Background: an optimization exercise with open tools, aiming at small area and a short achievable clock period. Do not read the settings as production practice.
At most, simulation tests tie the RTL to the original design; equivalence was not proved.
The series may have gaps, and a smaller design here may also do less where the tests do not look.
No functional check of the RTL was part of runs 1, 6 to 9 and 13.

**Run 1: clock nets**

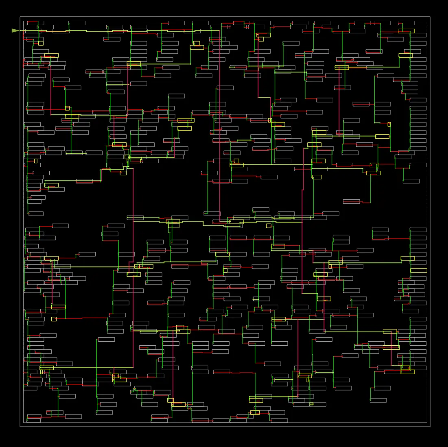
**Run 1: metal 4**

Supply wires on this layer in grey. Cells faint in the background.
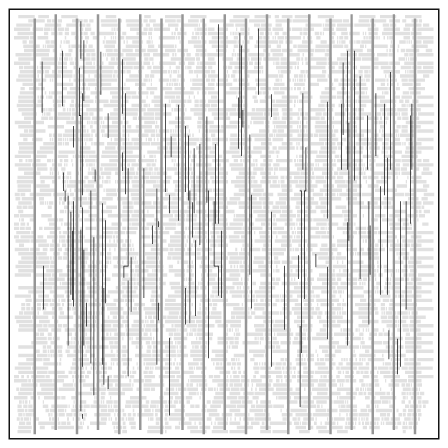
**Run 1: metal 1**

Supply wires on this layer in grey. Cells faint in the background.
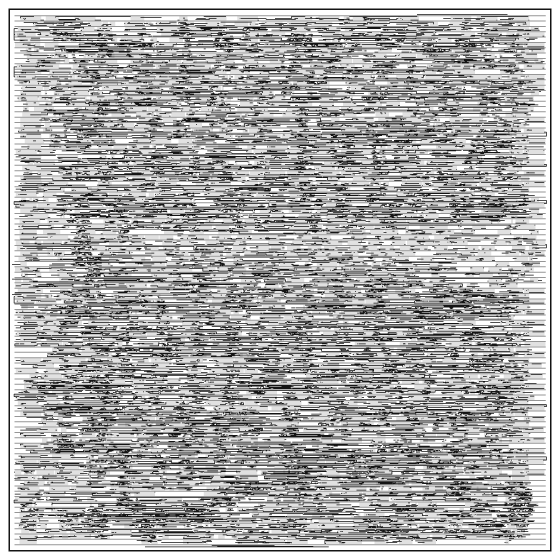
--- flow/design.v: outline only ---
// module SRGL: 6697 lines
// module srgl_fa: 4 lines
// module srgl_nor: 3 lines
// module srgl_inv: 3 lines
// module srgl_nand: 3 lines
// module srgl_nor2: 3 lines
// module srgl_andn: 3 lines
// module srgl_orn: 3 lines
// module srgl_aoi: 3 lines
// module srgl_oai: 3 lines
// module srgl_ha: 4 lines
module SRGL(
    input wire clk,
    input wire reset,
    input wire mov,
    input wire signed [31:0] mpu_valor,
    input wire [7:0] letra_base,
    input wire mpu_valid,
    output reg ready,
    output reg [7:0] letra_final
);
  // ...
==> flow/run.sh <==
#!/bin/bash
# synth_recipe.tcl (not shown) runs the flow's synth.tcl, then flattens the netlist and writes it again
# the make line also repeats each setting of config.mk as NAME=value (left out here)
make -C /OpenROAD-flow-scripts/flow DESIGN_CONFIG=/design/flow/config.mk WORK_HOME=/design/flow/orfs CLKGATE_MAP_FILE= SYNTH_SCRIPT=/design/flow/synth_recipe.tcl finish
==> flow/config.mk <==
export PLATFORM = sky130hd
export DESIGN_NAME = SRGL
export DESIGN_NICKNAME = SRGL
export VERILOG_FILES = /design/flow/design.v
export SDC_FILE = /design/flow/constraint.sdc
export NUM_CORES = 4
export LEC_CHECK = 0
export ABC_AREA = 0
export CAP_MARGIN = 20
export CORE_MARGIN = 2
export CORE_UTILIZATION = 65
export CTS_CLUSTER_DIAMETER = 80
export CTS_CLUSTER_SIZE = 30
export SLEW_MARGIN = 20
export SYNTH_HIERARCHICAL = 1
export SYNTH_MINIMUM_KEEP_SIZE = 0
==> flow/constraint.sdc <==
create_clock -name core_clock -period 90.0 [get_ports {clk}]
set_input_delay 18.0000 -clock core_clock [delete_from_list [all_inputs] [get_ports {clk}]]
set_output_delay 18.0000 -clock core_clock [all_outputs]
set_load 0.01 [all_outputs]
==> results_dict.tcl, run 1 <==
set metrics [dict create \
    run_status "finished clean" \
    syn_nets 4934 \
    synth_top_family_by_area "adder cells" \
    area.sequential_um2 14000 \
    post-place-cells 4803 \
    cap_violations 0 \
    design.seq.count 470 \
    mostFrequentLayoutCells "fa_1, nor2_1, edfxtp_1, xnor2_1, ha_1" \
    final_max_slew_viol_count 0 \
    gp_congestion 0.973 \
    multiInputGateArea_um2 33100 \
    hold_path_depth 0 \
    slowest_stage "clkdlybuf4s50_1" \
    drive_gt1_frac 0.0872 \
    path_max_fanout 46 \
    final_common_cell "fa_1" \
    largest_cell_class "multi-input combinational cells" \
    buf_share 0.0130 \
    cts_tree "done" \
    cts_sinks 470 \
    slowest_delay_ps 900 \
    criticalPathCategory "in2reg" \
    final_hold_viol_count 0 \
    die_h_um 275 \
    dp_hpwl_mm 97.3 \
    tap_cells 959 \
    numPortBuffers 36 \
    avgViaCountPerCell 6.02 \
    synth-seq-cells 470 \
    dp_slack_ps 59080 \
    synthArstFlopShare 0.0319 \
    rows 99 \
    startpoint_type "input port" \
    maxSlewHeadroom 0.299 \
    nNonClkInverters 162 \
    post_cts_buffers 0 \
    die_w_um 275 \
    fin_ws_ps 59460 \
    ios 53 \
    multi_input_gates 3137 \
]
-- 'clock nets' (at the start) --
worst-skew pair later-pin latency: 610 ps
CTS Buf Count: 37

-- 'metal 4' (at the start) --
nets with wire on the layer: 80
wire length on this layer: 5210 um
share of all routed wire: 4.3%
main direction: vertical
longest straight run: 130 um

-- 'metal 1' (at the start) --
share of all routed wire: 43%
longest straight run: 93.4 um

==> run 1: cells in the mapped netlist, types with 4 or more instances <==
| cell | instances | area (um2) |
|---|---|---|
| a21o_1 | 16 | 120 |
| nand2_1 | 184 | 691 |
| buf_1 | 10 | 37.5 |
| and3_1 | 4 | 25.0 |
| nor2b_1 | 18 | 113 |
| o21a_1 | 5 | 37.5 |
| mux2_2 | 4 | 45.0 |
| a21oi_2 | 160 | 1400 |
| nor4b_1 | 4 | 35.0 |
| edfxtp_1 | 455 | 13700 |
| nor2_1 | 617 | 2320 |
| a21oi_1 | 16 | 80.1 |
| o22ai_1 | 4 | 25.0 |
| a31oi_1 | 4 | 25.0 |
| xor2_1 | 285 | 2500 |
| and2_1 | 6 | 37.5 |
| clkbuf_1 | 13 | 48.8 |
| o21ai_0 | 12 | 60.1 |
| nand2b_1 | 38 | 238 |
| ha_1 | 303 | 3790 |
| mux2i_1 | 5 | 50.1 |
| dfrtp_1 | 9 | 225 |
| a211oi_1 | 6 | 45.0 |
| xnor2_4 | 16 | 440 |
| o21ai_1 | 141 | 706 |
| xnor2_1 | 382 | 3350 |
| nand3_1 | 6 | 30.0 |
| nor4_1 | 23 | 144 |
| dfstp_2 | 6 | 158 |
| nand4_1 | 16 | 100 |
| fa_1 | 789 | 15800 |
| nor3_1 | 8 | 40.0 |
| inv_1 | 159 | 597 |
| nor2b_4 | 15 | 206 |
==> run 1: worst max-delay path: cells and delay by family <==
kind / cells / cell delay (ps)
fa+ha+maj: 10 / 4790
compound gates: 15 / 3250
buf+inv: 6 / 2520
simple gates: 6 / 1700
xor+xnor: 2 / 400
mux: 1 / 350
==> run 1: metal layers <==
layer / vias up / GRT usage / wire length [um]
met3: 206 / 0.0425 / 8610
met2: 1128 / 0.526 / 56200
li1: 12825 / - / -
met5: - / 0 / 0
met1: 15160 / 0.500 / 52100
met4: 0 / 0.128 / 5210
==> run 1: metrics by stage <==
stage / hold WS (ps) / util / area (um2)
floorplan: 393 / - / 47700
global placement: 444 / 0.681 / 49600
detailed placement: 451 / 0.681 / 49600
CTS: 467 / 0.699 / 50900
global route: 484 / 0.699 / 50900
finish: 466 / 0.699 / 50900
==> run 1: kinds of logic after synthesis <==
logic type      count (synthesis)
fa+ha+maj                    1092
simple gates                  961
xor+xnor                      685
flops                         470
compound gates                388
buf+inv                       191
mux                            10
other cells                     1
--- run 2 (diff from run 1) ---
--- a/flow/design.v
+++ b/flow/design.v
@@ -117,10 +117,7 @@
 wire span_ok = (dmax[7] | ~|dmax[6:4]) & (dmin[7] | ~|dmin[6:4]);    
 wire [1:0] msel = {letra_base[3], letra_base[3] ? letra_base[2] : letra_base[1]};    
 wire [15:0] mf;
-genvar g;
-generate for (g = 0; g < 16; g = g + 1) begin : mfg
-    assign mf[g] = (msel == 2'd0) ? g[0] : (msel == 2'd1) ? g[1] : (msel == 2'd2) ? g[2] : g[3];
-end endgenerate
+srgl_dec u_dec (.b(letra_base[3:1]), .mf(mf));
 reg [14:0] qsel;
 always @(*) begin
     case (msel)
@@ -6702,6 +6699,24 @@
 module srgl_nor(input wire a, input wire b, output wire y);
 assign y = ~(a | b);
 endmodule
+module srgl_dec(input wire [3:1] b, output wire [15:0] mf);
+assign mf[0] = b[3] ? 1'b0 : 1'b0;
+assign mf[1] = b[3] ? 1'b0 : ~b[1];
+assign mf[2] = b[3] ? 1'b0 : b[1];
+assign mf[3] = b[3] ? 1'b0 : 1'b1;
+assign mf[4] = b[3] ? ~b[2] : 1'b0;
+assign mf[5] = b[3] ? ~b[2] : ~b[1];
+assign mf[6] = b[3] ? ~b[2] : b[1];
+assign mf[7] = b[3] ? ~b[2] : 1'b1;
+assign mf[8] = b[3] ? b[2] : 1'b0;
+assign mf[9] = b[3] ? b[2] : ~b[1];
+assign mf[10] = b[3] ? b[2] : b[1];
+assign mf[11] = b[3] ? b[2] : 1'b1;
+assign mf[12] = b[3] ? 1'b1 : 1'b0;
+assign mf[13] = b[3] ? 1'b1 : ~b[1];
+assign mf[14] = b[3] ? 1'b1 : b[1];
+assign mf[15] = b[3] ? 1'b1 : 1'b1;
+endmodule
 module srgl_inv(input wire a, output wire y);
 assign y = ~a;
 endmodule
==> run 2 against run 1 <==
Synthesized cell count increased by 0.29%; setup slack improved by 440 ps; flip-flop and latch count unchanged; critical endpoint unchanged; via count decreased by 1.7%; maximum frequency increased by 1.5%.
==> results_dict.tcl, run 2 <==
set metrics [dict create \
    run_status "finished clean" \
    skew_ps 22.9 \
    dp_slack_ps 59480 \
    final_hold_viol_count 0 \
    post_cts_buffers 0 \
    maxSlewHeadroom 0.268 \
    path_clk_slew_ps 80 \
    drive_gt1_frac 0.0881 \
    n_antenna_cell 0 \
    hold_ws_ps 435 \
    nets 5024 \
    slowest_delay_ps 610 \
    ios 53 \
    die_w_um 274 \
    path_max_fanout 43 \
    antenna_found_initial 0 \
    clock_latency_ps 610 \
    die-area_um2 75300 \
    final_max_slew_viol_count 0 \
    mostFrequentLayoutCells "fa_1, nor2_1, edfxtp_1, xor2_1, ha_1" \
    hold_path_depth 0 \
    fin_ws_ps 59910 \
    first_pass_iters 6 \
    final-setup-viol-count 0 \
    period_minus_slack_ps 30090 \
    drc 0 \
    numPortBuffers 36 \
    cts-buffers-inserted 38 \
    slowest_stage "buf_4" \
    placed_cell_area_um2 49400 \
    design_area_um2 50900 \
    startpoint_type "input port" \
    cts_tree "done" \
    dp_hpwl_mm 96.5 \
    syn_nets 4945 \
    gp_congestion 0.905 \
    die_h_um 274 \
    wire_per_inst_um 24.3 \
    cap_violations 0 \
    cts_sinks 470 \
    rows 99 \
    syn2layout_area_growth_pct 7.00 \
    criticalPathCategory "in2reg" \
    final_common_cell "fa_1" \
    clockBufferDepth 3 \
    avgViaCountPerCell 5.91 \
]
[run 2: per-layer routing]
metal	up-vias	routed length [um]	share of wire	track usage
met1	14880	51000	0.43	0.478
li1	12800	-	-	-
met3	169	7580	0.064	0.0394
met4	0	4560	0.038	0.114
met2	963	55500	0.47	0.528
met5	-	0	0	0
[run 2: metrics by stage]
stage | instances | util
2_1_floorplan | 3809 | -
3_3_place_gp | 4807 | 0.680
3_5_place_dp | 4807 | 0.680
4_1_cts | 4875 | 0.700
5_1_grt | 4875 | 0.700
6_report | 4875 | 0.700
[run 2: critical path: cells and delay by family]
family,cells,cell delay [ps]
simple gates,10,2180
buf+inv,7,2640
xor+xnor,2,380
mux,1,380
compound gates,11,2220
fa+ha+maj,10,4640
[run 2: final cells by class]
type	count	area [um2]
clock buffers	44	1070
fillers	5178	21800
clock inverters	24	400
flip-flops and latches	470	14000
repair buffers	73	646
inverters	165	628
well taps	959	1200
multi-input cells	3140	32900
**Run 2: the metal 2 layer**

The bar under the picture is 100 um long.
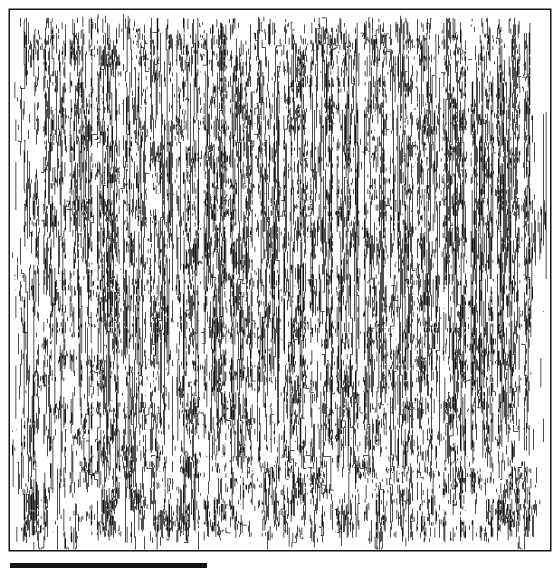
main direction: vertical
nets with wire on the layer: 4393
share of all routed wire: 47%
longest straight run: 111 um
wire length on this layer: 55.5 mm
M2 GR Usage: 0.528
total wire length: 119 mm
Via Count: 28812

**Run 2: metal 1**

Supply wires on this layer in grey. Cells faint in the background.
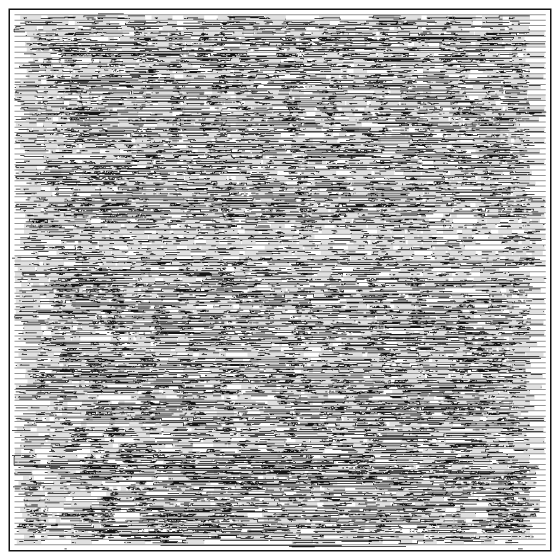
wire length on this layer: 51.0 mm
nets with wire on the layer: 4659
main direction: horizontal
longest straight run: 92.0 um
share of all routed wire: 43%
M1 GR Usage: 0.478

**Run 2: the metal 3 layer**

The bar under the picture is 100 um long. Cells faint in the background.
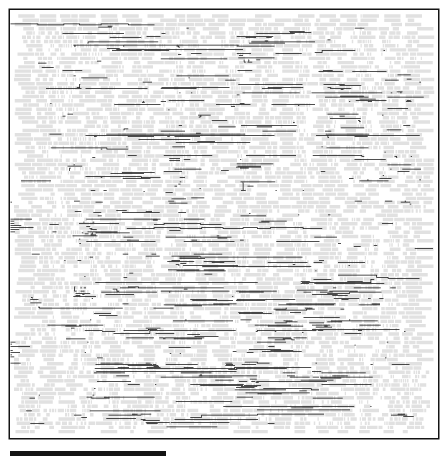
wire length on this layer: 7580 um
nets with wire on the layer: 348
longest straight run: 121 um
share of all routed wire: 6.4%
met3 usage: 0.0394

--- run 3 (diff from run 2) ---
--- a/flow/config.mk
+++ b/flow/config.mk
@@ -5,7 +5,7 @@
 export SDC_FILE = /design/flow/constraint.sdc
 export NUM_CORES = 4
 export LEC_CHECK = 0
-export ABC_AREA = 0
+export ABC_AREA = 1
 export CAP_MARGIN = 20
 export CORE_MARGIN = 2
 export CORE_UTILIZATION = 65
==> run 3 against run 2 <==
Area after synthesis shrank 0.48%; register-to-register slack about the same; setup slack better by 210 ps; core utilization up 0.45 points; count of clock-buffer cells in the layout decreased by 5; flip-flop and latch count did not move; critical path type unchanged.
==> results_dict.tcl, run 3 <==
set metrics [dict create \
    cap_violations 0 \
    final_max_slew_viol_count 0 \
    fin_ws_ps 60110 \
    nFillCells 5018 \
    mostFrequentLayoutCells "fa_1, nor2_1, edfxtp_1, xor2_1, ha_1" \
    die_h_um 274 \
    rows 98 \
    hold_path_depth 0 \
    period_minus_slack_ps 29890 \
    path_max_fanout 51 \
    slowest_stage "buf_4" \
    run_status "finished clean" \
    startpoint_type "input port" \
    antenna_found_initial 1 \
    syn2layout_area_growth_pct 6.75 \
    criticalPathCategory "in2reg" \
    cts_tree "done" \
    slowest_delay_ps 700 \
    die_w_um 274 \
    nets 5136 \
    vias 28984 \
    numPortBuffers 36 \
    skew_ps 41.1 \
    ios 53 \
    first_pass_iters 6 \
    dp_hpwl_mm 94.9 \
    die-area_um2 75000 \
    n_antenna_cell 0 \
    path_clk_slew_ps 100 \
    clockBufferDepth 3 \
    final-setup-viol-count 0 \
    syn_nets 5052 \
]
[run 3: critical path, delay by kind of cell]
kind | cells | cell delay [ps]
simple gates | 8 | 2830
compound gates | 15 | 2870
fa+ha+maj | 9 | 4270
buf+inv | 6 | 2000
xor+xnor | 2 | 390
[run 3: through the flow]
| step | utilization | instance area (um2) | hold WS, ps |
|---|---|---|---|
| after floorplan | - | 47300 | 375 |
| after detailed placement | 0.686 | 49200 | 447 |
| after global placement | 0.686 | 49200 | 439 |
| after CTS | 0.704 | 50500 | 453 |
| after global routing | 0.704 | 50500 | 472 |
| final | 0.704 | 50500 | 449 |
[run 3: metal layers]
metal,GRT usage,share of wire,vias up
met5,0,0.00011,-
met4,0.0955,0.031,2
met3,0.0392,0.067,147
met2,0.532,0.47,962
met1,0.481,0.43,14894
li1,-,-,12979
[run 3: layout make-up]
type / instances / area, um2 / share of cell area
inverters: 256 / 962 / 0.0190
multi-input cells: 3161 / 32300 / 0.640
clock buffers: 39 / 976 / 0.0193
clock inverters: 28 / 353 / 0.00698
repair buffers: 73 / 641 / 0.0127
well taps: 950 / 1190 / 0.0235
flip-flops and latches: 470 / 14000 / 0.278
**Run 3: the metal 2 layer**

The bar under the picture is 100 um long.
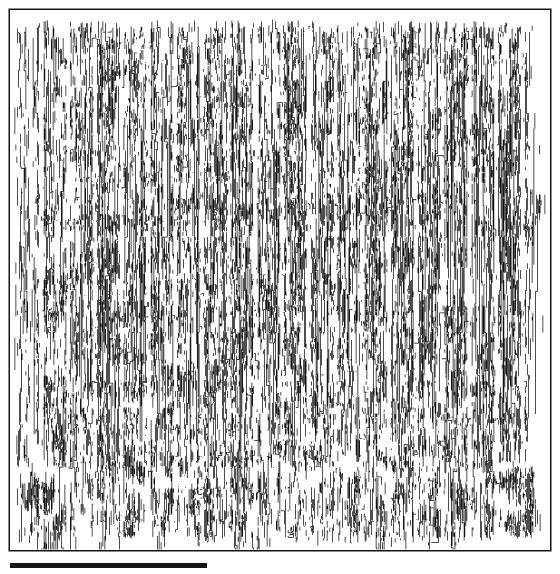
wire length on this layer: 55.8 mm
longest straight run: 99.9 um

**Run 3: metal 1**

Supply wires on this layer in grey. Cells faint in the background.
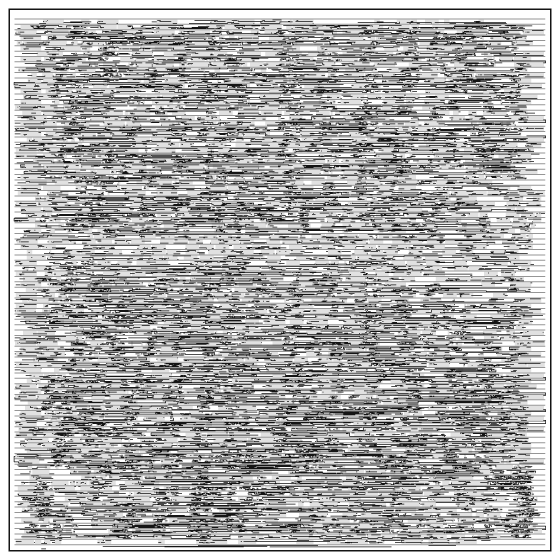
wire length on this layer: 50.5 mm
longest straight run: 83.3 um
nets with wire on the layer: 4781
share of all routed wire: 43%

**Run 3: metal 4**

Supply wires on this layer in grey. Cells faint in the background.
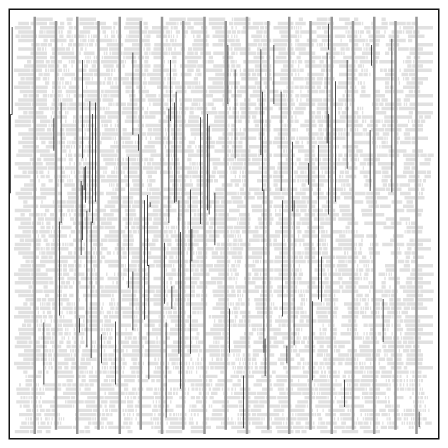
wire length on this layer: 3630 um
main direction: vertical
share of all routed wire: 3.1%

--- run 4 (diff from run 3) ---
--- a/flow/config.mk
+++ b/flow/config.mk
@@ -11,6 +11,7 @@
 export CORE_UTILIZATION = 65
 export CTS_CLUSTER_DIAMETER = 80
 export CTS_CLUSTER_SIZE = 30
+export PLACE_DENSITY = 0.88
 export SLEW_MARGIN = 20
 export SYNTH_HIERARCHICAL = 1
 export SYNTH_MINIMUM_KEEP_SIZE = 0
==> run 4 against run 3 <==
Critical endpoint unchanged; largest cell class unchanged; area after synthesis is the same; setup slack gained 200 ps; die area is the same.
==> results_dict.tcl, run 4 <==
set metrics [dict create \
    dp_hpwl_mm 92.3 \
    fin_cells 4967 \
    use_met1 0.434 \
    grt_busiest_layer "met2" \
    die_h_um 274 \
    clock_latency_ps 650 \
    wire_per_inst_um 23.3 \
    n_antenna_cell 0 \
    gp_congestion 0.940 \
    ios 53 \
    first_pass_iters 5 \
    criticalPathCategory "in2reg" \
    slowest_stage "clkdlybuf4s50_1" \
    cts_sinks 470 \
    syn2layout_area_growth_pct 6.27 \
    startpoint_type "input port" \
    drive_gt1_frac 0.0792 \
    setup.worst_path.end_class "flip-flop" \
    clockBufferDepth 3 \
    skew_ps 26.0 \
    path_clk_slew_ps 100 \
    final_common_cell "fa_1" \
    mostFrequentLayoutCells "fa_1, nor2_1, edfxtp_1, xor2_1, ha_1" \
    final_hold_viol_count 0 \
    run_status "finished clean" \
    cts-buffers-inserted 31 \
    placed_cell_area_um2 49200 \
    design_area_um2 50300 \
    synthesis.area_um2 47300 \
    post_cts_buffers 0 \
    antenna_found_initial 0 \
    die-area_um2 75000 \
    hold_path_depth 0 \
    syn_nets 5052 \
    cap_violations 0 \
    maxSlewHeadroom 0.277 \
    slowest_delay_ps 660 \
    post-place-cells 4911 \
    finalWirelength_mm 116 \
    path_max_fanout 45 \
    die_w_um 274 \
    overflow 0 \
    first_iter_violations 3381 \
    nets 5130 \
    rrSetupSlack_ps 67680 \
    cts_tree "done" \
    drc 0 \
    final-setup-viol-count 0 \
    numPortBuffers 36 \
    period_minus_slack_ps 29690 \
    final_max_slew_viol_count 0 \
    avgViaCountPerCell 6.08 \
    grtUsageMet2 0.510 \
    rows 98 \
]
## run 4: through the flow
stage | setup slack, ps | hold WS, ps | utilization
floorplan | 51090 | 375 | -
global placement | 60260 | 440 | 0.686
detailed placement | 59970 | 441 | 0.686
CTS | 60650 | 465 | 0.701
global route | 60050 | 486 | 0.701
finish | 60310 | 463 | 0.701
## run 4: area by class of cell
class                      instances  area, um2
multi-input combinational       3161      32300
fill                            4504      21400
sequential                       470      14000
tap                              950       1190
inverter                         256        962
clock buffer                      34        797
timing repair buffer              74        641
clock inverter                    22        307
## run 4: layer usage
metal,wire length (um),up-vias
li1,-,12974
met1,43000,15226
met2,54100,1695
met3,11600,312
met4,7220,0
met5,0,-
## run 4: worst max-delay path: cells and delay by family
kind	cells	cell delay, ps
buffers and inverters	4	2090
XOR/XNOR	2	410
AO/OA/AOI/OAI	13	2430
AND/OR/NAND/NOR	9	2480
adder cells (fa/ha/maj)	10	4770
**Run 4: the metal 3 layer**

The bar under the picture is 100 um long. Cells faint in the background.
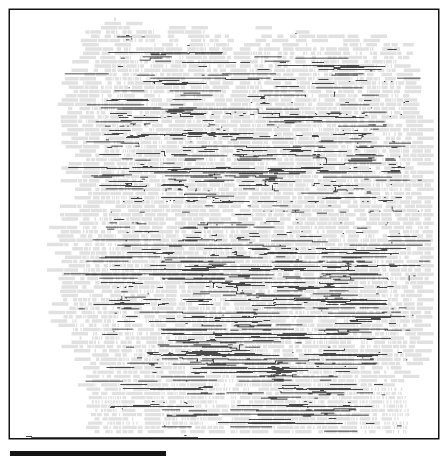
wire length on this layer: 11600 um
share of all routed wire: 10%
nets with wire on the layer: 566
met3 usage: 0.0496
Via Count: 30207

**Run 4: the metal 2 layer**

The bar under the picture is 100 um long.
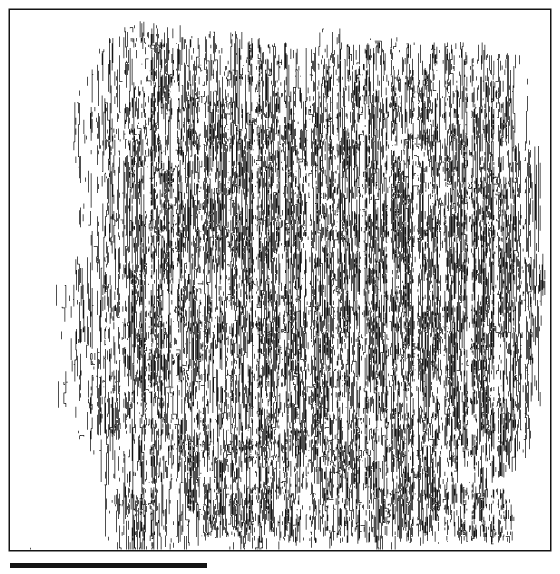
main direction: vertical
wire length on this layer: 54.1 mm
longest straight run: 79.7 um

**Run 4: metal 4**

Supply wires on this layer in grey. Cells faint in the background.
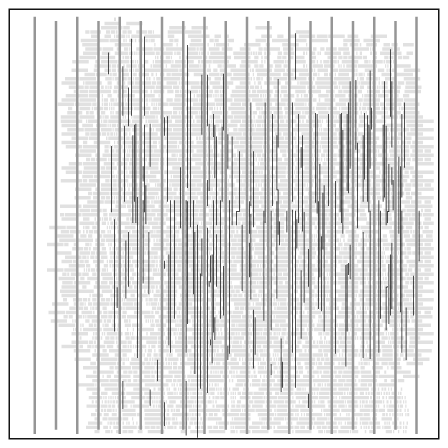
longest straight run: 136 um
nets with wire on the layer: 131

--- run 5 (diff from run 4) ---
--- a/flow/config.mk
+++ b/flow/config.mk
@@ -11,7 +11,7 @@
 export CORE_UTILIZATION = 65
 export CTS_CLUSTER_DIAMETER = 80
 export CTS_CLUSTER_SIZE = 30
-export PLACE_DENSITY = 0.88
+export PLACE_DENSITY = 0.75
 export SLEW_MARGIN = 20
 export SYNTH_HIERARCHICAL = 1
 export SYNTH_MINIMUM_KEEP_SIZE = 0
==> run 5 against run 4 <==
Still clean; critical path depth grew 1; non-clock buffer count unchanged; count of clock-buffer cells in the layout increased by 7; first-iteration DRC count down 23%; maximum frequency rose by 1.0%; global-route usage down 0.87 points; area after synthesis unchanged; sequential share of layout area is 0.095 points lower; synthesized cell count is the same; largest cell class unchanged.
==> results_dict.tcl, run 5 <==
set metrics [dict create \
    post_cts_buffers 0 \
    cap_violations 0 \
    drive_gt1_frac 0.0814 \
    path_clk_slew_ps 80 \
    dp_slack_ps 60090 \
    hold_path_depth 0 \
    avgViaCountPerCell 5.77 \
    area.sequential_um2 14000 \
    period_minus_slack_ps 29380 \
    cts-buffers-inserted 37 \
    startpoint_type "input port" \
    wire_per_inst_um 22.4 \
    gp_congestion 0.891 \
    wl_met1_mm 48.3 \
    placed_cell_area_um2 49200 \
    nFillCells 5064 \
    run_status "finished clean" \
    die-area_um2 75000 \
    multiInputGateArea_um2 32300 \
    first_pass_iters 6 \
    slowest_delay_ps 570 \
    criticalPathCategory "in2reg" \
    numPortBuffers 36 \
    overflow 0 \
    rrSetupSlack_ps 67840 \
    ios 53 \
    antenna_found_initial 0 \
    utilization 0.703 \
    skew_ps 33.6 \
    dp_hpwl_mm 90.1 \
    first_iter_violations 2590 \
    final-setup-viol-count 0 \
    nets 5136 \
    die_h_um 274 \
    final_hold_viol_count 0 \
    n_antenna_cell 0 \
    die_w_um 274 \
    routed-wl-met3_mm 8.69 \
    fmax_mhz 34.0 \
    setup.worst_path.end_class "flip-flop" \
    clockBufferDepth 3 \
    drc 0 \
    maxSlewHeadroom 0.303 \
    clock_latency_ps 610 \
    grt_pass1_wl_mm 173 \
    rows 98 \
    fin_ws_ps 60620 \
    cts_tree "done" \
    syn2layout_area_growth_pct 6.63 \
    mostFrequentLayoutCells "fa_1, nor2_1, edfxtp_1, xor2_1, ha_1" \
    slowest_stage "fa_1" \
    wl_met2_mm 49.5 \
    top_layer "met4" \
    synthesis.area_um2 47300 \
    initial_core_util 0.660 \
    final_max_slew_viol_count 0 \
    syn_nets 5052 \
    final_common_cell "fa_1" \
]
## run 5: critical path, delay by kind of cell
| kind | cells | cell delay, ps |
|---|---|---|
| adder cells (fa/ha/maj) | 9 | 4320 |
| AO/OA/AOI/OAI | 15 | 2920 |
| buffers and inverters | 5 | 1520 |
| AND/OR/NAND/NOR | 8 | 2670 |
| XOR/XNOR | 2 | 420 |
## run 5: area by class of cell
type,count,share of cell area
inverters,256,0.0191
well taps,950,0.0236
clock buffers,41,0.0199
clock inverters,26,0.00511
multi-input cells,3161,0.641
repair buffers,74,0.0129
flip-flops and latches,470,0.278
## run 5: per-stage QoR
stage	hold slack, ps	cells
after floorplan	375	3916
after global placement	435	4911
after detailed placement	446	4911
after CTS	464	4978
after global routing	471	4978
final	463	4978
## run 5: metal layers
layer,vias up,GRT usage
li1,12998,-
met4,0,0.123
met1,14469,0.468
met5,-,0
met2,1082,0.468
met3,181,0.0451
**Run 5: the metal 3 layer**

The bar under the picture is 100 um long. Cells faint in the background.
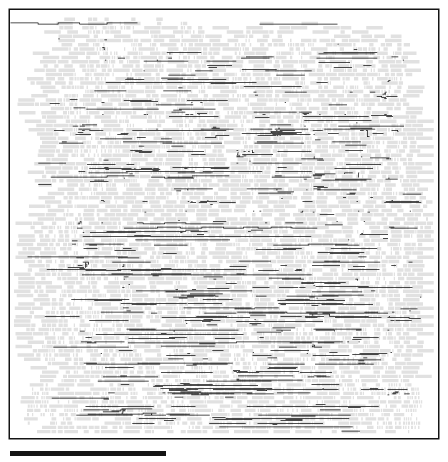
longest straight run: 147 um
main direction: horizontal
wire length on this layer: 8690 um
share of all routed wire: 7.8%

**Run 5: metal 1**

Supply wires on this layer in grey. Cells faint in the background.
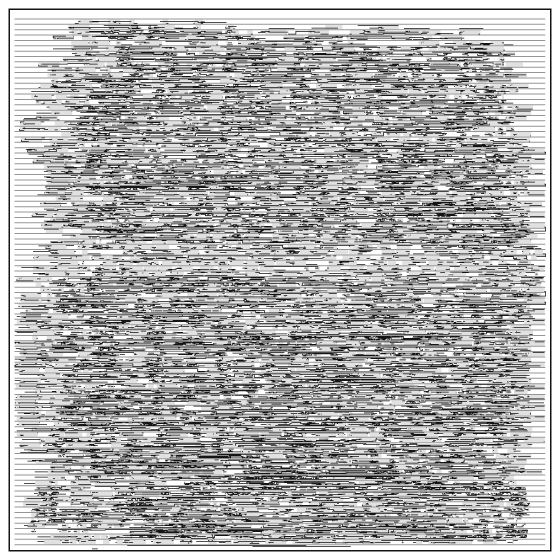
wire length on this layer: 48.3 mm
nets with wire on the layer: 4778
M1 GR Usage: 0.468
total wire length: 111 mm
Via Count: 28730

**Run 5: clock nets**

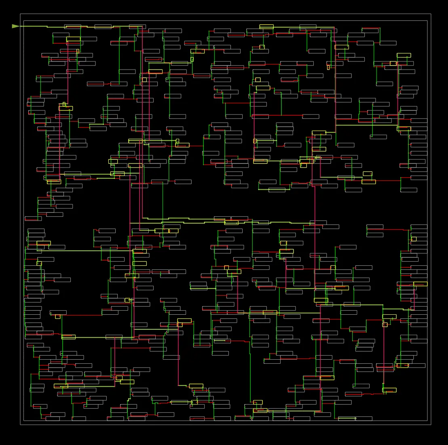
clkbuf count: 41
clk sinks: 470

--- run 6 (diff from run 5) ---
--- a/flow/design.v
+++ b/flow/design.v
@@ -117,7 +117,22 @@
 wire span_ok = (dmax[7] | ~|dmax[6:4]) & (dmin[7] | ~|dmin[6:4]);    
 wire [1:0] msel = {letra_base[3], letra_base[3] ? letra_base[2] : letra_base[1]};    
 wire [15:0] mf;
-srgl_dec u_dec (.b(letra_base[3:1]), .mf(mf));
+assign mf[0] = letra_base[3] ? 1'b0 : 1'b0;
+assign mf[1] = letra_base[3] ? 1'b0 : ~letra_base[1];
+assign mf[2] = letra_base[3] ? 1'b0 : letra_base[1];
+assign mf[3] = letra_base[3] ? 1'b0 : 1'b1;
+assign mf[4] = letra_base[3] ? ~letra_base[2] : 1'b0;
+assign mf[5] = letra_base[3] ? ~letra_base[2] : ~letra_base[1];
+assign mf[6] = letra_base[3] ? ~letra_base[2] : letra_base[1];
+assign mf[7] = letra_base[3] ? ~letra_base[2] : 1'b1;
+assign mf[8] = letra_base[3] ? letra_base[2] : 1'b0;
+assign mf[9] = letra_base[3] ? letra_base[2] : ~letra_base[1];
+assign mf[10] = letra_base[3] ? letra_base[2] : letra_base[1];
+assign mf[11] = letra_base[3] ? letra_base[2] : 1'b1;
+assign mf[12] = letra_base[3] ? 1'b1 : 1'b0;
+assign mf[13] = letra_base[3] ? 1'b1 : ~letra_base[1];
+assign mf[14] = letra_base[3] ? 1'b1 : letra_base[1];
+assign mf[15] = letra_base[3] ? 1'b1 : 1'b1;
 reg [14:0] qsel;
 always @(*) begin
     case (msel)
@@ -6699,24 +6714,6 @@
 module srgl_nor(input wire a, input wire b, output wire y);
 assign y = ~(a | b);
 endmodule
-module srgl_dec(input wire [3:1] b, output wire [15:0] mf);
-assign mf[0] = b[3] ? 1'b0 : 1'b0;
-assign mf[1] = b[3] ? 1'b0 : ~b[1];
-assign mf[2] = b[3] ? 1'b0 : b[1];
-assign mf[3] = b[3] ? 1'b0 : 1'b1;
-assign mf[4] = b[3] ? ~b[2] : 1'b0;
-assign mf[5] = b[3] ? ~b[2] : ~b[1];
-assign mf[6] = b[3] ? ~b[2] : b[1];
-assign mf[7] = b[3] ? ~b[2] : 1'b1;
-assign mf[8] = b[3] ? b[2] : 1'b0;
-assign mf[9] = b[3] ? b[2] : ~b[1];
-assign mf[10] = b[3] ? b[2] : b[1];
-assign mf[11] = b[3] ? b[2] : 1'b1;
-assign mf[12] = b[3] ? 1'b1 : 1'b0;
-assign mf[13] = b[3] ? 1'b1 : ~b[1];
-assign mf[14] = b[3] ? 1'b1 : b[1];
-assign mf[15] = b[3] ? 1'b1 : 1'b1;
-endmodule
 module srgl_inv(input wire a, output wire y);
 assign y = ~a;
 endmodule
--- a/flow/config.mk
+++ b/flow/config.mk
@@ -5,13 +5,12 @@
 export SDC_FILE = /design/flow/constraint.sdc
 export NUM_CORES = 4
 export LEC_CHECK = 0
-export ABC_AREA = 1
+export ABC_AREA = 0
 export CAP_MARGIN = 20
 export CORE_MARGIN = 2
 export CORE_UTILIZATION = 65
 export CTS_CLUSTER_DIAMETER = 80
 export CTS_CLUSTER_SIZE = 30
-export PLACE_DENSITY = 0.75
 export SLEW_MARGIN = 20
 export SYNTH_HIERARCHICAL = 1
 export SYNTH_MINIMUM_KEEP_SIZE = 0
==> run 6 against run 5 <==
Maximum frequency shrank 3.6%; via count grew 1.7%; core utilization shrank 0.42 points; first-iteration DRC count grew 5.5%; setup slack lost 1100 ps; critical endpoint is now letra_final[2]; highest routed layer unchanged.
==> results_dict.tcl, run 6 <==
set metrics [dict create \
    first_iter_violations 2733 \
    die-area_um2 75300 \
    final_max_slew_viol_count 0 \
    netlist_top_cells_count "fa_1, nor2_1, edfxtp_1" \
    synth-seq-cells 470 \
    hold_path_depth 0 \
    cts_tree "done" \
    post_cts_buffers 0 \
    drive_gt1_frac 0.0905 \
    criticalPathCategory "in2reg" \
    maxSlewHeadroom 0.271 \
    vias 29228 \
    antenna_found_initial 0 \
    nets 5039 \
    path_clk_slew_ps 90 \
    die_h_um 274 \
    gp_congestion 0.892 \
    mostFrequentLayoutCells "fa_1, nor2_1, edfxtp_1, xnor2_1, ha_1" \
    yosysMostFrequentCell "fa_1" \
    ios 53 \
    period_minus_slack_ps 30470 \
    die_w_um 274 \
    run_status "finished clean" \
    overflow 0 \
    n_antenna_cell 0 \
    netlist.area_leader.share 0.332 \
    syn_nets 4947 \
    cap_violations 0 \
    clockBufferDepth 3 \
    initial_core_util 0.654 \
    grt_pass1_wl_mm 189 \
    fmax_mhz 32.8 \
    yosysTopAreaCell "fa_1" \
    setup.worst_path.end_class "flip-flop" \
    dp_hpwl_mm 97.7 \
    numPortBuffers 36 \
    post-place-cells 4821 \
    synthesis.area_um2 47500 \
    first_pass_iters 6 \
    synthArstFlopShare 0.0319 \
    final-setup-viol-count 0 \
    rrSetupSlack_ps 66390 \
    finalWirelength_mm 122 \
    rows 99 \
    final_common_cell "fa_1" \
    path_max_fanout 23 \
    avgViaCountPerCell 5.98 \
    synth_area_leaders "fa_1, edfxtp_1, ha_1" \
]
==> run 6: cell types whose count changed in the layout (fill, tap and decap cells not counted), moves of 31 or more <==
| cell | delta |
|---|---|
| xor2_1 | -138 |
| xnor2_1 | +155 |
| inv_1 | -94 |
| nand3_1 | -31 |
| nand2_1 | -116 |
| nand2b_1 | +33 |
==> run 6: final cells by class <==
class,instances,area [um2],share of cell area
well taps,959,1200,0.0236
inverters,166,633,0.0125
repair buffers,80,718,0.0141
clock buffers,41,993,0.0195
multi-input cells,3147,32900,0.647
clock inverters,28,358,0.00704
flip-flops and latches,470,14000,0.276
==> run 6: cell families (layout without fill, tap and decap cells) <==
kind of cell	after synthesis	count (layout)	share of synthesized area
muxes	11	11	0.00242
buffers and inverters	194	315	0.0159
xor gates and xnor gates	678	678	0.126
adders and majority gates	1092	1092	0.412
DFF	470	470	0.296
other	1	1	0.0000789
and+or+nand+nor	967	967	0.0884
AOI/OAI and AO/OA	398	398	0.0594
==> run 6: critical path, delay by kind of cell <==
kind	cells	cell delay, ps
AO/OA/AOI/OAI	12	2430
XOR/XNOR	2	470
adder cells (fa/ha/maj)	10	4830
buffers and inverters	7	2540
multiplexers	1	320
AND/OR/NAND/NOR	10	2360
==> run 6: stage by stage <==
stage	utilization	setup slack (ps)
floorplan	-	60580
global placement	0.680	59200
detailed placement	0.680	58980
CTS	0.699	59610
global route	0.699	59010
finish	0.699	59530
==> run 6: layer usage <==
metal,up-vias,wire length (um),track usage
li1,12874,-,-
met1,15056,51800,0.495
met2,1132,57000,0.540
met3,166,9270,0.0490
met4,0,4200,0.110
met5,-,0,0
**Run 6: the metal 3 layer**

The bar under the picture is 100 um long. Cells faint in the background.
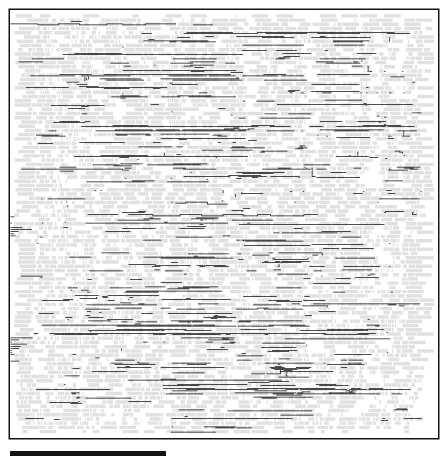
main direction: horizontal
share of all routed wire: 7.6%

**Run 6: the metal 2 layer**

The bar under the picture is 100 um long.
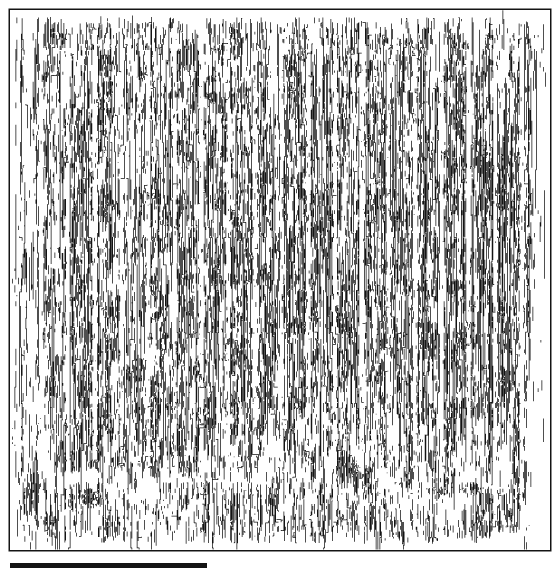
wire length on this layer: 57.0 mm
nets with wire on the layer: 4370
share of all routed wire: 47%

**Run 6: clock nets**

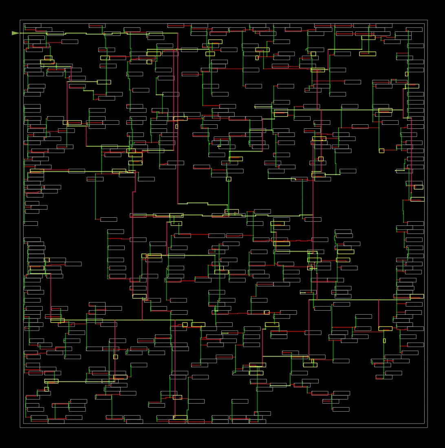
worst-skew pair later-pin latency: 620 ps
CTS Buf Count: 38
skew final: 46.8 ps
flip-flop and latch count: 470

--- run 7 (diff from run 6) ---
--- a/flow/design.v
+++ b/flow/design.v
@@ -117,22 +117,7 @@
 wire span_ok = (dmax[7] | ~|dmax[6:4]) & (dmin[7] | ~|dmin[6:4]);    
 wire [1:0] msel = {letra_base[3], letra_base[3] ? letra_base[2] : letra_base[1]};    
 wire [15:0] mf;
-assign mf[0] = letra_base[3] ? 1'b0 : 1'b0;
-assign mf[1] = letra_base[3] ? 1'b0 : ~letra_base[1];
-assign mf[2] = letra_base[3] ? 1'b0 : letra_base[1];
-assign mf[3] = letra_base[3] ? 1'b0 : 1'b1;
-assign mf[4] = letra_base[3] ? ~letra_base[2] : 1'b0;
-assign mf[5] = letra_base[3] ? ~letra_base[2] : ~letra_base[1];
-assign mf[6] = letra_base[3] ? ~letra_base[2] : letra_base[1];
-assign mf[7] = letra_base[3] ? ~letra_base[2] : 1'b1;
-assign mf[8] = letra_base[3] ? letra_base[2] : 1'b0;
-assign mf[9] = letra_base[3] ? letra_base[2] : ~letra_base[1];
-assign mf[10] = letra_base[3] ? letra_base[2] : letra_base[1];
-assign mf[11] = letra_base[3] ? letra_base[2] : 1'b1;
-assign mf[12] = letra_base[3] ? 1'b1 : 1'b0;
-assign mf[13] = letra_base[3] ? 1'b1 : ~letra_base[1];
-assign mf[14] = letra_base[3] ? 1'b1 : letra_base[1];
-assign mf[15] = letra_base[3] ? 1'b1 : 1'b1;
+srgl_dec u_dec (.b(letra_base[3:1]), .mf(mf));
 reg [14:0] qsel;
 always @(*) begin
     case (msel)
@@ -6684,8 +6669,9 @@
 srgl_fa u_fs3729 (.a(fc3670), .b(fs3701), .c(fc3700), .s(fs3729), .co(fc3730));
 wire [13:0] row_a = {fs3729, fs3727, fs3725, fs3723, fs3721, fs3719, fs3717, fs3715, fs3713, fs3711, fs3709, fs3707, fs3705, hs3675};
 wire [13:0] row_b = {fc3728, fc3726, fc3724, fc3722, fc3720, fc3718, fc3716, fc3714, fc3712, fc3710, fc3708, fc3706, hc3704, hs3703};
-wire [14:0] row_sum = {1'b0, row_a} + {1'b0, row_b};
-wire big = fc3428 | fc3430 | fc3432 | fc3532 | fc3534 | fc3536 | fc3538 | fc3616 | fc3618 | fc3620 | fc3672 | fc3674 | fc3702 | fc3730 | sat156 | sat261 | sat361 | sat460 | sat565 | sat664 | sat761 | sat866 | sat971 | sat1076 | sat1179 | sat1284 | sat1384 | sat1471 | sat1565 | sat1659 | sat1753 | sat1843 | sat1945 | sat2043 | sat2145 | sat2237 | sat2327 | sat2416 | sat2510 | sat2602 | sat2694 | sat2786 | sat2875 | sat2969 | row_sum[14];
+wire row_co;
+srgl_cout u_cout (.a(row_a), .b(row_b), .co(row_co));
+wire big = fc3428 | fc3430 | fc3432 | fc3532 | fc3534 | fc3536 | fc3538 | fc3616 | fc3618 | fc3620 | fc3672 | fc3674 | fc3702 | fc3730 | sat156 | sat261 | sat361 | sat460 | sat565 | sat664 | sat761 | sat866 | sat971 | sat1076 | sat1179 | sat1284 | sat1384 | sat1471 | sat1565 | sat1659 | sat1753 | sat1843 | sat1945 | sat2043 | sat2145 | sat2237 | sat2327 | sat2416 | sat2510 | sat2602 | sat2694 | sat2786 | sat2875 | sat2969 | row_co;
 wire match = ~big & span_ok;
 wire is_model = (letra_base == "D") | (letra_base == "H") | (letra_base == "F") | (letra_base == "L");
 reg [7:0] target;
@@ -6714,6 +6700,40 @@
 module srgl_nor(input wire a, input wire b, output wire y);
 assign y = ~(a | b);
 endmodule
+module srgl_dec(input wire [3:1] b, output wire [15:0] mf);
+assign mf[0] = b[3] ? 1'b0 : 1'b0;
+assign mf[1] = b[3] ? 1'b0 : ~b[1];
+assign mf[2] = b[3] ? 1'b0 : b[1];
+assign mf[3] = b[3] ? 1'b0 : 1'b1;
+assign mf[4] = b[3] ? ~b[2] : 1'b0;
+assign mf[5] = b[3] ? ~b[2] : ~b[1];
+assign mf[6] = b[3] ? ~b[2] : b[1];
+assign mf[7] = b[3] ? ~b[2] : 1'b1;
+assign mf[8] = b[3] ? b[2] : 1'b0;
+assign mf[9] = b[3] ? b[2] : ~b[1];
+assign mf[10] = b[3] ? b[2] : b[1];
+assign mf[11] = b[3] ? b[2] : 1'b1;
+assign mf[12] = b[3] ? 1'b1 : 1'b0;
+assign mf[13] = b[3] ? 1'b1 : ~b[1];
+assign mf[14] = b[3] ? 1'b1 : b[1];
+assign mf[15] = b[3] ? 1'b1 : 1'b1;
+endmodule
+module srgl_cout(input wire [13:0] a, input wire [13:0] b, output wire co);
+wire [13:0] g0 = a & b, p0 = a | b;
+wire [13:0] g1, p1, g2, p2, g3, p3, g4;
+genvar i;
+generate for (i = 0; i < 14; i = i + 1) begin : pf
+    if (i >= 1) begin assign g1[i] = g0[i] | (p0[i] & g0[i-1]); assign p1[i] = p0[i] & p0[i-1]; end
+    else begin assign g1[i] = g0[i]; assign p1[i] = p0[i]; end
+    if (i >= 2) begin assign g2[i] = g1[i] | (p1[i] & g1[i-2]); assign p2[i] = p1[i] & p1[i-2]; end
+    else begin assign g2[i] = g1[i]; assign p2[i] = p1[i]; end
+    if (i >= 4) begin assign g3[i] = g2[i] | (p2[i] & g2[i-4]); assign p3[i] = p2[i] & p2[i-4]; end
+    else begin assign g3[i] = g2[i]; assign p3[i] = p2[i]; end
+    if (i >= 8) begin assign g4[i] = g3[i] | (p3[i] & g3[i-8]); end
+    else begin assign g4[i] = g3[i]; end
+end endgenerate
+assign co = g4[13];
+endmodule
 module srgl_inv(input wire a, output wire y);
 assign y = ~a;
 endmodule
--- a/flow/config.mk
+++ b/flow/config.mk
@@ -5,7 +5,7 @@
 export SDC_FILE = /design/flow/constraint.sdc
 export NUM_CORES = 4
 export LEC_CHECK = 0
-export ABC_AREA = 0
+export ABC_AREA = 1
 export CAP_MARGIN = 20
 export CORE_MARGIN = 2
 export CORE_UTILIZATION = 65
==> run 7 against run 6 <==
Critical path type unchanged; core utilization down 0.30 points; hold slack gained 32 ps.
==> results_dict.tcl, run 7 <==
set metrics [dict create \
    cts_sinks 470 \
    post_cts_buffers 0 \
    startpoint_type "input port" \
    multiInputGateArea_um2 32500 \
    avgViaCountPerCell 5.78 \
    slowest_delay_ps 600 \
    nFillCells 5169 \
    run_status "finished clean" \
    dp_hpwl_mm 96.0 \
    period_minus_slack_ps 30530 \
    utilization 0.696 \
    overflow 0 \
    mostFrequentLayoutCells "fa_1, nor2_1, edfxtp_1, xor2_1, nand2_1" \
    ios 53 \
    fmax_mhz 32.8 \
    area.sequential_um2 14000 \
    first_pass_iters 5 \
    n_antenna_cell 0 \
    rrSetupSlack_ps 66840 \
    wl_met2_mm 53.5 \
    die_w_um 275 \
    maxSlewHeadroom 0.307 \
    final-setup-viol-count 0 \
    hold_ws_ps 460 \
]
-- run 7: changes by cell type in the layout (fill, tap and decap cells not counted), moves of 21 or more --
cell      previous run  this run
nor2b_1             21         0
nand3_1              7        38
nor2_1             619       644
inv_1              159       254
xor2_1             264       391
nand2b_1            33         0
nand2_1            180       325
xnor2_1            397       242
-- run 7: cell type report --
type	instances	share of cell area
Clock buffer	40	0.0185
Clock inverter	26	0.00519
Inverter	264	0.0196
Multi-Input combinational cell	3195	0.643
Sequential cell	470	0.277
Tap cell	959	0.0237
Timing Repair Buffer	74	0.0129
-- run 7: worst max-delay path: cells and delay by family --
kind,cells,cell delay [ps]
buf+inv,6,2450
compound gates,14,2720
simple gates,16,3440
xor+xnor,2,360
fa+ha+maj,8,4020
-- run 7: metrics by stage --
step	cells	setup WS, ps	area [um2]
final	5028	59470	50600
after CTS	5028	59660	50600
after detailed placement	4962	59020	49400
after floorplan	3958	51160	47600
after global placement	4962	59150	49400
after global routing	5028	59000	50600
-- run 7: layer usage --
metal / vias to the layer above / track usage
met5: - / 0
met4: 0 / 0.125
met3: 193 / 0.0489
met2: 1037 / 0.508
met1: 14778 / 0.478
li1: 13078 / -
**Run 7: metal 1**

Supply wires on this layer in grey. Cells faint in the background.
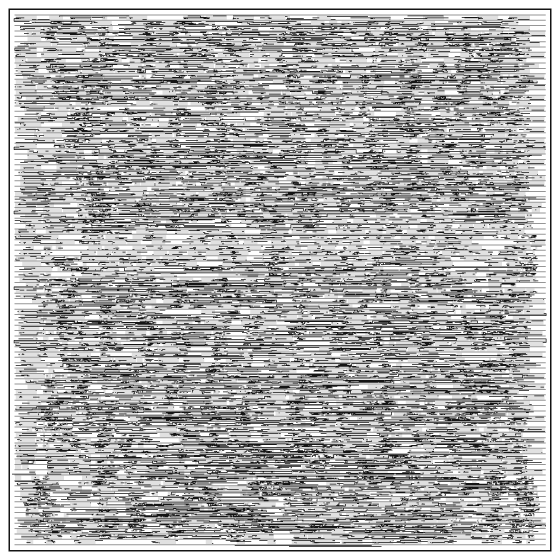
main direction: horizontal
nets with wire on the layer: 4801
wire length on this layer: 50.3 mm
longest straight run: 76.8 um
share of all routed wire: 43%
total wire length: 118 mm
M1 GR Usage: 0.478
Via Count: 29086

**Run 7: the metal 2 layer**

The bar under the picture is 100 um long.
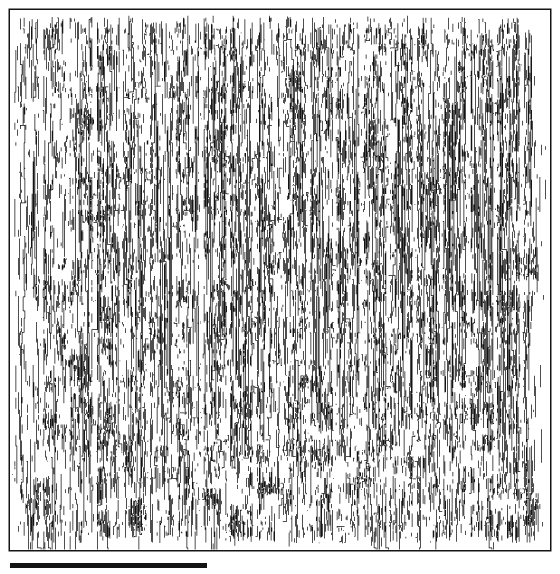
nets with wire on the layer: 4425
wire length on this layer: 53.5 mm
main direction: vertical
longest straight run: 104 um
share of all routed wire: 45%

**Run 7: clock nets**

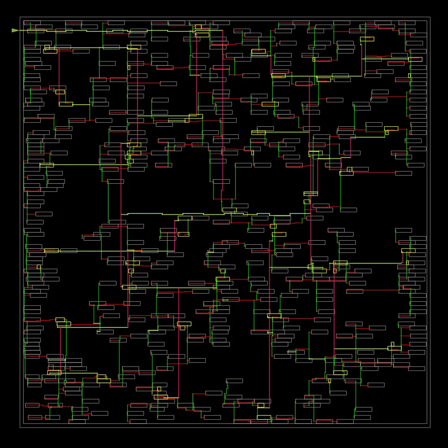
CTS Buf Count: 37
skew final: 35.5 ps
worst-skew pair later-pin latency: 610 ps
clkbuf count: 40

--- run 8: outline of the changes from run 7 ---
flow/design.v: 6761 -> 6702 lines; modules unchanged: 11
  SRGL: edited, 6695 -> 6652 lines
  removed: srgl_cout
--- a/flow/config.mk
+++ b/flow/config.mk
@@ -12,4 +12,5 @@
 export CTS_CLUSTER_DIAMETER = 80
 export CTS_CLUSTER_SIZE = 30
+export PLACE_DENSITY = 0.75
 export SLEW_MARGIN = 20
 export SYNTH_HIERARCHICAL = 1
==> run 8 against run 7 <==
Still clean on timing, DRC and antenna; hold slack improved by 1.3 ps; count of clock-buffer cells in the layout shrank 2; global-route usage fell by 1.3 points; register-to-register slack better by 1100 ps; largest cell class unchanged; highest routed layer unchanged.
==> results_dict.tcl, run 8 <==
set metrics [dict create \
    die_h_um 274 \
    path_clk_slew_ps 90 \
    nets 5133 \
    post-place-cells 4933 \
    numPortBuffers 36 \
    fin_ws_ps 60180 \
    fmax_mhz 33.5 \
    gp_congestion 0.913 \
    post_cts_buffers 0 \
    ios 53 \
    die-area_um2 75100 \
    rows 99 \
    antenna_found_initial 1 \
    skew_ps 31.0 \
    first_iter_violations 2511 \
    utilization 0.696 \
    drc 0 \
    slowest_stage "nand2_2" \
    syn_nets 5050 \
    avgViaCountPerCell 5.81 \
    synthesis.area_um2 47400 \
    path_max_fanout 42 \
    grt_pass1_wl_mm 176 \
    placed_cell_area_um2 49300 \
    cp.required_ps 90540 \
    cts_tree "done" \
    drive_gt1_frac 0.0867 \
    clock_latency_ps 600 \
    mostFrequentLayoutCells "fa_1, nor2_1, edfxtp_1, xor2_1, nand2_1" \
    dp_hpwl_mm 90.6 \
    rrSetupSlack_ps 67970 \
    wire_per_inst_um 22.6 \
    n_antenna_cell 0 \
    hold_ws_ps 462 \
    cap_violations 0 \
    syn2layout_area_growth_pct 6.65 \
    design_area_um2 50600 \
    dp_slack_ps 59880 \
    final_max_slew_viol_count 0 \
    period_minus_slack_ps 29820 \
    run_status "finished clean" \
    final_hold_viol_count 0 \
    hold_path_depth 0 \
    first_pass_iters 5 \
    setup.worst_path.end_class "flip-flop" \
    final_common_cell "fa_1" \
    initial_core_util 0.653 \
    maxSlewHeadroom 0.320 \
    final-setup-viol-count 0 \
    cts_sinks 470 \
    synth_cells 3930 \
    overflow 0 \
    criticalPathCategory "in2reg" \
    fin_cells 4997 \
    cts-htree-levels 2 \
    cts-buffers-inserted 37 \
]
==> run 8: layer usage <==
metal | share of wire | routed length (um) | global-route usage
met5 | 0 | 0 | 0
met3 | 0.069 | 7820 | 0.0352
met1 | 0.43 | 48700 | 0.469
met4 | 0.032 | 3560 | 0.0928
met2 | 0.47 | 52600 | 0.499
==> run 8: critical path: cells and delay by family <==
family	cells	cell delay, ps
simple gates	14	2620
buf+inv	7	2070
fa+ha+maj	10	4770
compound gates	14	2830
==> run 8: area by class of cell <==
| type | instances | area [um2] |
|---|---|---|
| Multi-Input combinational cell | 3179 | 32400 |
| Fill cell | 5216 | 22000 |
| Clock inverter | 26 | 342 |
| Inverter | 251 | 943 |
| Tap cell | 959 | 1200 |
| Sequential cell | 470 | 14000 |
| Clock buffer | 38 | 930 |
| Timing Repair Buffer | 74 | 653 |
**Run 8: metal 4**

Supply wires on this layer in grey. Cells faint in the background.
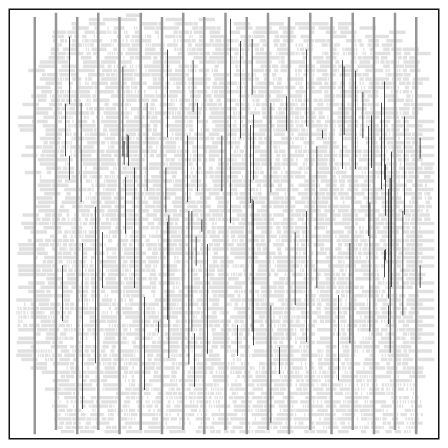
nets with wire on the layer: 55
wire length on this layer: 3560 um
longest straight run: 131 um
Via Count: 29042
total wire length: 113 mm

**Run 8: the metal 2 layer**

The bar under the picture is 100 um long.
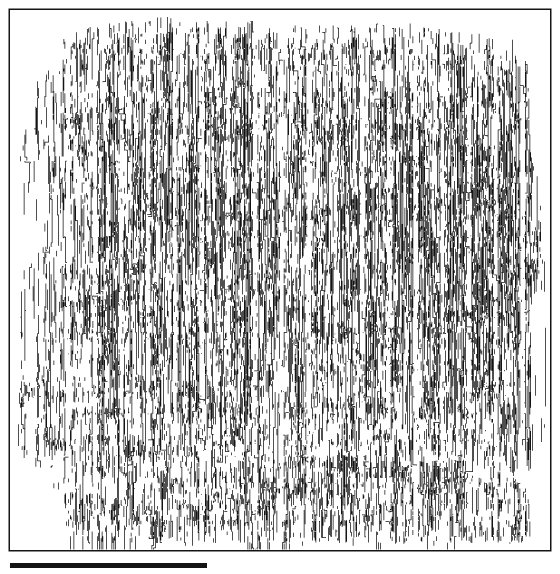
longest straight run: 116 um
main direction: vertical
wire length on this layer: 52.6 mm
nets with wire on the layer: 4379
share of all routed wire: 47%

**Run 8: the metal 3 layer**

The bar under the picture is 100 um long. Cells faint in the background.
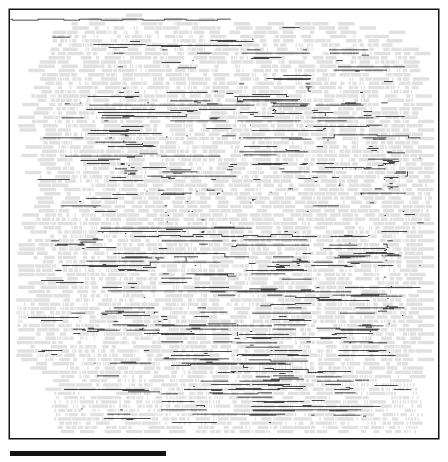
main direction: horizontal
nets with wire on the layer: 367
longest straight run: 130 um
met3 usage: 0.0352

--- run 9 (diff from run 8) ---
--- a/flow/design.v
+++ b/flow/design.v
@@ -3833,67 +3833,113 @@
 wire fc3702;
 wire hs3703;
 wire hc3704;
-wire fs3705;
-wire fc3706;
-wire fs3707;
-wire fc3708;
-wire fs3709;
-wire fc3710;
-wire fs3711;
-wire fc3712;
-wire fs3713;
-wire fc3714;
-wire fs3715;
-wire fc3716;
-wire fs3717;
-wire fc3718;
-wire fs3719;
-wire fc3720;
-wire fs3721;
-wire fc3722;
-wire fs3723;
-wire fc3724;
-wire fs3725;
-wire fc3726;
-wire fs3727;
-wire fc3728;
-wire fs3729;
-wire fc3730;
-wire fs3731;
-wire fc3732;
-wire fs3733;
-wire fc3734;
-wire fs3735;
-wire fc3736;
-wire fs3737;
-wire fc3738;
-wire fs3739;
-wire fc3740;
-wire fs3741;
-wire fc3742;
-wire xs3743;
-srgl_ha u_hs3703 (.a(acc_base[0]), .b(x[0]), .s(hs3703), .co(hc3704));
-srgl_fa u_fs3705 (.a(acc_base[1]), .b(x[1]), .c(hc3704), .s(fs3705), .co(fc3706));
-srgl_fa u_fs3707 (.a(acc_base[2]), .b(x[2]), .c(fc3706), .s(fs3707), .co(fc3708));
-srgl_fa u_fs3709 (.a(acc_base[3]), .b(x[3]), .c(fc3708), .s(fs3709), .co(fc3710));
-srgl_fa u_fs3711 (.a(acc_base[4]), .b(x[4]), .c(fc3710), .s(fs3711), .co(fc3712));
-srgl_fa u_fs3713 (.a(acc_base[5]), .b(x[5]), .c(fc3712), .s(fs3713), .co(fc3714));
-srgl_fa u_fs3715 (.a(acc_base[6]), .b(x[6]), .c(fc3714), .s(fs3715), .co(fc3716));
-srgl_fa u_fs3717 (.a(acc_base[7]), .b(x[7]), .c(fc3716), .s(fs3717), .co(fc3718));
-srgl_fa u_fs3719 (.a(acc_base[8]), .b(x[8]), .c(fc3718), .s(fs3719), .co(fc3720));
-srgl_fa u_fs3721 (.a(acc_base[9]), .b(x[9]), .c(fc3720), .s(fs3721), .co(fc3722));
-srgl_fa u_fs3723 (.a(acc_base[10]), .b(x[10]), .c(fc3722), .s(fs3723), .co(fc3724));
-srgl_fa u_fs3725 (.a(acc_base[11]), .b(x[11]), .c(fc3724), .s(fs3725), .co(fc3726));
-srgl_fa u_fs3727 (.a(acc_base[12]), .b(x[12]), .c(fc3726), .s(fs3727), .co(fc3728));
-srgl_fa u_fs3729 (.a(acc_base[13]), .b(x[13]), .c(fc3728), .s(fs3729), .co(fc3730));
-srgl_fa u_fs3731 (.a(acc_base[14]), .b(x[14]), .c(fc3730), .s(fs3731), .co(fc3732));
-srgl_fa u_fs3733 (.a(acc_base[15]), .b(x[15]), .c(fc3732), .s(fs3733), .co(fc3734));
-srgl_fa u_fs3735 (.a(acc_base[16]), .b(x[15]), .c(fc3734), .s(fs3735), .co(fc3736));
-srgl_fa u_fs3737 (.a(acc_base[17]), .b(x[15]), .c(fc3736), .s(fs3737), .co(fc3738));
-srgl_fa u_fs3739 (.a(acc_base[18]), .b(x[15]), .c(fc3738), .s(fs3739), .co(fc3740));
-srgl_fa u_fs3741 (.a(acc_base[19]), .b(x[15]), .c(fc3740), .s(fs3741), .co(fc3742));
-assign xs3743 = acc_base[20] ^ x[15] ^ fc3742;
-assign acc_next = {xs3743, fs3741, fs3739, fs3737, fs3735, fs3733, fs3731, fs3729, fs3727, fs3725, fs3723, fs3721, fs3719, fs3717, fs3715, fs3713, fs3711, fs3709, fs3707, fs3705, hs3703};
+wire hs3705;
+wire hc3706;
+wire hs3707;
+wire hc3708;
+wire hs3709;
+wire hc3710;
+wire hs3711;
+wire hc3712;
+wire hs3713;
+wire hc3714;
+wire hs3715;
+wire hc3716;
+wire hs3717;
+wire hc3718;
+wire hs3719;
+wire hc3720;
+wire hs3721;
+wire hc3722;
+wire hs3723;
+wire hc3724;
+wire hs3725;
+wire hc3726;
+wire hs3727;
+wire hc3728;
+wire g3729;
+wire g3730;
+wire g3731;
+wire g3732;
+wire g3733;
+wire g3734;
+wire g3735;
+wire g3736;
+wire g3737;
+wire g3738;
+wire g3739;
+wire g3740;
+wire g3741;
+wire g3742;
+wire g3743;
+wire g3744;
+wire g3745;
+wire g3746;
+wire g3747;
+wire g3748;
+wire hs3749;
+wire hc3750;
+wire fs3751;
+wire fc3752;
+wire fs3753;
+wire fc3754;
+wire fs3755;
+wire fc3756;
+wire fs3757;
+wire fc3758;
+wire fs3759;
+wire fc3760;
+wire fs3761;
+wire fc3762;
+wire fs3763;
+wire fc3764;
+wire fs3765;
+wire fc3766;
+wire fs3767;
+wire fc3768;
+wire fs3769;
+wire fc3770;
+wire fs3771;
+wire fc3772;
+wire fs3773;
+wire fc3774;
+wire fs3775;
+wire fc3776;
+wire fs3777;
+wire fc3778;
+wire fs3779;
+wire fc3780;
+wire fs3781;
+wire fc3782;
+wire fs3783;
+wire fc3784;
+wire fs3785;
+wire fc3786;
+wire fs3787;
+wire fc3788;
+wire xs3789;
+srgl_ha u_hs3749 (.a(acc_base[0]), .b(x[0]), .s(hs3749), .co(hc3750));
+srgl_fa u_fs3751 (.a(acc_base[1]), .b(x[1]), .c(hc3750), .s(fs3751), .co(fc3752));
+srgl_fa u_fs3753 (.a(acc_base[2]), .b(x[2]), .c(fc3752), .s(fs3753), .co(fc3754));
+srgl_fa u_fs3755 (.a(acc_base[3]), .b(x[3]), .c(fc3754), .s(fs3755), .co(fc3756));
+srgl_fa u_fs3757 (.a(acc_base[4]), .b(x[4]), .c(fc3756), .s(fs3757), .co(fc3758));
+srgl_fa u_fs3759 (.a(acc_base[5]), .b(x[5]), .c(fc3758), .s(fs3759), .co(fc3760));
+srgl_fa u_fs3761 (.a(acc_base[6]), .b(x[6]), .c(fc3760), .s(fs3761), .co(fc3762));
+srgl_fa u_fs3763 (.a(acc_base[7]), .b(x[7]), .c(fc3762), .s(fs3763), .co(fc3764));
+srgl_fa u_fs3765 (.a(acc_base[8]), .b(x[8]), .c(fc3764), .s(fs3765), .co(fc3766));
+srgl_fa u_fs3767 (.a(acc_base[9]), .b(x[9]), .c(fc3766), .s(fs3767), .co(fc3768));
+srgl_fa u_fs3769 (.a(acc_base[10]), .b(x[10]), .c(fc3768), .s(fs3769), .co(fc3770));
+srgl_fa u_fs3771 (.a(acc_base[11]), .b(x[11]), .c(fc3770), .s(fs3771), .co(fc3772));
+srgl_fa u_fs3773 (.a(acc_base[12]), .b(x[12]), .c(fc3772), .s(fs3773), .co(fc3774));
+srgl_fa u_fs3775 (.a(acc_base[13]), .b(x[13]), .c(fc3774), .s(fs3775), .co(fc3776));
+srgl_fa u_fs3777 (.a(acc_base[14]), .b(x[14]), .c(fc3776), .s(fs3777), .co(fc3778));
+srgl_fa u_fs3779 (.a(acc_base[15]), .b(x[15]), .c(fc3778), .s(fs3779), .co(fc3780));
+srgl_fa u_fs3781 (.a(acc_base[16]), .b(x[15]), .c(fc3780), .s(fs3781), .co(fc3782));
+srgl_fa u_fs3783 (.a(acc_base[17]), .b(x[15]), .c(fc3782), .s(fs3783), .co(fc3784));
+srgl_fa u_fs3785 (.a(acc_base[18]), .b(x[15]), .c(fc3784), .s(fs3785), .co(fc3786));
+srgl_fa u_fs3787 (.a(acc_base[19]), .b(x[15]), .c(fc3786), .s(fs3787), .co(fc3788));
+assign xs3789 = acc_base[20] ^ x[15] ^ fc3788;
+assign acc_next = {xs3789, fs3787, fs3785, fs3783, fs3781, fs3779, fs3777, fs3775, fs3773, fs3771, fs3769, fs3767, fs3765, fs3763, fs3761, fs3759, fs3757, fs3755, fs3753, fs3751, hs3749};
 assign fs1 = ~(acc[0] ^ nrem[0]);
 assign fc2 = acc[0] | nrem[0];
 srgl_fa u_fs3 (.a(acc[1]), .b(nrem[1]), .c(fc2), .s(fs3), .co(fc4));
@@ -6627,8 +6673,40 @@
 srgl_fa u_fs3701 (.a(fc3646), .b(fs3675), .c(fc3674), .s(fs3701), .co(fc3702));
 wire [12:0] row_a = {fs3701, fs3699, fs3697, fs3695, fs3693, fs3691, fs3689, fs3687, fs3685, fs3683, fs3681, fs3679, hs3651};
 wire [12:0] row_b = {fc3700, fc3698, fc3696, fc3694, fc3692, fc3690, fc3688, fc3686, fc3684, fc3682, fc3680, hc3678, hs3677};
-wire [13:0] row_sum = {1'b0, row_a} + {1'b0, row_b};
-wire big = fc3054 | fc3056 | fc3058 | fc3262 | fc3264 | fc3266 | fc3268 | fc3270 | fc3272 | fc3274 | fc3276 | fc3278 | fc3416 | fc3418 | fc3420 | fc3422 | fc3424 | fc3426 | fc3518 | fc3520 | fc3522 | fc3524 | fc3596 | fc3598 | fc3600 | fc3648 | fc3650 | fc3676 | fc3702 | sat156 | sat261 | sat361 | sat460 | sat565 | sat664 | sat761 | sat866 | sat971 | sat1076 | sat1179 | sat1284 | sat1384 | sat1471 | sat1565 | sat1659 | sat1753 | sat1843 | sat1945 | sat2043 | sat2145 | sat2237 | sat2327 | sat2416 | sat2510 | sat2602 | sat2694 | sat2786 | sat2875 | sat2969 | row_sum[13];
+srgl_ha u_hs3703 (.a(hs3651), .b(hs3677), .s(hs3703), .co(hc3704));
+srgl_ha u_hs3705 (.a(fs3679), .b(hc3678), .s(hs3705), .co(hc3706));
+srgl_ha u_hs3707 (.a(fs3681), .b(fc3680), .s(hs3707), .co(hc3708));
+srgl_ha u_hs3709 (.a(fs3683), .b(fc3682), .s(hs3709), .co(hc3710));
+srgl_ha u_hs3711 (.a(fs3685), .b(fc3684), .s(hs3711), .co(hc3712));
+srgl_ha u_hs3713 (.a(fs3687), .b(fc3686), .s(hs3713), .co(hc3714));
+srgl_ha u_hs3715 (.a(fs3689), .b(fc3688), .s(hs3715), .co(hc3716));
+srgl_ha u_hs3717 (.a(fs3691), .b(fc3690), .s(hs3717), .co(hc3718));
+srgl_ha u_hs3719 (.a(fs3693), .b(fc3692), .s(hs3719), .co(hc3720));
+srgl_ha u_hs3721 (.a(fs3695), .b(fc3694), .s(hs3721), .co(hc3722));
+srgl_ha u_hs3723 (.a(fs3697), .b(fc3696), .s(hs3723), .co(hc3724));
+srgl_ha u_hs3725 (.a(fs3699), .b(fc3698), .s(hs3725), .co(hc3726));
+srgl_ha u_hs3727 (.a(fs3701), .b(fc3700), .s(hs3727), .co(hc3728));
+srgl_ao21 u_g3729 (.a(hs3705), .b(hc3704), .c(hc3706), .y(g3729));
+srgl_ao21 u_g3730 (.a(hs3709), .b(hc3708), .c(hc3710), .y(g3730));
+srgl_and2 u_g3731 (.a(hs3709), .b(hs3707), .y(g3731));
+srgl_ao21 u_g3732 (.a(g3731), .b(g3729), .c(g3730), .y(g3732));
+srgl_ao21 u_g3733 (.a(hs3713), .b(hc3712), .c(hc3714), .y(g3733));
+srgl_and2 u_g3734 (.a(hs3713), .b(hs3711), .y(g3734));
+srgl_ao21 u_g3735 (.a(hs3715), .b(g3733), .c(hc3716), .y(g3735));
+srgl_and2 u_g3736 (.a(hs3715), .b(g3734), .y(g3736));
+srgl_ao21 u_g3737 (.a(g3736), .b(g3732), .c(g3735), .y(g3737));
+srgl_ao21 u_g3738 (.a(hs3719), .b(hc3718), .c(hc3720), .y(g3738));
+srgl_and2 u_g3739 (.a(hs3719), .b(hs3717), .y(g3739));
+srgl_ao21 u_g3740 (.a(hs3721), .b(g3738), .c(hc3722), .y(g3740));
+srgl_and2 u_g3741 (.a(hs3721), .b(g3739), .y(g3741));
+srgl_ao21 u_g3742 (.a(hs3725), .b(hc3724), .c(hc3726), .y(g3742));
+srgl_and2 u_g3743 (.a(hs3725), .b(hs3723), .y(g3743));
+srgl_ao21 u_g3744 (.a(hs3727), .b(g3742), .c(hc3728), .y(g3744));
+srgl_and2 u_g3745 (.a(hs3727), .b(g3743), .y(g3745));
+srgl_ao21 u_g3746 (.a(g3745), .b(g3740), .c(g3744), .y(g3746));
+srgl_and2 u_g3747 (.a(g3745), .b(g3741), .y(g3747));
+srgl_ao21 u_g3748 (.a(g3747), .b(g3737), .c(g3746), .y(g3748));
+wire big = fc3054 | fc3056 | fc3058 | fc3262 | fc3264 | fc3266 | fc3268 | fc3270 | fc3272 | fc3274 | fc3276 | fc3278 | fc3416 | fc3418 | fc3420 | fc3422 | fc3424 | fc3426 | fc3518 | fc3520 | fc3522 | fc3524 | fc3596 | fc3598 | fc3600 | fc3648 | fc3650 | fc3676 | fc3702 | sat156 | sat261 | sat361 | sat460 | sat565 | sat664 | sat761 | sat866 | sat971 | sat1076 | sat1179 | sat1284 | sat1384 | sat1471 | sat1565 | sat1659 | sat1753 | sat1843 | sat1945 | sat2043 | sat2145 | sat2237 | sat2327 | sat2416 | sat2510 | sat2602 | sat2694 | sat2786 | sat2875 | sat2969 | g3748;
 wire match = ~big & span_ok;
 wire is_model = (letra_base == "D") | (letra_base == "H") | (letra_base == "F") | (letra_base == "L");
 reg [7:0] target;
@@ -6675,6 +6753,12 @@
 assign mf[14] = b[3] ? 1'b1 : b[1];
 assign mf[15] = b[3] ? 1'b1 : 1'b1;
 endmodule
+module srgl_ao21(input wire a, input wire b, input wire c, output wire y);
+assign y = (a & b) | c;
+endmodule
+module srgl_and2(input wire a, input wire b, output wire y);
+assign y = a & b;
+endmodule
 module srgl_inv(input wire a, output wire y);
 assign y = ~a;
 endmodule
==> run 9 against run 8 <==
Non-clock buffer count shrank 4; setup slack got worse by 180 ps; wire length down 1.7%; global-route usage shrank 0.22 points; flip-flop and latch count unchanged; die area decreased by 0.17%; sequential share of layout area increased by 0.062 points; register-to-register slack got worse by 470 ps; count of clock-buffer cells in the layout decreased by 1; clock skew shrank 8.6 ps; first-iteration DRC count shrank 2.4%.
==> results_dict.tcl, run 9 <==
set metrics [dict create \
    drive_gt1_frac 0.0908 \
    grtUsageMet2 0.488 \
    criticalPathCategory "in2reg" \
    maxSlewHeadroom 0.299 \
    cts_sinks 470 \
    first_pass_iters 5 \
    use_met1 0.459 \
    run_status "finished clean" \
    period_minus_slack_ps 30000 \
    path_clk_slew_ps 90 \
    gp_congestion 0.882 \
    crit_family "adder cells" \
    grt_pass1_wl_mm 174 \
    finalWirelength_mm 111 \
    die_h_um 274 \
    syn2layout_area_growth_pct 6.60 \
    hold_path_depth 0 \
    first_iter_violations 2451 \
    crit_cells 47 \
    cts-htree-levels 2 \
    cts_tree "done" \
    setup.worst_path.end_class "flip-flop" \
    overflow 0 \
    cap_violations 0 \
    cp.required_ps 90520 \
]
run 9: per-stage QoR:
stage | cell area [um2] | hold WS (ps) | setup WS [ps] | utilization
2_1_floorplan | 47300 | 375 | 50590 | -
3_3_place_gp | 49200 | 441 | 59690 | 0.685
3_5_place_dp | 49200 | 444 | 59550 | 0.685
4_1_cts | 50400 | 466 | 60150 | 0.703
5_1_grt | 50400 | 479 | 59460 | 0.703
6_report | 50400 | 465 | 60000 | 0.703
run 9: metal layers:
layer / wire length, um / share of wire / vias up
li1: - / - / 13038
met1: 47800 / 0.43 / 14488
met2: 50700 / 0.46 / 1012
met3: 8580 / 0.077 / 148
met4: 3680 / 0.033 / 0
met5: 0 / 0 / -
run 9: cell type report:
cell class / count / area [um2] / share of cell area
clock buffers: 37 / 926 / 0.0184
multi-input cells: 3174 / 32300 / 0.641
flip-flops and latches: 470 / 14000 / 0.278
inverters: 264 / 992 / 0.0197
well taps: 950 / 1190 / 0.0236
repair buffers: 70 / 623 / 0.0124
clock inverters: 26 / 353 / 0.00700
run 9: worst register-to-register path, delay by kind of cell, from the launching register on:
family,cells,cell delay (ps)
adders and majority gates,37,15510
and+or+nand+nor,25,3580
xor gates and xnor gates,6,1010
buffers and inverters,6,970
AOI/OAI and AO/OA,6,760
DFF,1,570
**Run 9: metal 4**

Supply wires on this layer in grey. Cells faint in the background.
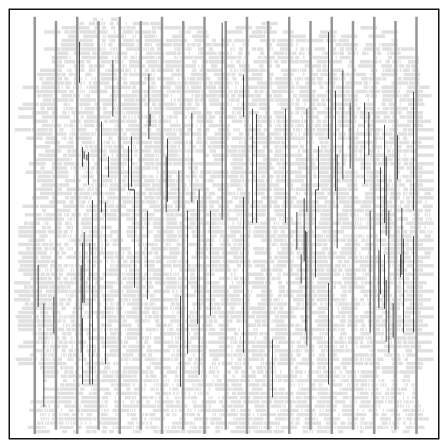
share of all routed wire: 3.3%
main direction: vertical

**Run 9: the metal 3 layer**

The bar under the picture is 100 um long. Cells faint in the background.
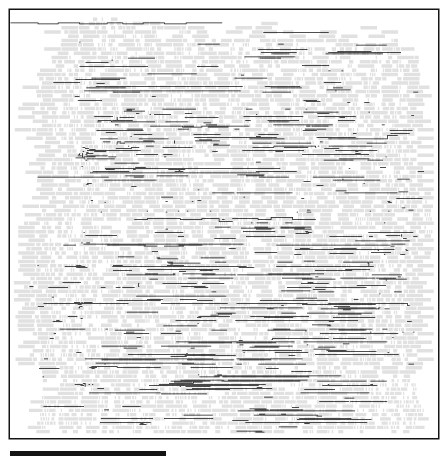
longest straight run: 112 um
main direction: horizontal
share of all routed wire: 7.7%

**Run 9: clock nets**

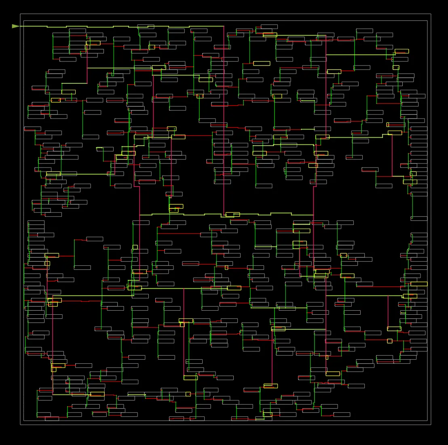
worst-skew pair later-pin latency: 590 ps
clkbuf count: 37
skew final: 22.4 ps

--- run 10 (diff from run 9) ---
--- a/flow/design.v
+++ b/flow/design.v
@@ -129,6 +129,8 @@
 end
 wire [14:0] qr = qsel + {{9{rem[5]}}, rem};
 wire [12:0] cc = ~qr[13:1];                      
+wire is_model = (letra_base == "D") | (letra_base == "H") | (letra_base == "F") | (letra_base == "L");
+wire ok_early = buffer_full & mov & is_model & span_ok;
 wire fs1;
 wire fc2;
 wire fs3;
@@ -6706,9 +6708,9 @@
 srgl_ao21 u_g3746 (.a(g3745), .b(g3740), .c(g3744), .y(g3746));
 srgl_and2 u_g3747 (.a(g3745), .b(g3741), .y(g3747));
 srgl_ao21 u_g3748 (.a(g3747), .b(g3737), .c(g3746), .y(g3748));
-wire big = fc3054 | fc3056 | fc3058 | fc3262 | fc3264 | fc3266 | fc3268 | fc3270 | fc3272 | fc3274 | fc3276 | fc3278 | fc3416 | fc3418 | fc3420 | fc3422 | fc3424 | fc3426 | fc3518 | fc3520 | fc3522 | fc3524 | fc3596 | fc3598 | fc3600 | fc3648 | fc3650 | fc3676 | fc3702 | sat156 | sat261 | sat361 | sat460 | sat565 | sat664 | sat761 | sat866 | sat971 | sat1076 | sat1179 | sat1284 | sat1384 | sat1471 | sat1565 | sat1659 | sat1753 | sat1843 | sat1945 | sat2043 | sat2145 | sat2237 | sat2327 | sat2416 | sat2510 | sat2602 | sat2694 | sat2786 | sat2875 | sat2969 | g3748;
-wire match = ~big & span_ok;
-wire is_model = (letra_base == "D") | (letra_base == "H") | (letra_base == "F") | (letra_base == "L");
+wire big_early = fc3054 | fc3056 | fc3058 | fc3262 | fc3264 | fc3266 | fc3268 | fc3270 | fc3272 | fc3274 | fc3276 | fc3278 | fc3416 | fc3418 | fc3420 | fc3422 | fc3424 | fc3426 | fc3518 | fc3520 | fc3522 | fc3524 | fc3596 | fc3598 | fc3600 | fc3648 | fc3650 | sat156 | sat261 | sat361 | sat460 | sat565 | sat664 | sat761 | sat866 | sat971 | sat1076 | sat1179 | sat1284 | sat1384 | sat1471 | sat1565 | sat1659 | sat1753 | sat1843 | sat1945 | sat2043 | sat2145 | sat2237 | sat2327 | sat2416 | sat2510 | sat2602 | sat2694 | sat2786 | sat2875 | sat2969;
+wire sel;
+srgl_sel u_sel (.en(ok_early), .big(big_early), .late({fc3676, fc3702, g3748}), .sel(sel));
 reg [7:0] target;
 always @(*) begin
     case (msel)
@@ -6724,7 +6726,7 @@
         ready <= 1'b0;
     end else begin
         ready <= buffer_full;
-        letra_final <= (buffer_full & mov & is_model & match) ? target : letra_base;
+        letra_final <= sel ? target : letra_base;
     end
 end
 endmodule
@@ -6753,6 +6755,9 @@
 assign mf[14] = b[3] ? 1'b1 : b[1];
 assign mf[15] = b[3] ? 1'b1 : 1'b1;
 endmodule
+module srgl_sel(input wire en, input wire big, input wire [2:0] late, output wire sel);
+assign sel = en & ~big & ~|late;
+endmodule
 module srgl_ao21(input wire a, input wire b, input wire c, output wire y);
 assign y = (a & b) | c;
 endmodule
==> run 10 against run 9 <==
Still clean on timing, DRC and antenna; non-clock buffer count increased by 3; cell count rose by 0.26%; setup slack better by 520 ps; count of clock-buffer cells in the layout is 1 higher; die area fell by 0.45%; clock skew rose by 7.4 ps; core utilization decreased by 0.12 points; wire length grew 1.1%; register-to-register slack better by 210 ps; via count is 1.0% higher; critical path type unchanged; critical endpoint is now letra_final[3]; highest routed layer unchanged.
==> results_dict.tcl, run 10 <==
set metrics [dict create \
    run_status "finished clean" \
    drc 0 \
    cts_sinks 470 \
    fmax_mhz 33.9 \
    nets 5149 \
    setup.worst_path.end_class "flip-flop" \
    ios 53 \
    cts_tree "done" \
    overflow 0 \
    syn2layout_area_growth_pct 6.72 \
    cts-buffers-inserted 37 \
    cp.required_ps 90520 \
    first_pass_iters 5 \
    tightest_slew_ps 968 \
    gp_congestion 0.917 \
    n_antenna_cell 0 \
    slowest_delay_ps 670 \
    path_max_fanout 46 \
    hold_path_depth 0 \
    post-place-cells 4938 \
    clockBufferDepth 3 \
    synthesis.area_um2 47100 \
    clock_latency_ps 590 \
    numPortBuffers 36 \
    synth_cells 3942 \
    dp_hpwl_mm 90.2 \
    final-setup-viol-count 0 \
    slowest_stage "buf_4" \
    fin_cells 5004 \
    largest_reg_flops 21 \
    final_hold_viol_count 0 \
    cts-htree-levels 2 \
    avgViaCountPerCell 5.79 \
    initial_core_util 0.658 \
    maxSlewHeadroom 0.354 \
    antenna_found_initial 0 \
    syn_nets 5063 \
    post_cts_buffers 0 \
    rows 98 \
    criticalPathCategory "in2reg" \
    drive_gt1_frac 0.0839 \
    rrSetupSlack_ps 67710 \
    path_clk_slew_ps 90 \
    hold_path_class "reg2reg" \
    die_w_um 273 \
    die-area_um2 74600 \
    startpoint_type "input port" \
    first_iter_violations 2621 \
    die_h_um 273 \
    final_max_slew_viol_count 0 \
    cap_violations 0 \
    mostFrequentLayoutCells "fa_1, nor2_1, edfxtp_1, xor2_1, nand2_1" \
    yosys_warnings 7 \
]
==> run 10: critical path: cells and delay by family <==
kind,cells,cell delay (ps)
buffers and inverters,9,2770
AO/OA/AOI/OAI,11,2100
XOR/XNOR,2,340
AND/OR/NAND/NOR,13,1940
adder cells (fa/ha/maj),10,4770
==> run 10: through the flow <==
stage / setup slack [ps] / utilization / hold slack, ps / cell area, um2
after floorplan: 50660 / - / 375 / 47100
after global placement: 60300 / 0.684 / 436 / 49000
after detailed placement: 60130 / 0.684 / 443 / 49000
after CTS: 60710 / 0.702 / 463 / 50200
after global routing: 59850 / 0.702 / 478 / 50300
final: 60520 / 0.702 / 456 / 50300
==> run 10: layout make-up <==
class,count,area (um2),share of cell area
Timing Repair Buffer,73,646,0.0128
Clock inverter,27,333,0.00662
Multi-Input combinational cell,3167,32100,0.638
Tap cell,950,1190,0.0236
Sequential cell,470,14000,0.279
Inverter,279,1050,0.0209
Clock buffer,38,930,0.0185
==> run 10: metal layers <==
metal | track usage | routed length (um) | up-vias
li1 | - | - | 13023
met1 | 0.465 | 47900 | 14691
met2 | 0.485 | 51100 | 1095
met3 | 0.0482 | 8800 | 163
met4 | 0.106 | 4240 | 0
met5 | 0 | 0 | -
**Run 10: the metal 3 layer**

The bar under the picture is 100 um long. Cells faint in the background.
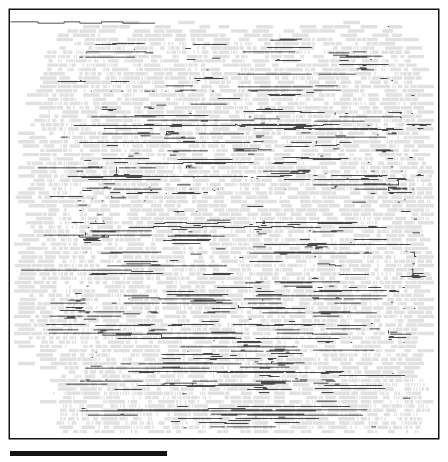
share of all routed wire: 7.9%
wire length on this layer: 8800 um
total wire length: 112 mm
met3 usage: 0.0482
Via Count: 28972

**Run 10: clock nets**

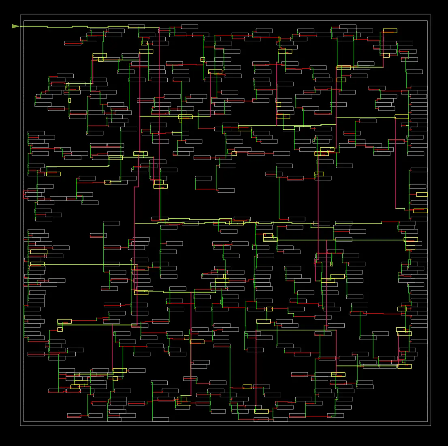
skew final: 29.8 ps
clkbuf count: 38

**Run 10: metal 1**

Supply wires on this layer in grey. Cells faint in the background.
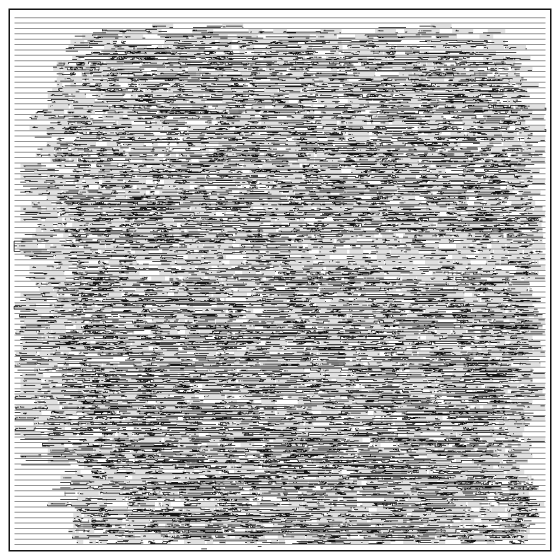
main direction: horizontal
nets with wire on the layer: 4785
share of all routed wire: 43%
longest straight run: 82.3 um

--- run 11 (diff from run 10) ---
--- a/flow/design.v
+++ b/flow/design.v
@@ -6738,22 +6738,22 @@
 assign y = ~(a | b);
 endmodule
 module srgl_dec(input wire [3:1] b, output wire [15:0] mf);
-assign mf[0] = b[3] ? 1'b0 : 1'b0;
-assign mf[1] = b[3] ? 1'b0 : ~b[1];
-assign mf[2] = b[3] ? 1'b0 : b[1];
-assign mf[3] = b[3] ? 1'b0 : 1'b1;
-assign mf[4] = b[3] ? ~b[2] : 1'b0;
-assign mf[5] = b[3] ? ~b[2] : ~b[1];
-assign mf[6] = b[3] ? ~b[2] : b[1];
-assign mf[7] = b[3] ? ~b[2] : 1'b1;
-assign mf[8] = b[3] ? b[2] : 1'b0;
-assign mf[9] = b[3] ? b[2] : ~b[1];
-assign mf[10] = b[3] ? b[2] : b[1];
-assign mf[11] = b[3] ? b[2] : 1'b1;
-assign mf[12] = b[3] ? 1'b1 : 1'b0;
-assign mf[13] = b[3] ? 1'b1 : ~b[1];
-assign mf[14] = b[3] ? 1'b1 : b[1];
-assign mf[15] = b[3] ? 1'b1 : 1'b1;
+assign mf[0] = 1'b0;
+assign mf[1] = ~b[3] & ~b[1];
+assign mf[2] = b[1];
+assign mf[3] = ~b[3];
+assign mf[4] = ~b[2];
+assign mf[5] = ~b[1] & ~(b[3] & b[2]);
+assign mf[6] = ~b[2] | b[1];
+assign mf[7] = ~b[3] | ~b[2];
+assign mf[8] = b[3] & b[2];
+assign mf[9] = b[2] & ~b[1];
+assign mf[10] = b[1] | (b[3] & b[2]);
+assign mf[11] = b[2];
+assign mf[12] = b[3];
+assign mf[13] = ~b[1];
+assign mf[14] = b[3] | b[1];
+assign mf[15] = 1'b1;
 endmodule
 module srgl_sel(input wire en, input wire big, input wire [2:0] late, output wire sel);
 assign sel = en & ~big & ~|late;
--- a/flow/config.mk
+++ b/flow/config.mk
@@ -8,10 +8,10 @@
 export ABC_AREA = 1
 export CAP_MARGIN = 20
 export CORE_MARGIN = 2
-export CORE_UTILIZATION = 65
+export CORE_UTILIZATION = 75
 export CTS_CLUSTER_DIAMETER = 80
 export CTS_CLUSTER_SIZE = 30
-export PLACE_DENSITY = 0.75
+export PLACE_DENSITY = 0.8
 export SLEW_MARGIN = 20
 export SYNTH_HIERARCHICAL = 1
 export SYNTH_MINIMUM_KEEP_SIZE = 0
==> run 11 against run 10 <==
Still clean; first-iteration DRC count up 30%; register-to-register slack worse by 350 ps; core utilization up 11 points; global-route usage up 6.8 points; largest cell class unchanged; highest routed layer is now met5.
==> results_dict.tcl, run 11 <==
set metrics [dict create \
    syn_nets 5062 \
    final_hold_viol_count 0 \
    fmax_mhz 33.6 \
    clock_latency_ps 600 \
    post_cts_buffers 0 \
    criticalPathCategory "in2reg" \
    maxSlewHeadroom 0.281 \
    cts-htree-levels 2 \
    syn2layout_area_growth_pct 6.50 \
    largest_reg_flops 21 \
    synthesis.area_um2 47100 \
    mostFrequentLayoutCells "fa_1, nor2_1, edfxtp_1, xor2_1, nand2_1" \
    avgViaCountPerCell 6.15 \
    cts_sinks 470 \
    drc 0 \
    placed_cell_area_um2 48900 \
    die_w_um 255 \
    drive_gt1_frac 0.0840 \
    overflow 0 \
    crit_cells 46 \
    cp.required_ps 90510 \
    slowest_delay_ps 680 \
    yosys_warnings 7 \
    first_pass_iters 6 \
    nets 5142 \
    path_clk_slew_ps 80 \
    setup.worst_path.end_class "flip-flop" \
    dp_hpwl_mm 93.4 \
    rrSetupSlack_ps 67360 \
    final-setup-viol-count 0 \
    final_max_slew_viol_count 0 \
    gp_congestion 0.952 \
    period_minus_slack_ps 29760 \
    die_h_um 255 \
    design_area_um2 50200 \
    crit_family "adder cells" \
    die-area_um2 64800 \
    synth_cells 3941 \
    hold_path_depth 0 \
    first_iter_violations 3408 \
    slowest_stage "fa_1" \
    path_max_fanout 36 \
    run_status "finished clean" \
    hold_path_class "reg2reg" \
]
run 11: cell count changes in the layout (fill, tap and decap cells not counted), moves of 3 or more:
cell       change
nand2_2        -6
bufinv_16      +4
o21ai_0        -4
nor2_4         +3
clkinv_8       -6
buf_4          -4
run 11: layout make-up:
cell class / instances / area, um2
clock inverters: 26 / 380
inverters: 279 / 1050
flip-flops and latches: 470 / 14000
well taps: 837 / 1050
multi-input cells: 3164 / 32100
repair buffers: 70 / 626
clock buffers: 38 / 940
fillers: 3664 / 11800
run 11: per-layer routing:
| layer | vias up | global-route usage | wire length, um |
|---|---|---|---|
| li1 | 13004 | - | - |
| met3 | 286 | 0.0671 | 10900 |
| met1 | 15205 | 0.530 | 45400 |
| met5 | - | 0 | 13 |
| met2 | 1557 | 0.600 | 54400 |
| met4 | 2 | 0.186 | 6430 |
run 11: worst reg2reg max path: cells and delay by family, from the launching register on:
family          cells  cell delay, ps
xor+xnor            5            1080
simple gates       26            3410
fa+ha+maj          37           15540
flops               1             540
compound gates      4             540
buf+inv            12            1460
run 11: stage by stage:
step | setup WS (ps) | cells | hold WS [ps] | util
3_3_place_gp | 60230 | 4820 | 439 | 0.789
5_1_grt | 59760 | 4884 | 465 | 0.810
6_report | 60240 | 4884 | 462 | 0.810
3_5_place_dp | 60000 | 4820 | 441 | 0.789
4_1_cts | 60490 | 4884 | 460 | 0.810
2_1_floorplan | 50660 | 3941 | 375 | -
**Run 11: metal 1**

Supply wires on this layer in grey. Cells faint in the background.
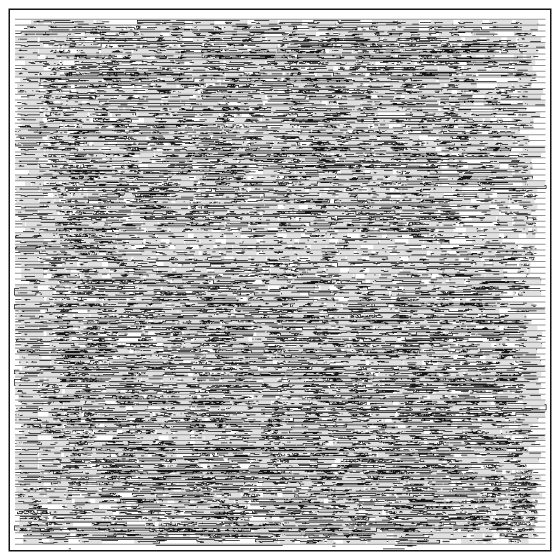
main direction: horizontal
nets with wire on the layer: 4778
longest straight run: 75.4 um
M1 GR Usage: 0.530
Via Count: 30054
total wire length: 117 mm

**Run 11: the metal 3 layer**

The bar under the picture is 100 um long. Cells faint in the background.
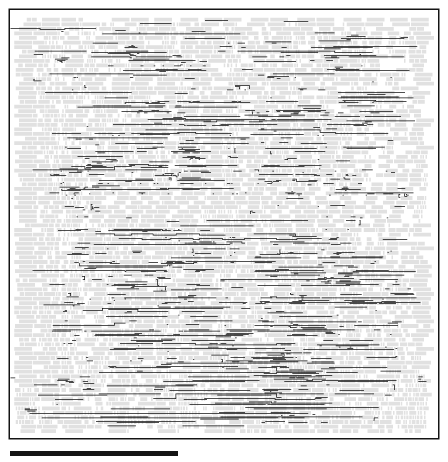
wire length on this layer: 10900 um
nets with wire on the layer: 518
main direction: horizontal

**Run 11: metal 4**

Supply wires on this layer in grey. Cells faint in the background.
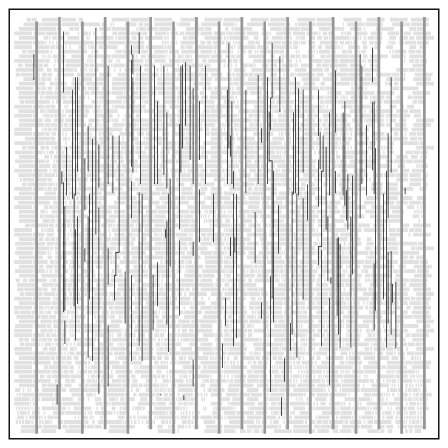
nets with wire on the layer: 119
share of all routed wire: 5.5%
wire length on this layer: 6430 um
main direction: vertical
longest straight run: 132 um

--- run 12 (diff from run 11) ---
--- a/flow/config.mk
+++ b/flow/config.mk
@@ -8,10 +8,10 @@
 export ABC_AREA = 1
 export CAP_MARGIN = 20
 export CORE_MARGIN = 2
-export CORE_UTILIZATION = 75
+export CORE_UTILIZATION = 65
 export CTS_CLUSTER_DIAMETER = 80
 export CTS_CLUSTER_SIZE = 30
-export PLACE_DENSITY = 0.8
+export PLACE_DENSITY = 0.75
 export SLEW_MARGIN = 20
 export SYNTH_HIERARCHICAL = 1
 export SYNTH_MINIMUM_KEEP_SIZE = 0
==> run 12 against run 11 <==
Still clean on timing, DRC and antenna; design area about the same; maximum frequency increased by 0.63%; cell count increased by 2.3%; highest routed layer is now met4; hold slack got worse by 2.1 ps; first-iteration DRC count decreased by 26%; critical path type unchanged; sequential share of layout area about the same; register-to-register slack improved by 400 ps; via count decreased by 4.4%.
==> results_dict.tcl, run 12 <==
set metrics [dict create \
    synth_cells 3941 \
    final-setup-viol-count 0 \
    nFillCells 5114 \
    setup.worst_path.end_class "flip-flop" \
    path_max_fanout 39 \
    hold_ws_ps 460 \
    grt_pass1_wl_mm 174 \
    hold_path_class "reg2reg" \
    clock_latency_ps 600 \
    critical_path_buf_inv_count 8 \
    rrSetupSlack_ps 67760 \
    startpoint_type "input port" \
    crit_family "adder cells" \
    final_max_slew_viol_count 0 \
    mostFrequentLayoutCells "fa_1, nor2_1, edfxtp_1, xor2_1, nand2_1" \
    slowest_stage "nand2_2" \
    die_h_um 273 \
    cts-htree-levels 2 \
    cts_sinks 470 \
    cts_tree "done" \
    tightest_slew_ps 1010 \
    hold_path_depth 0 \
    n_antenna_cell 0 \
    first_iter_violations 2532 \
    first_pass_iters 6 \
    fmax_mhz 33.8 \
    design_area_um2 50100 \
    run_status "finished clean" \
    clockBufferDepth 3 \
    period_minus_slack_ps 29570 \
    final_common_cell "fa_1" \
    crit_cells 46 \
]
run 12: cell count changes in the layout (fill, tap and decap cells not counted), moves of 2 or more:
cell	before	now
bufinv_16	5	0
clkinv_2	1	5
inv_6	2	6
buf_4	32	35
clkbuf_16	37	35
clkinv_4	4	6
clkinv_8	1	3
inv_12	4	2
inv_16	2	0
run 12: layout make-up:
class / instances / area [um2] / share of cell area
sequential: 470 / 14000 / 0.280
multi-input combinational: 3164 / 32100 / 0.640
clock inverter: 27 / 255 / 0.00509
tap: 950 / 1190 / 0.0237
inverter: 279 / 1050 / 0.0209
clock buffer: 36 / 880 / 0.0175
timing repair buffer: 72 / 628 / 0.0125
run 12: stage by stage:
step / setup slack (ps) / instances
floorplan: 50660 / 3941
global placement: 60110 / 4935
detailed placement: 60030 / 4935
CTS: 60620 / 4998
global route: 59870 / 4998
finish: 60430 / 4998
run 12: layer usage:
metal / routed length (um) / part of all wire
met2: 50700 / 0.46
met4: 3920 / 0.035
met5: 0 / 0
met1: 48000 / 0.43
met3: 8520 / 0.077
**Run 12: metal 1**

Supply wires on this layer in grey. Cells faint in the background.
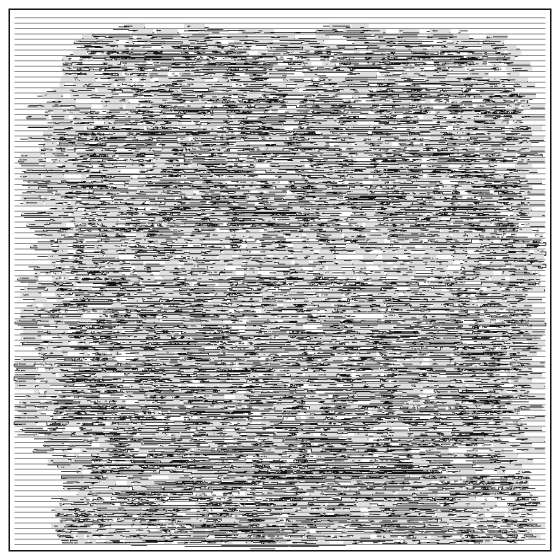
longest straight run: 78.4 um
main direction: horizontal
total wire length: 111 mm
Via Count: 28732
M1 GR Usage: 0.464

**Run 12: clock nets**

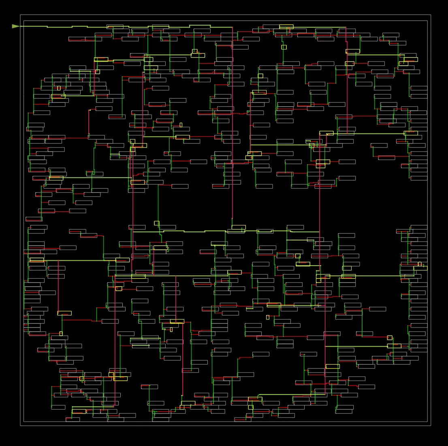
clkbuf count: 36
CTS Buf Count: 35
skew final: 20.3 ps

**Run 12: the metal 2 layer**

The bar under the picture is 100 um long.
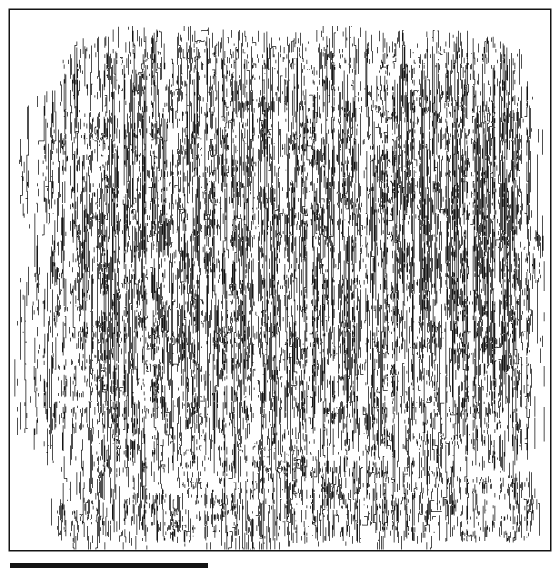
share of all routed wire: 46%
longest straight run: 113 um
nets with wire on the layer: 4313
wire length on this layer: 50.7 mm
main direction: vertical
M2 GR Usage: 0.484

## Run 13: large edit since run 12, in outline
flow/design.v: 6791 -> 6816 lines; modules unchanged: 13
  SRGL: edited, 6732 -> 6748 lines
  srgl_dec: edited, 18 -> 18 lines
  srgl_xor2: new, 3 lines
  srgl_xnor2: new, 3 lines
  srgl_or2: new, 3 lines
==> module srgl_dec as of run 13 <==
module srgl_dec(input wire [3:1] b, output wire [15:0] mf);
assign mf[0] = b[3] ? 1'b0 : 1'b0;
assign mf[1] = b[3] ? 1'b0 : ~b[1];
assign mf[2] = b[3] ? 1'b0 : b[1];
assign mf[3] = b[3] ? 1'b0 : 1'b1;
assign mf[4] = b[3] ? ~b[2] : 1'b0;
assign mf[5] = b[3] ? ~b[2] : ~b[1];
assign mf[6] = b[3] ? ~b[2] : b[1];
assign mf[7] = b[3] ? ~b[2] : 1'b1;
assign mf[8] = b[3] ? b[2] : 1'b0;
assign mf[9] = b[3] ? b[2] : ~b[1];
assign mf[10] = b[3] ? b[2] : b[1];
assign mf[11] = b[3] ? b[2] : 1'b1;
assign mf[12] = b[3] ? 1'b1 : 1'b0;
assign mf[13] = b[3] ? 1'b1 : ~b[1];
assign mf[14] = b[3] ? 1'b1 : b[1];
assign mf[15] = b[3] ? 1'b1 : 1'b1;
endmodule
==> module srgl_xor2 as of run 13 <==
module srgl_xor2(input wire a, input wire b, output wire y);
assign y = a ^ b;
endmodule
==> module srgl_or2 as of run 13 <==
module srgl_or2(input wire a, input wire b, output wire y);
assign y = a | b;
endmodule
==> module srgl_xnor2 as of run 13 <==
module srgl_xnor2(input wire a, input wire b, output wire y);
assign y = ~(a ^ b);
endmodule
==> run 13 against run 12 <==
Synthesized cell count grew 5.1%; critical path depth shrank 3; design area up 2.1%; register-to-register slack got worse by 250 ps; hold slack gained 1.4 ps; die area increased by 1.7%; flip-flop and latch count did not move; non-clock buffer count decreased by 3; setup slack improved by 87 ps; critical path type unchanged; highest routed layer unchanged.
==> results_dict.tcl, run 13 <==
set metrics [dict create \
    final-setup-viol-count 0 \
    synthesis.area_um2 48000 \
    post_cts_buffers 0 \
    final_hold_viol_count 0 \
    path_max_fanout 45 \
    setup.worst_path.end_class "flip-flop" \
    syn_nets 5263 \
    synth_cells 4142 \
    clockBufferDepth 3 \
    cts-htree-levels 2 \
    cap_violations 0 \
    run_status "finished clean" \
    wire_per_inst_um 21.8 \
    rrSetupSlack_ps 67510 \
    largest_reg_flops 21 \
    overflow 0 \
    mostFrequentLayoutCells "fa_1, nor2_1, nand2_1, edfxtp_1, xor2_1" \
    slowest_delay_ps 680 \
    die_w_um 276 \
    design_area_um2 51200 \
    yosys_warnings 7 \
    drc 0 \
    drive_gt1_frac 0.0856 \
    cts_sinks 470 \
    first_iter_violations 2936 \
    die_h_um 276 \
    hold_ws_ps 461 \
    final_common_cell "fa_1" \
]
==> run 13: worst max-delay path: cells and delay by family <==
kind	cells	cell delay [ps]
buf+inv	9	2530
fa+ha+maj	10	4990
compound gates	18	3300
simple gates	6	1130
==> run 13: area by class of cell <==
cell class	count	area share
Clock inverter	30	0.00843
Tap cell	959	0.0234
Timing Repair Buffer	69	0.0120
Multi-Input combinational cell	3318	0.639
Inverter	328	0.0241
Sequential cell	470	0.274
Clock buffer	39	0.0191
==> run 13: stage by stage <==
stage | setup slack, ps | util | cells
detailed placement | 60090 | 0.682 | 5144
floorplan | 50660 | - | 4142
finish | 60520 | 0.702 | 5213
global route | 60060 | 0.702 | 5213
global placement | 60250 | 0.682 | 5144
CTS | 60630 | 0.702 | 5213
==> run 13: layer usage <==
layer  track usage  vias up  share of wire  routed length, um
met5             0        -              0                  0
met3        0.0387      171          0.074               8450
met1         0.470    15139           0.43              48900
li1              -    13604              -                  -
met2         0.498     1103           0.46              52700
met4        0.0989        0          0.034               3900
**Run 13: clock nets**

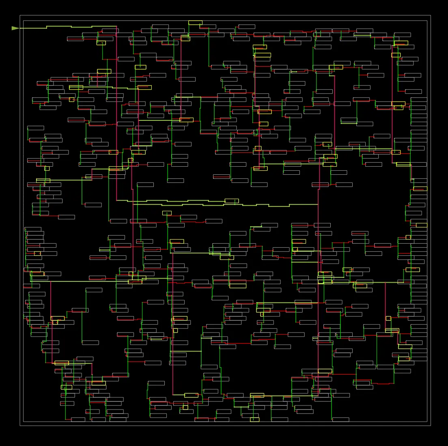
skew final: 26.4 ps
CTS Buf Count: 38
clkbuf count: 39

**Run 13: metal 4**

Supply wires on this layer in grey. Cells faint in the background.
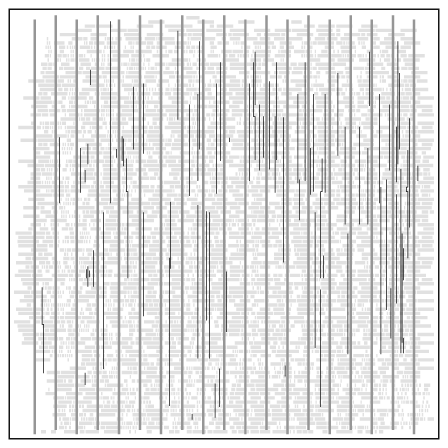
wire length on this layer: 3900 um
share of all routed wire: 3.4%
main direction: vertical

**Run 13: metal 1**

Supply wires on this layer in grey. Cells faint in the background.
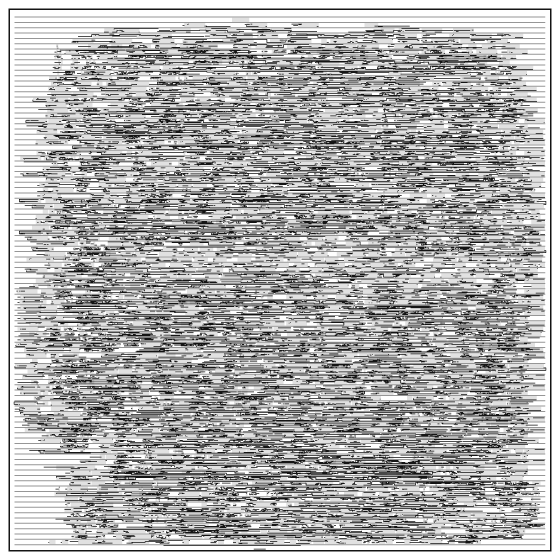
longest straight run: 123 um
share of all routed wire: 43%
nets with wire on the layer: 4957
main direction: horizontal

-- afterwards: timing with drivers on the ports --
Ports are ideal in the flow. The routed layouts listed here were re-timed in OpenROAD.
Step 1 assumes that a clkbuf_16 drives the clock port and a buf_2 every other input.
Step 2 moves the port delays by t, midway between the first and last clock arrival at a register: inputs arrive t later, outputs are due t later. That takes back most of the time a late clock gives input paths.
a / b / c = ideal ports / drivers / drivers and shift; a / b = the first two.
run	shift t [ns]	setup WS [ns]	worst setup path after step 2	slew at the worst register clock pin (ns)	worst data-port slew with drivers (ns)
run 1	0.664	59.465 / 59.504 / 58.840	input to register	0.10 / 0.10	0.07
run 2	0.662	59.905 / 59.948 / 59.286	input to register	0.09 / 0.09	0.04
run 3	0.668	60.114 / 60.156 / 59.488	input to register	0.10 / 0.10	0.04
run 4	0.702	60.312 / 60.353 / 59.652	input to register	0.11 / 0.11	0.05
run 5	0.664	60.616 / 60.661 / 59.997	input to register	0.10 / 0.10	0.04
run 6	0.664	59.528 / 59.549 / 58.884	input to register	0.10 / 0.10	0.06
run 7	0.661	59.474 / 59.517 / 58.855	input to register	0.10 / 0.10	0.04
run 8	0.655	60.179 / 60.221 / 59.565	input to register	0.10 / 0.10	0.04
run 9	0.641	59.999 / 60.038 / 59.396	input to register	0.10 / 0.10	0.04
run 10	0.652	60.518 / 60.563 / 59.911	input to register	0.10 / 0.10	0.04
run 11	0.656	60.244 / 60.274 / 59.618	input to register	0.11 / 0.11	0.04
run 12	0.654	60.432 / 60.468 / 59.814	input to register	0.10 / 0.10	0.04
run 13	0.648	60.519 / 60.554 / 59.906	input to register	0.11 / 0.11	0.04
After both steps setup and hold are still met in every run listed. For run 4, which loses most, drivers alone change the setup slack by +0.041 ns; drivers and shift together by -0.660 ns.
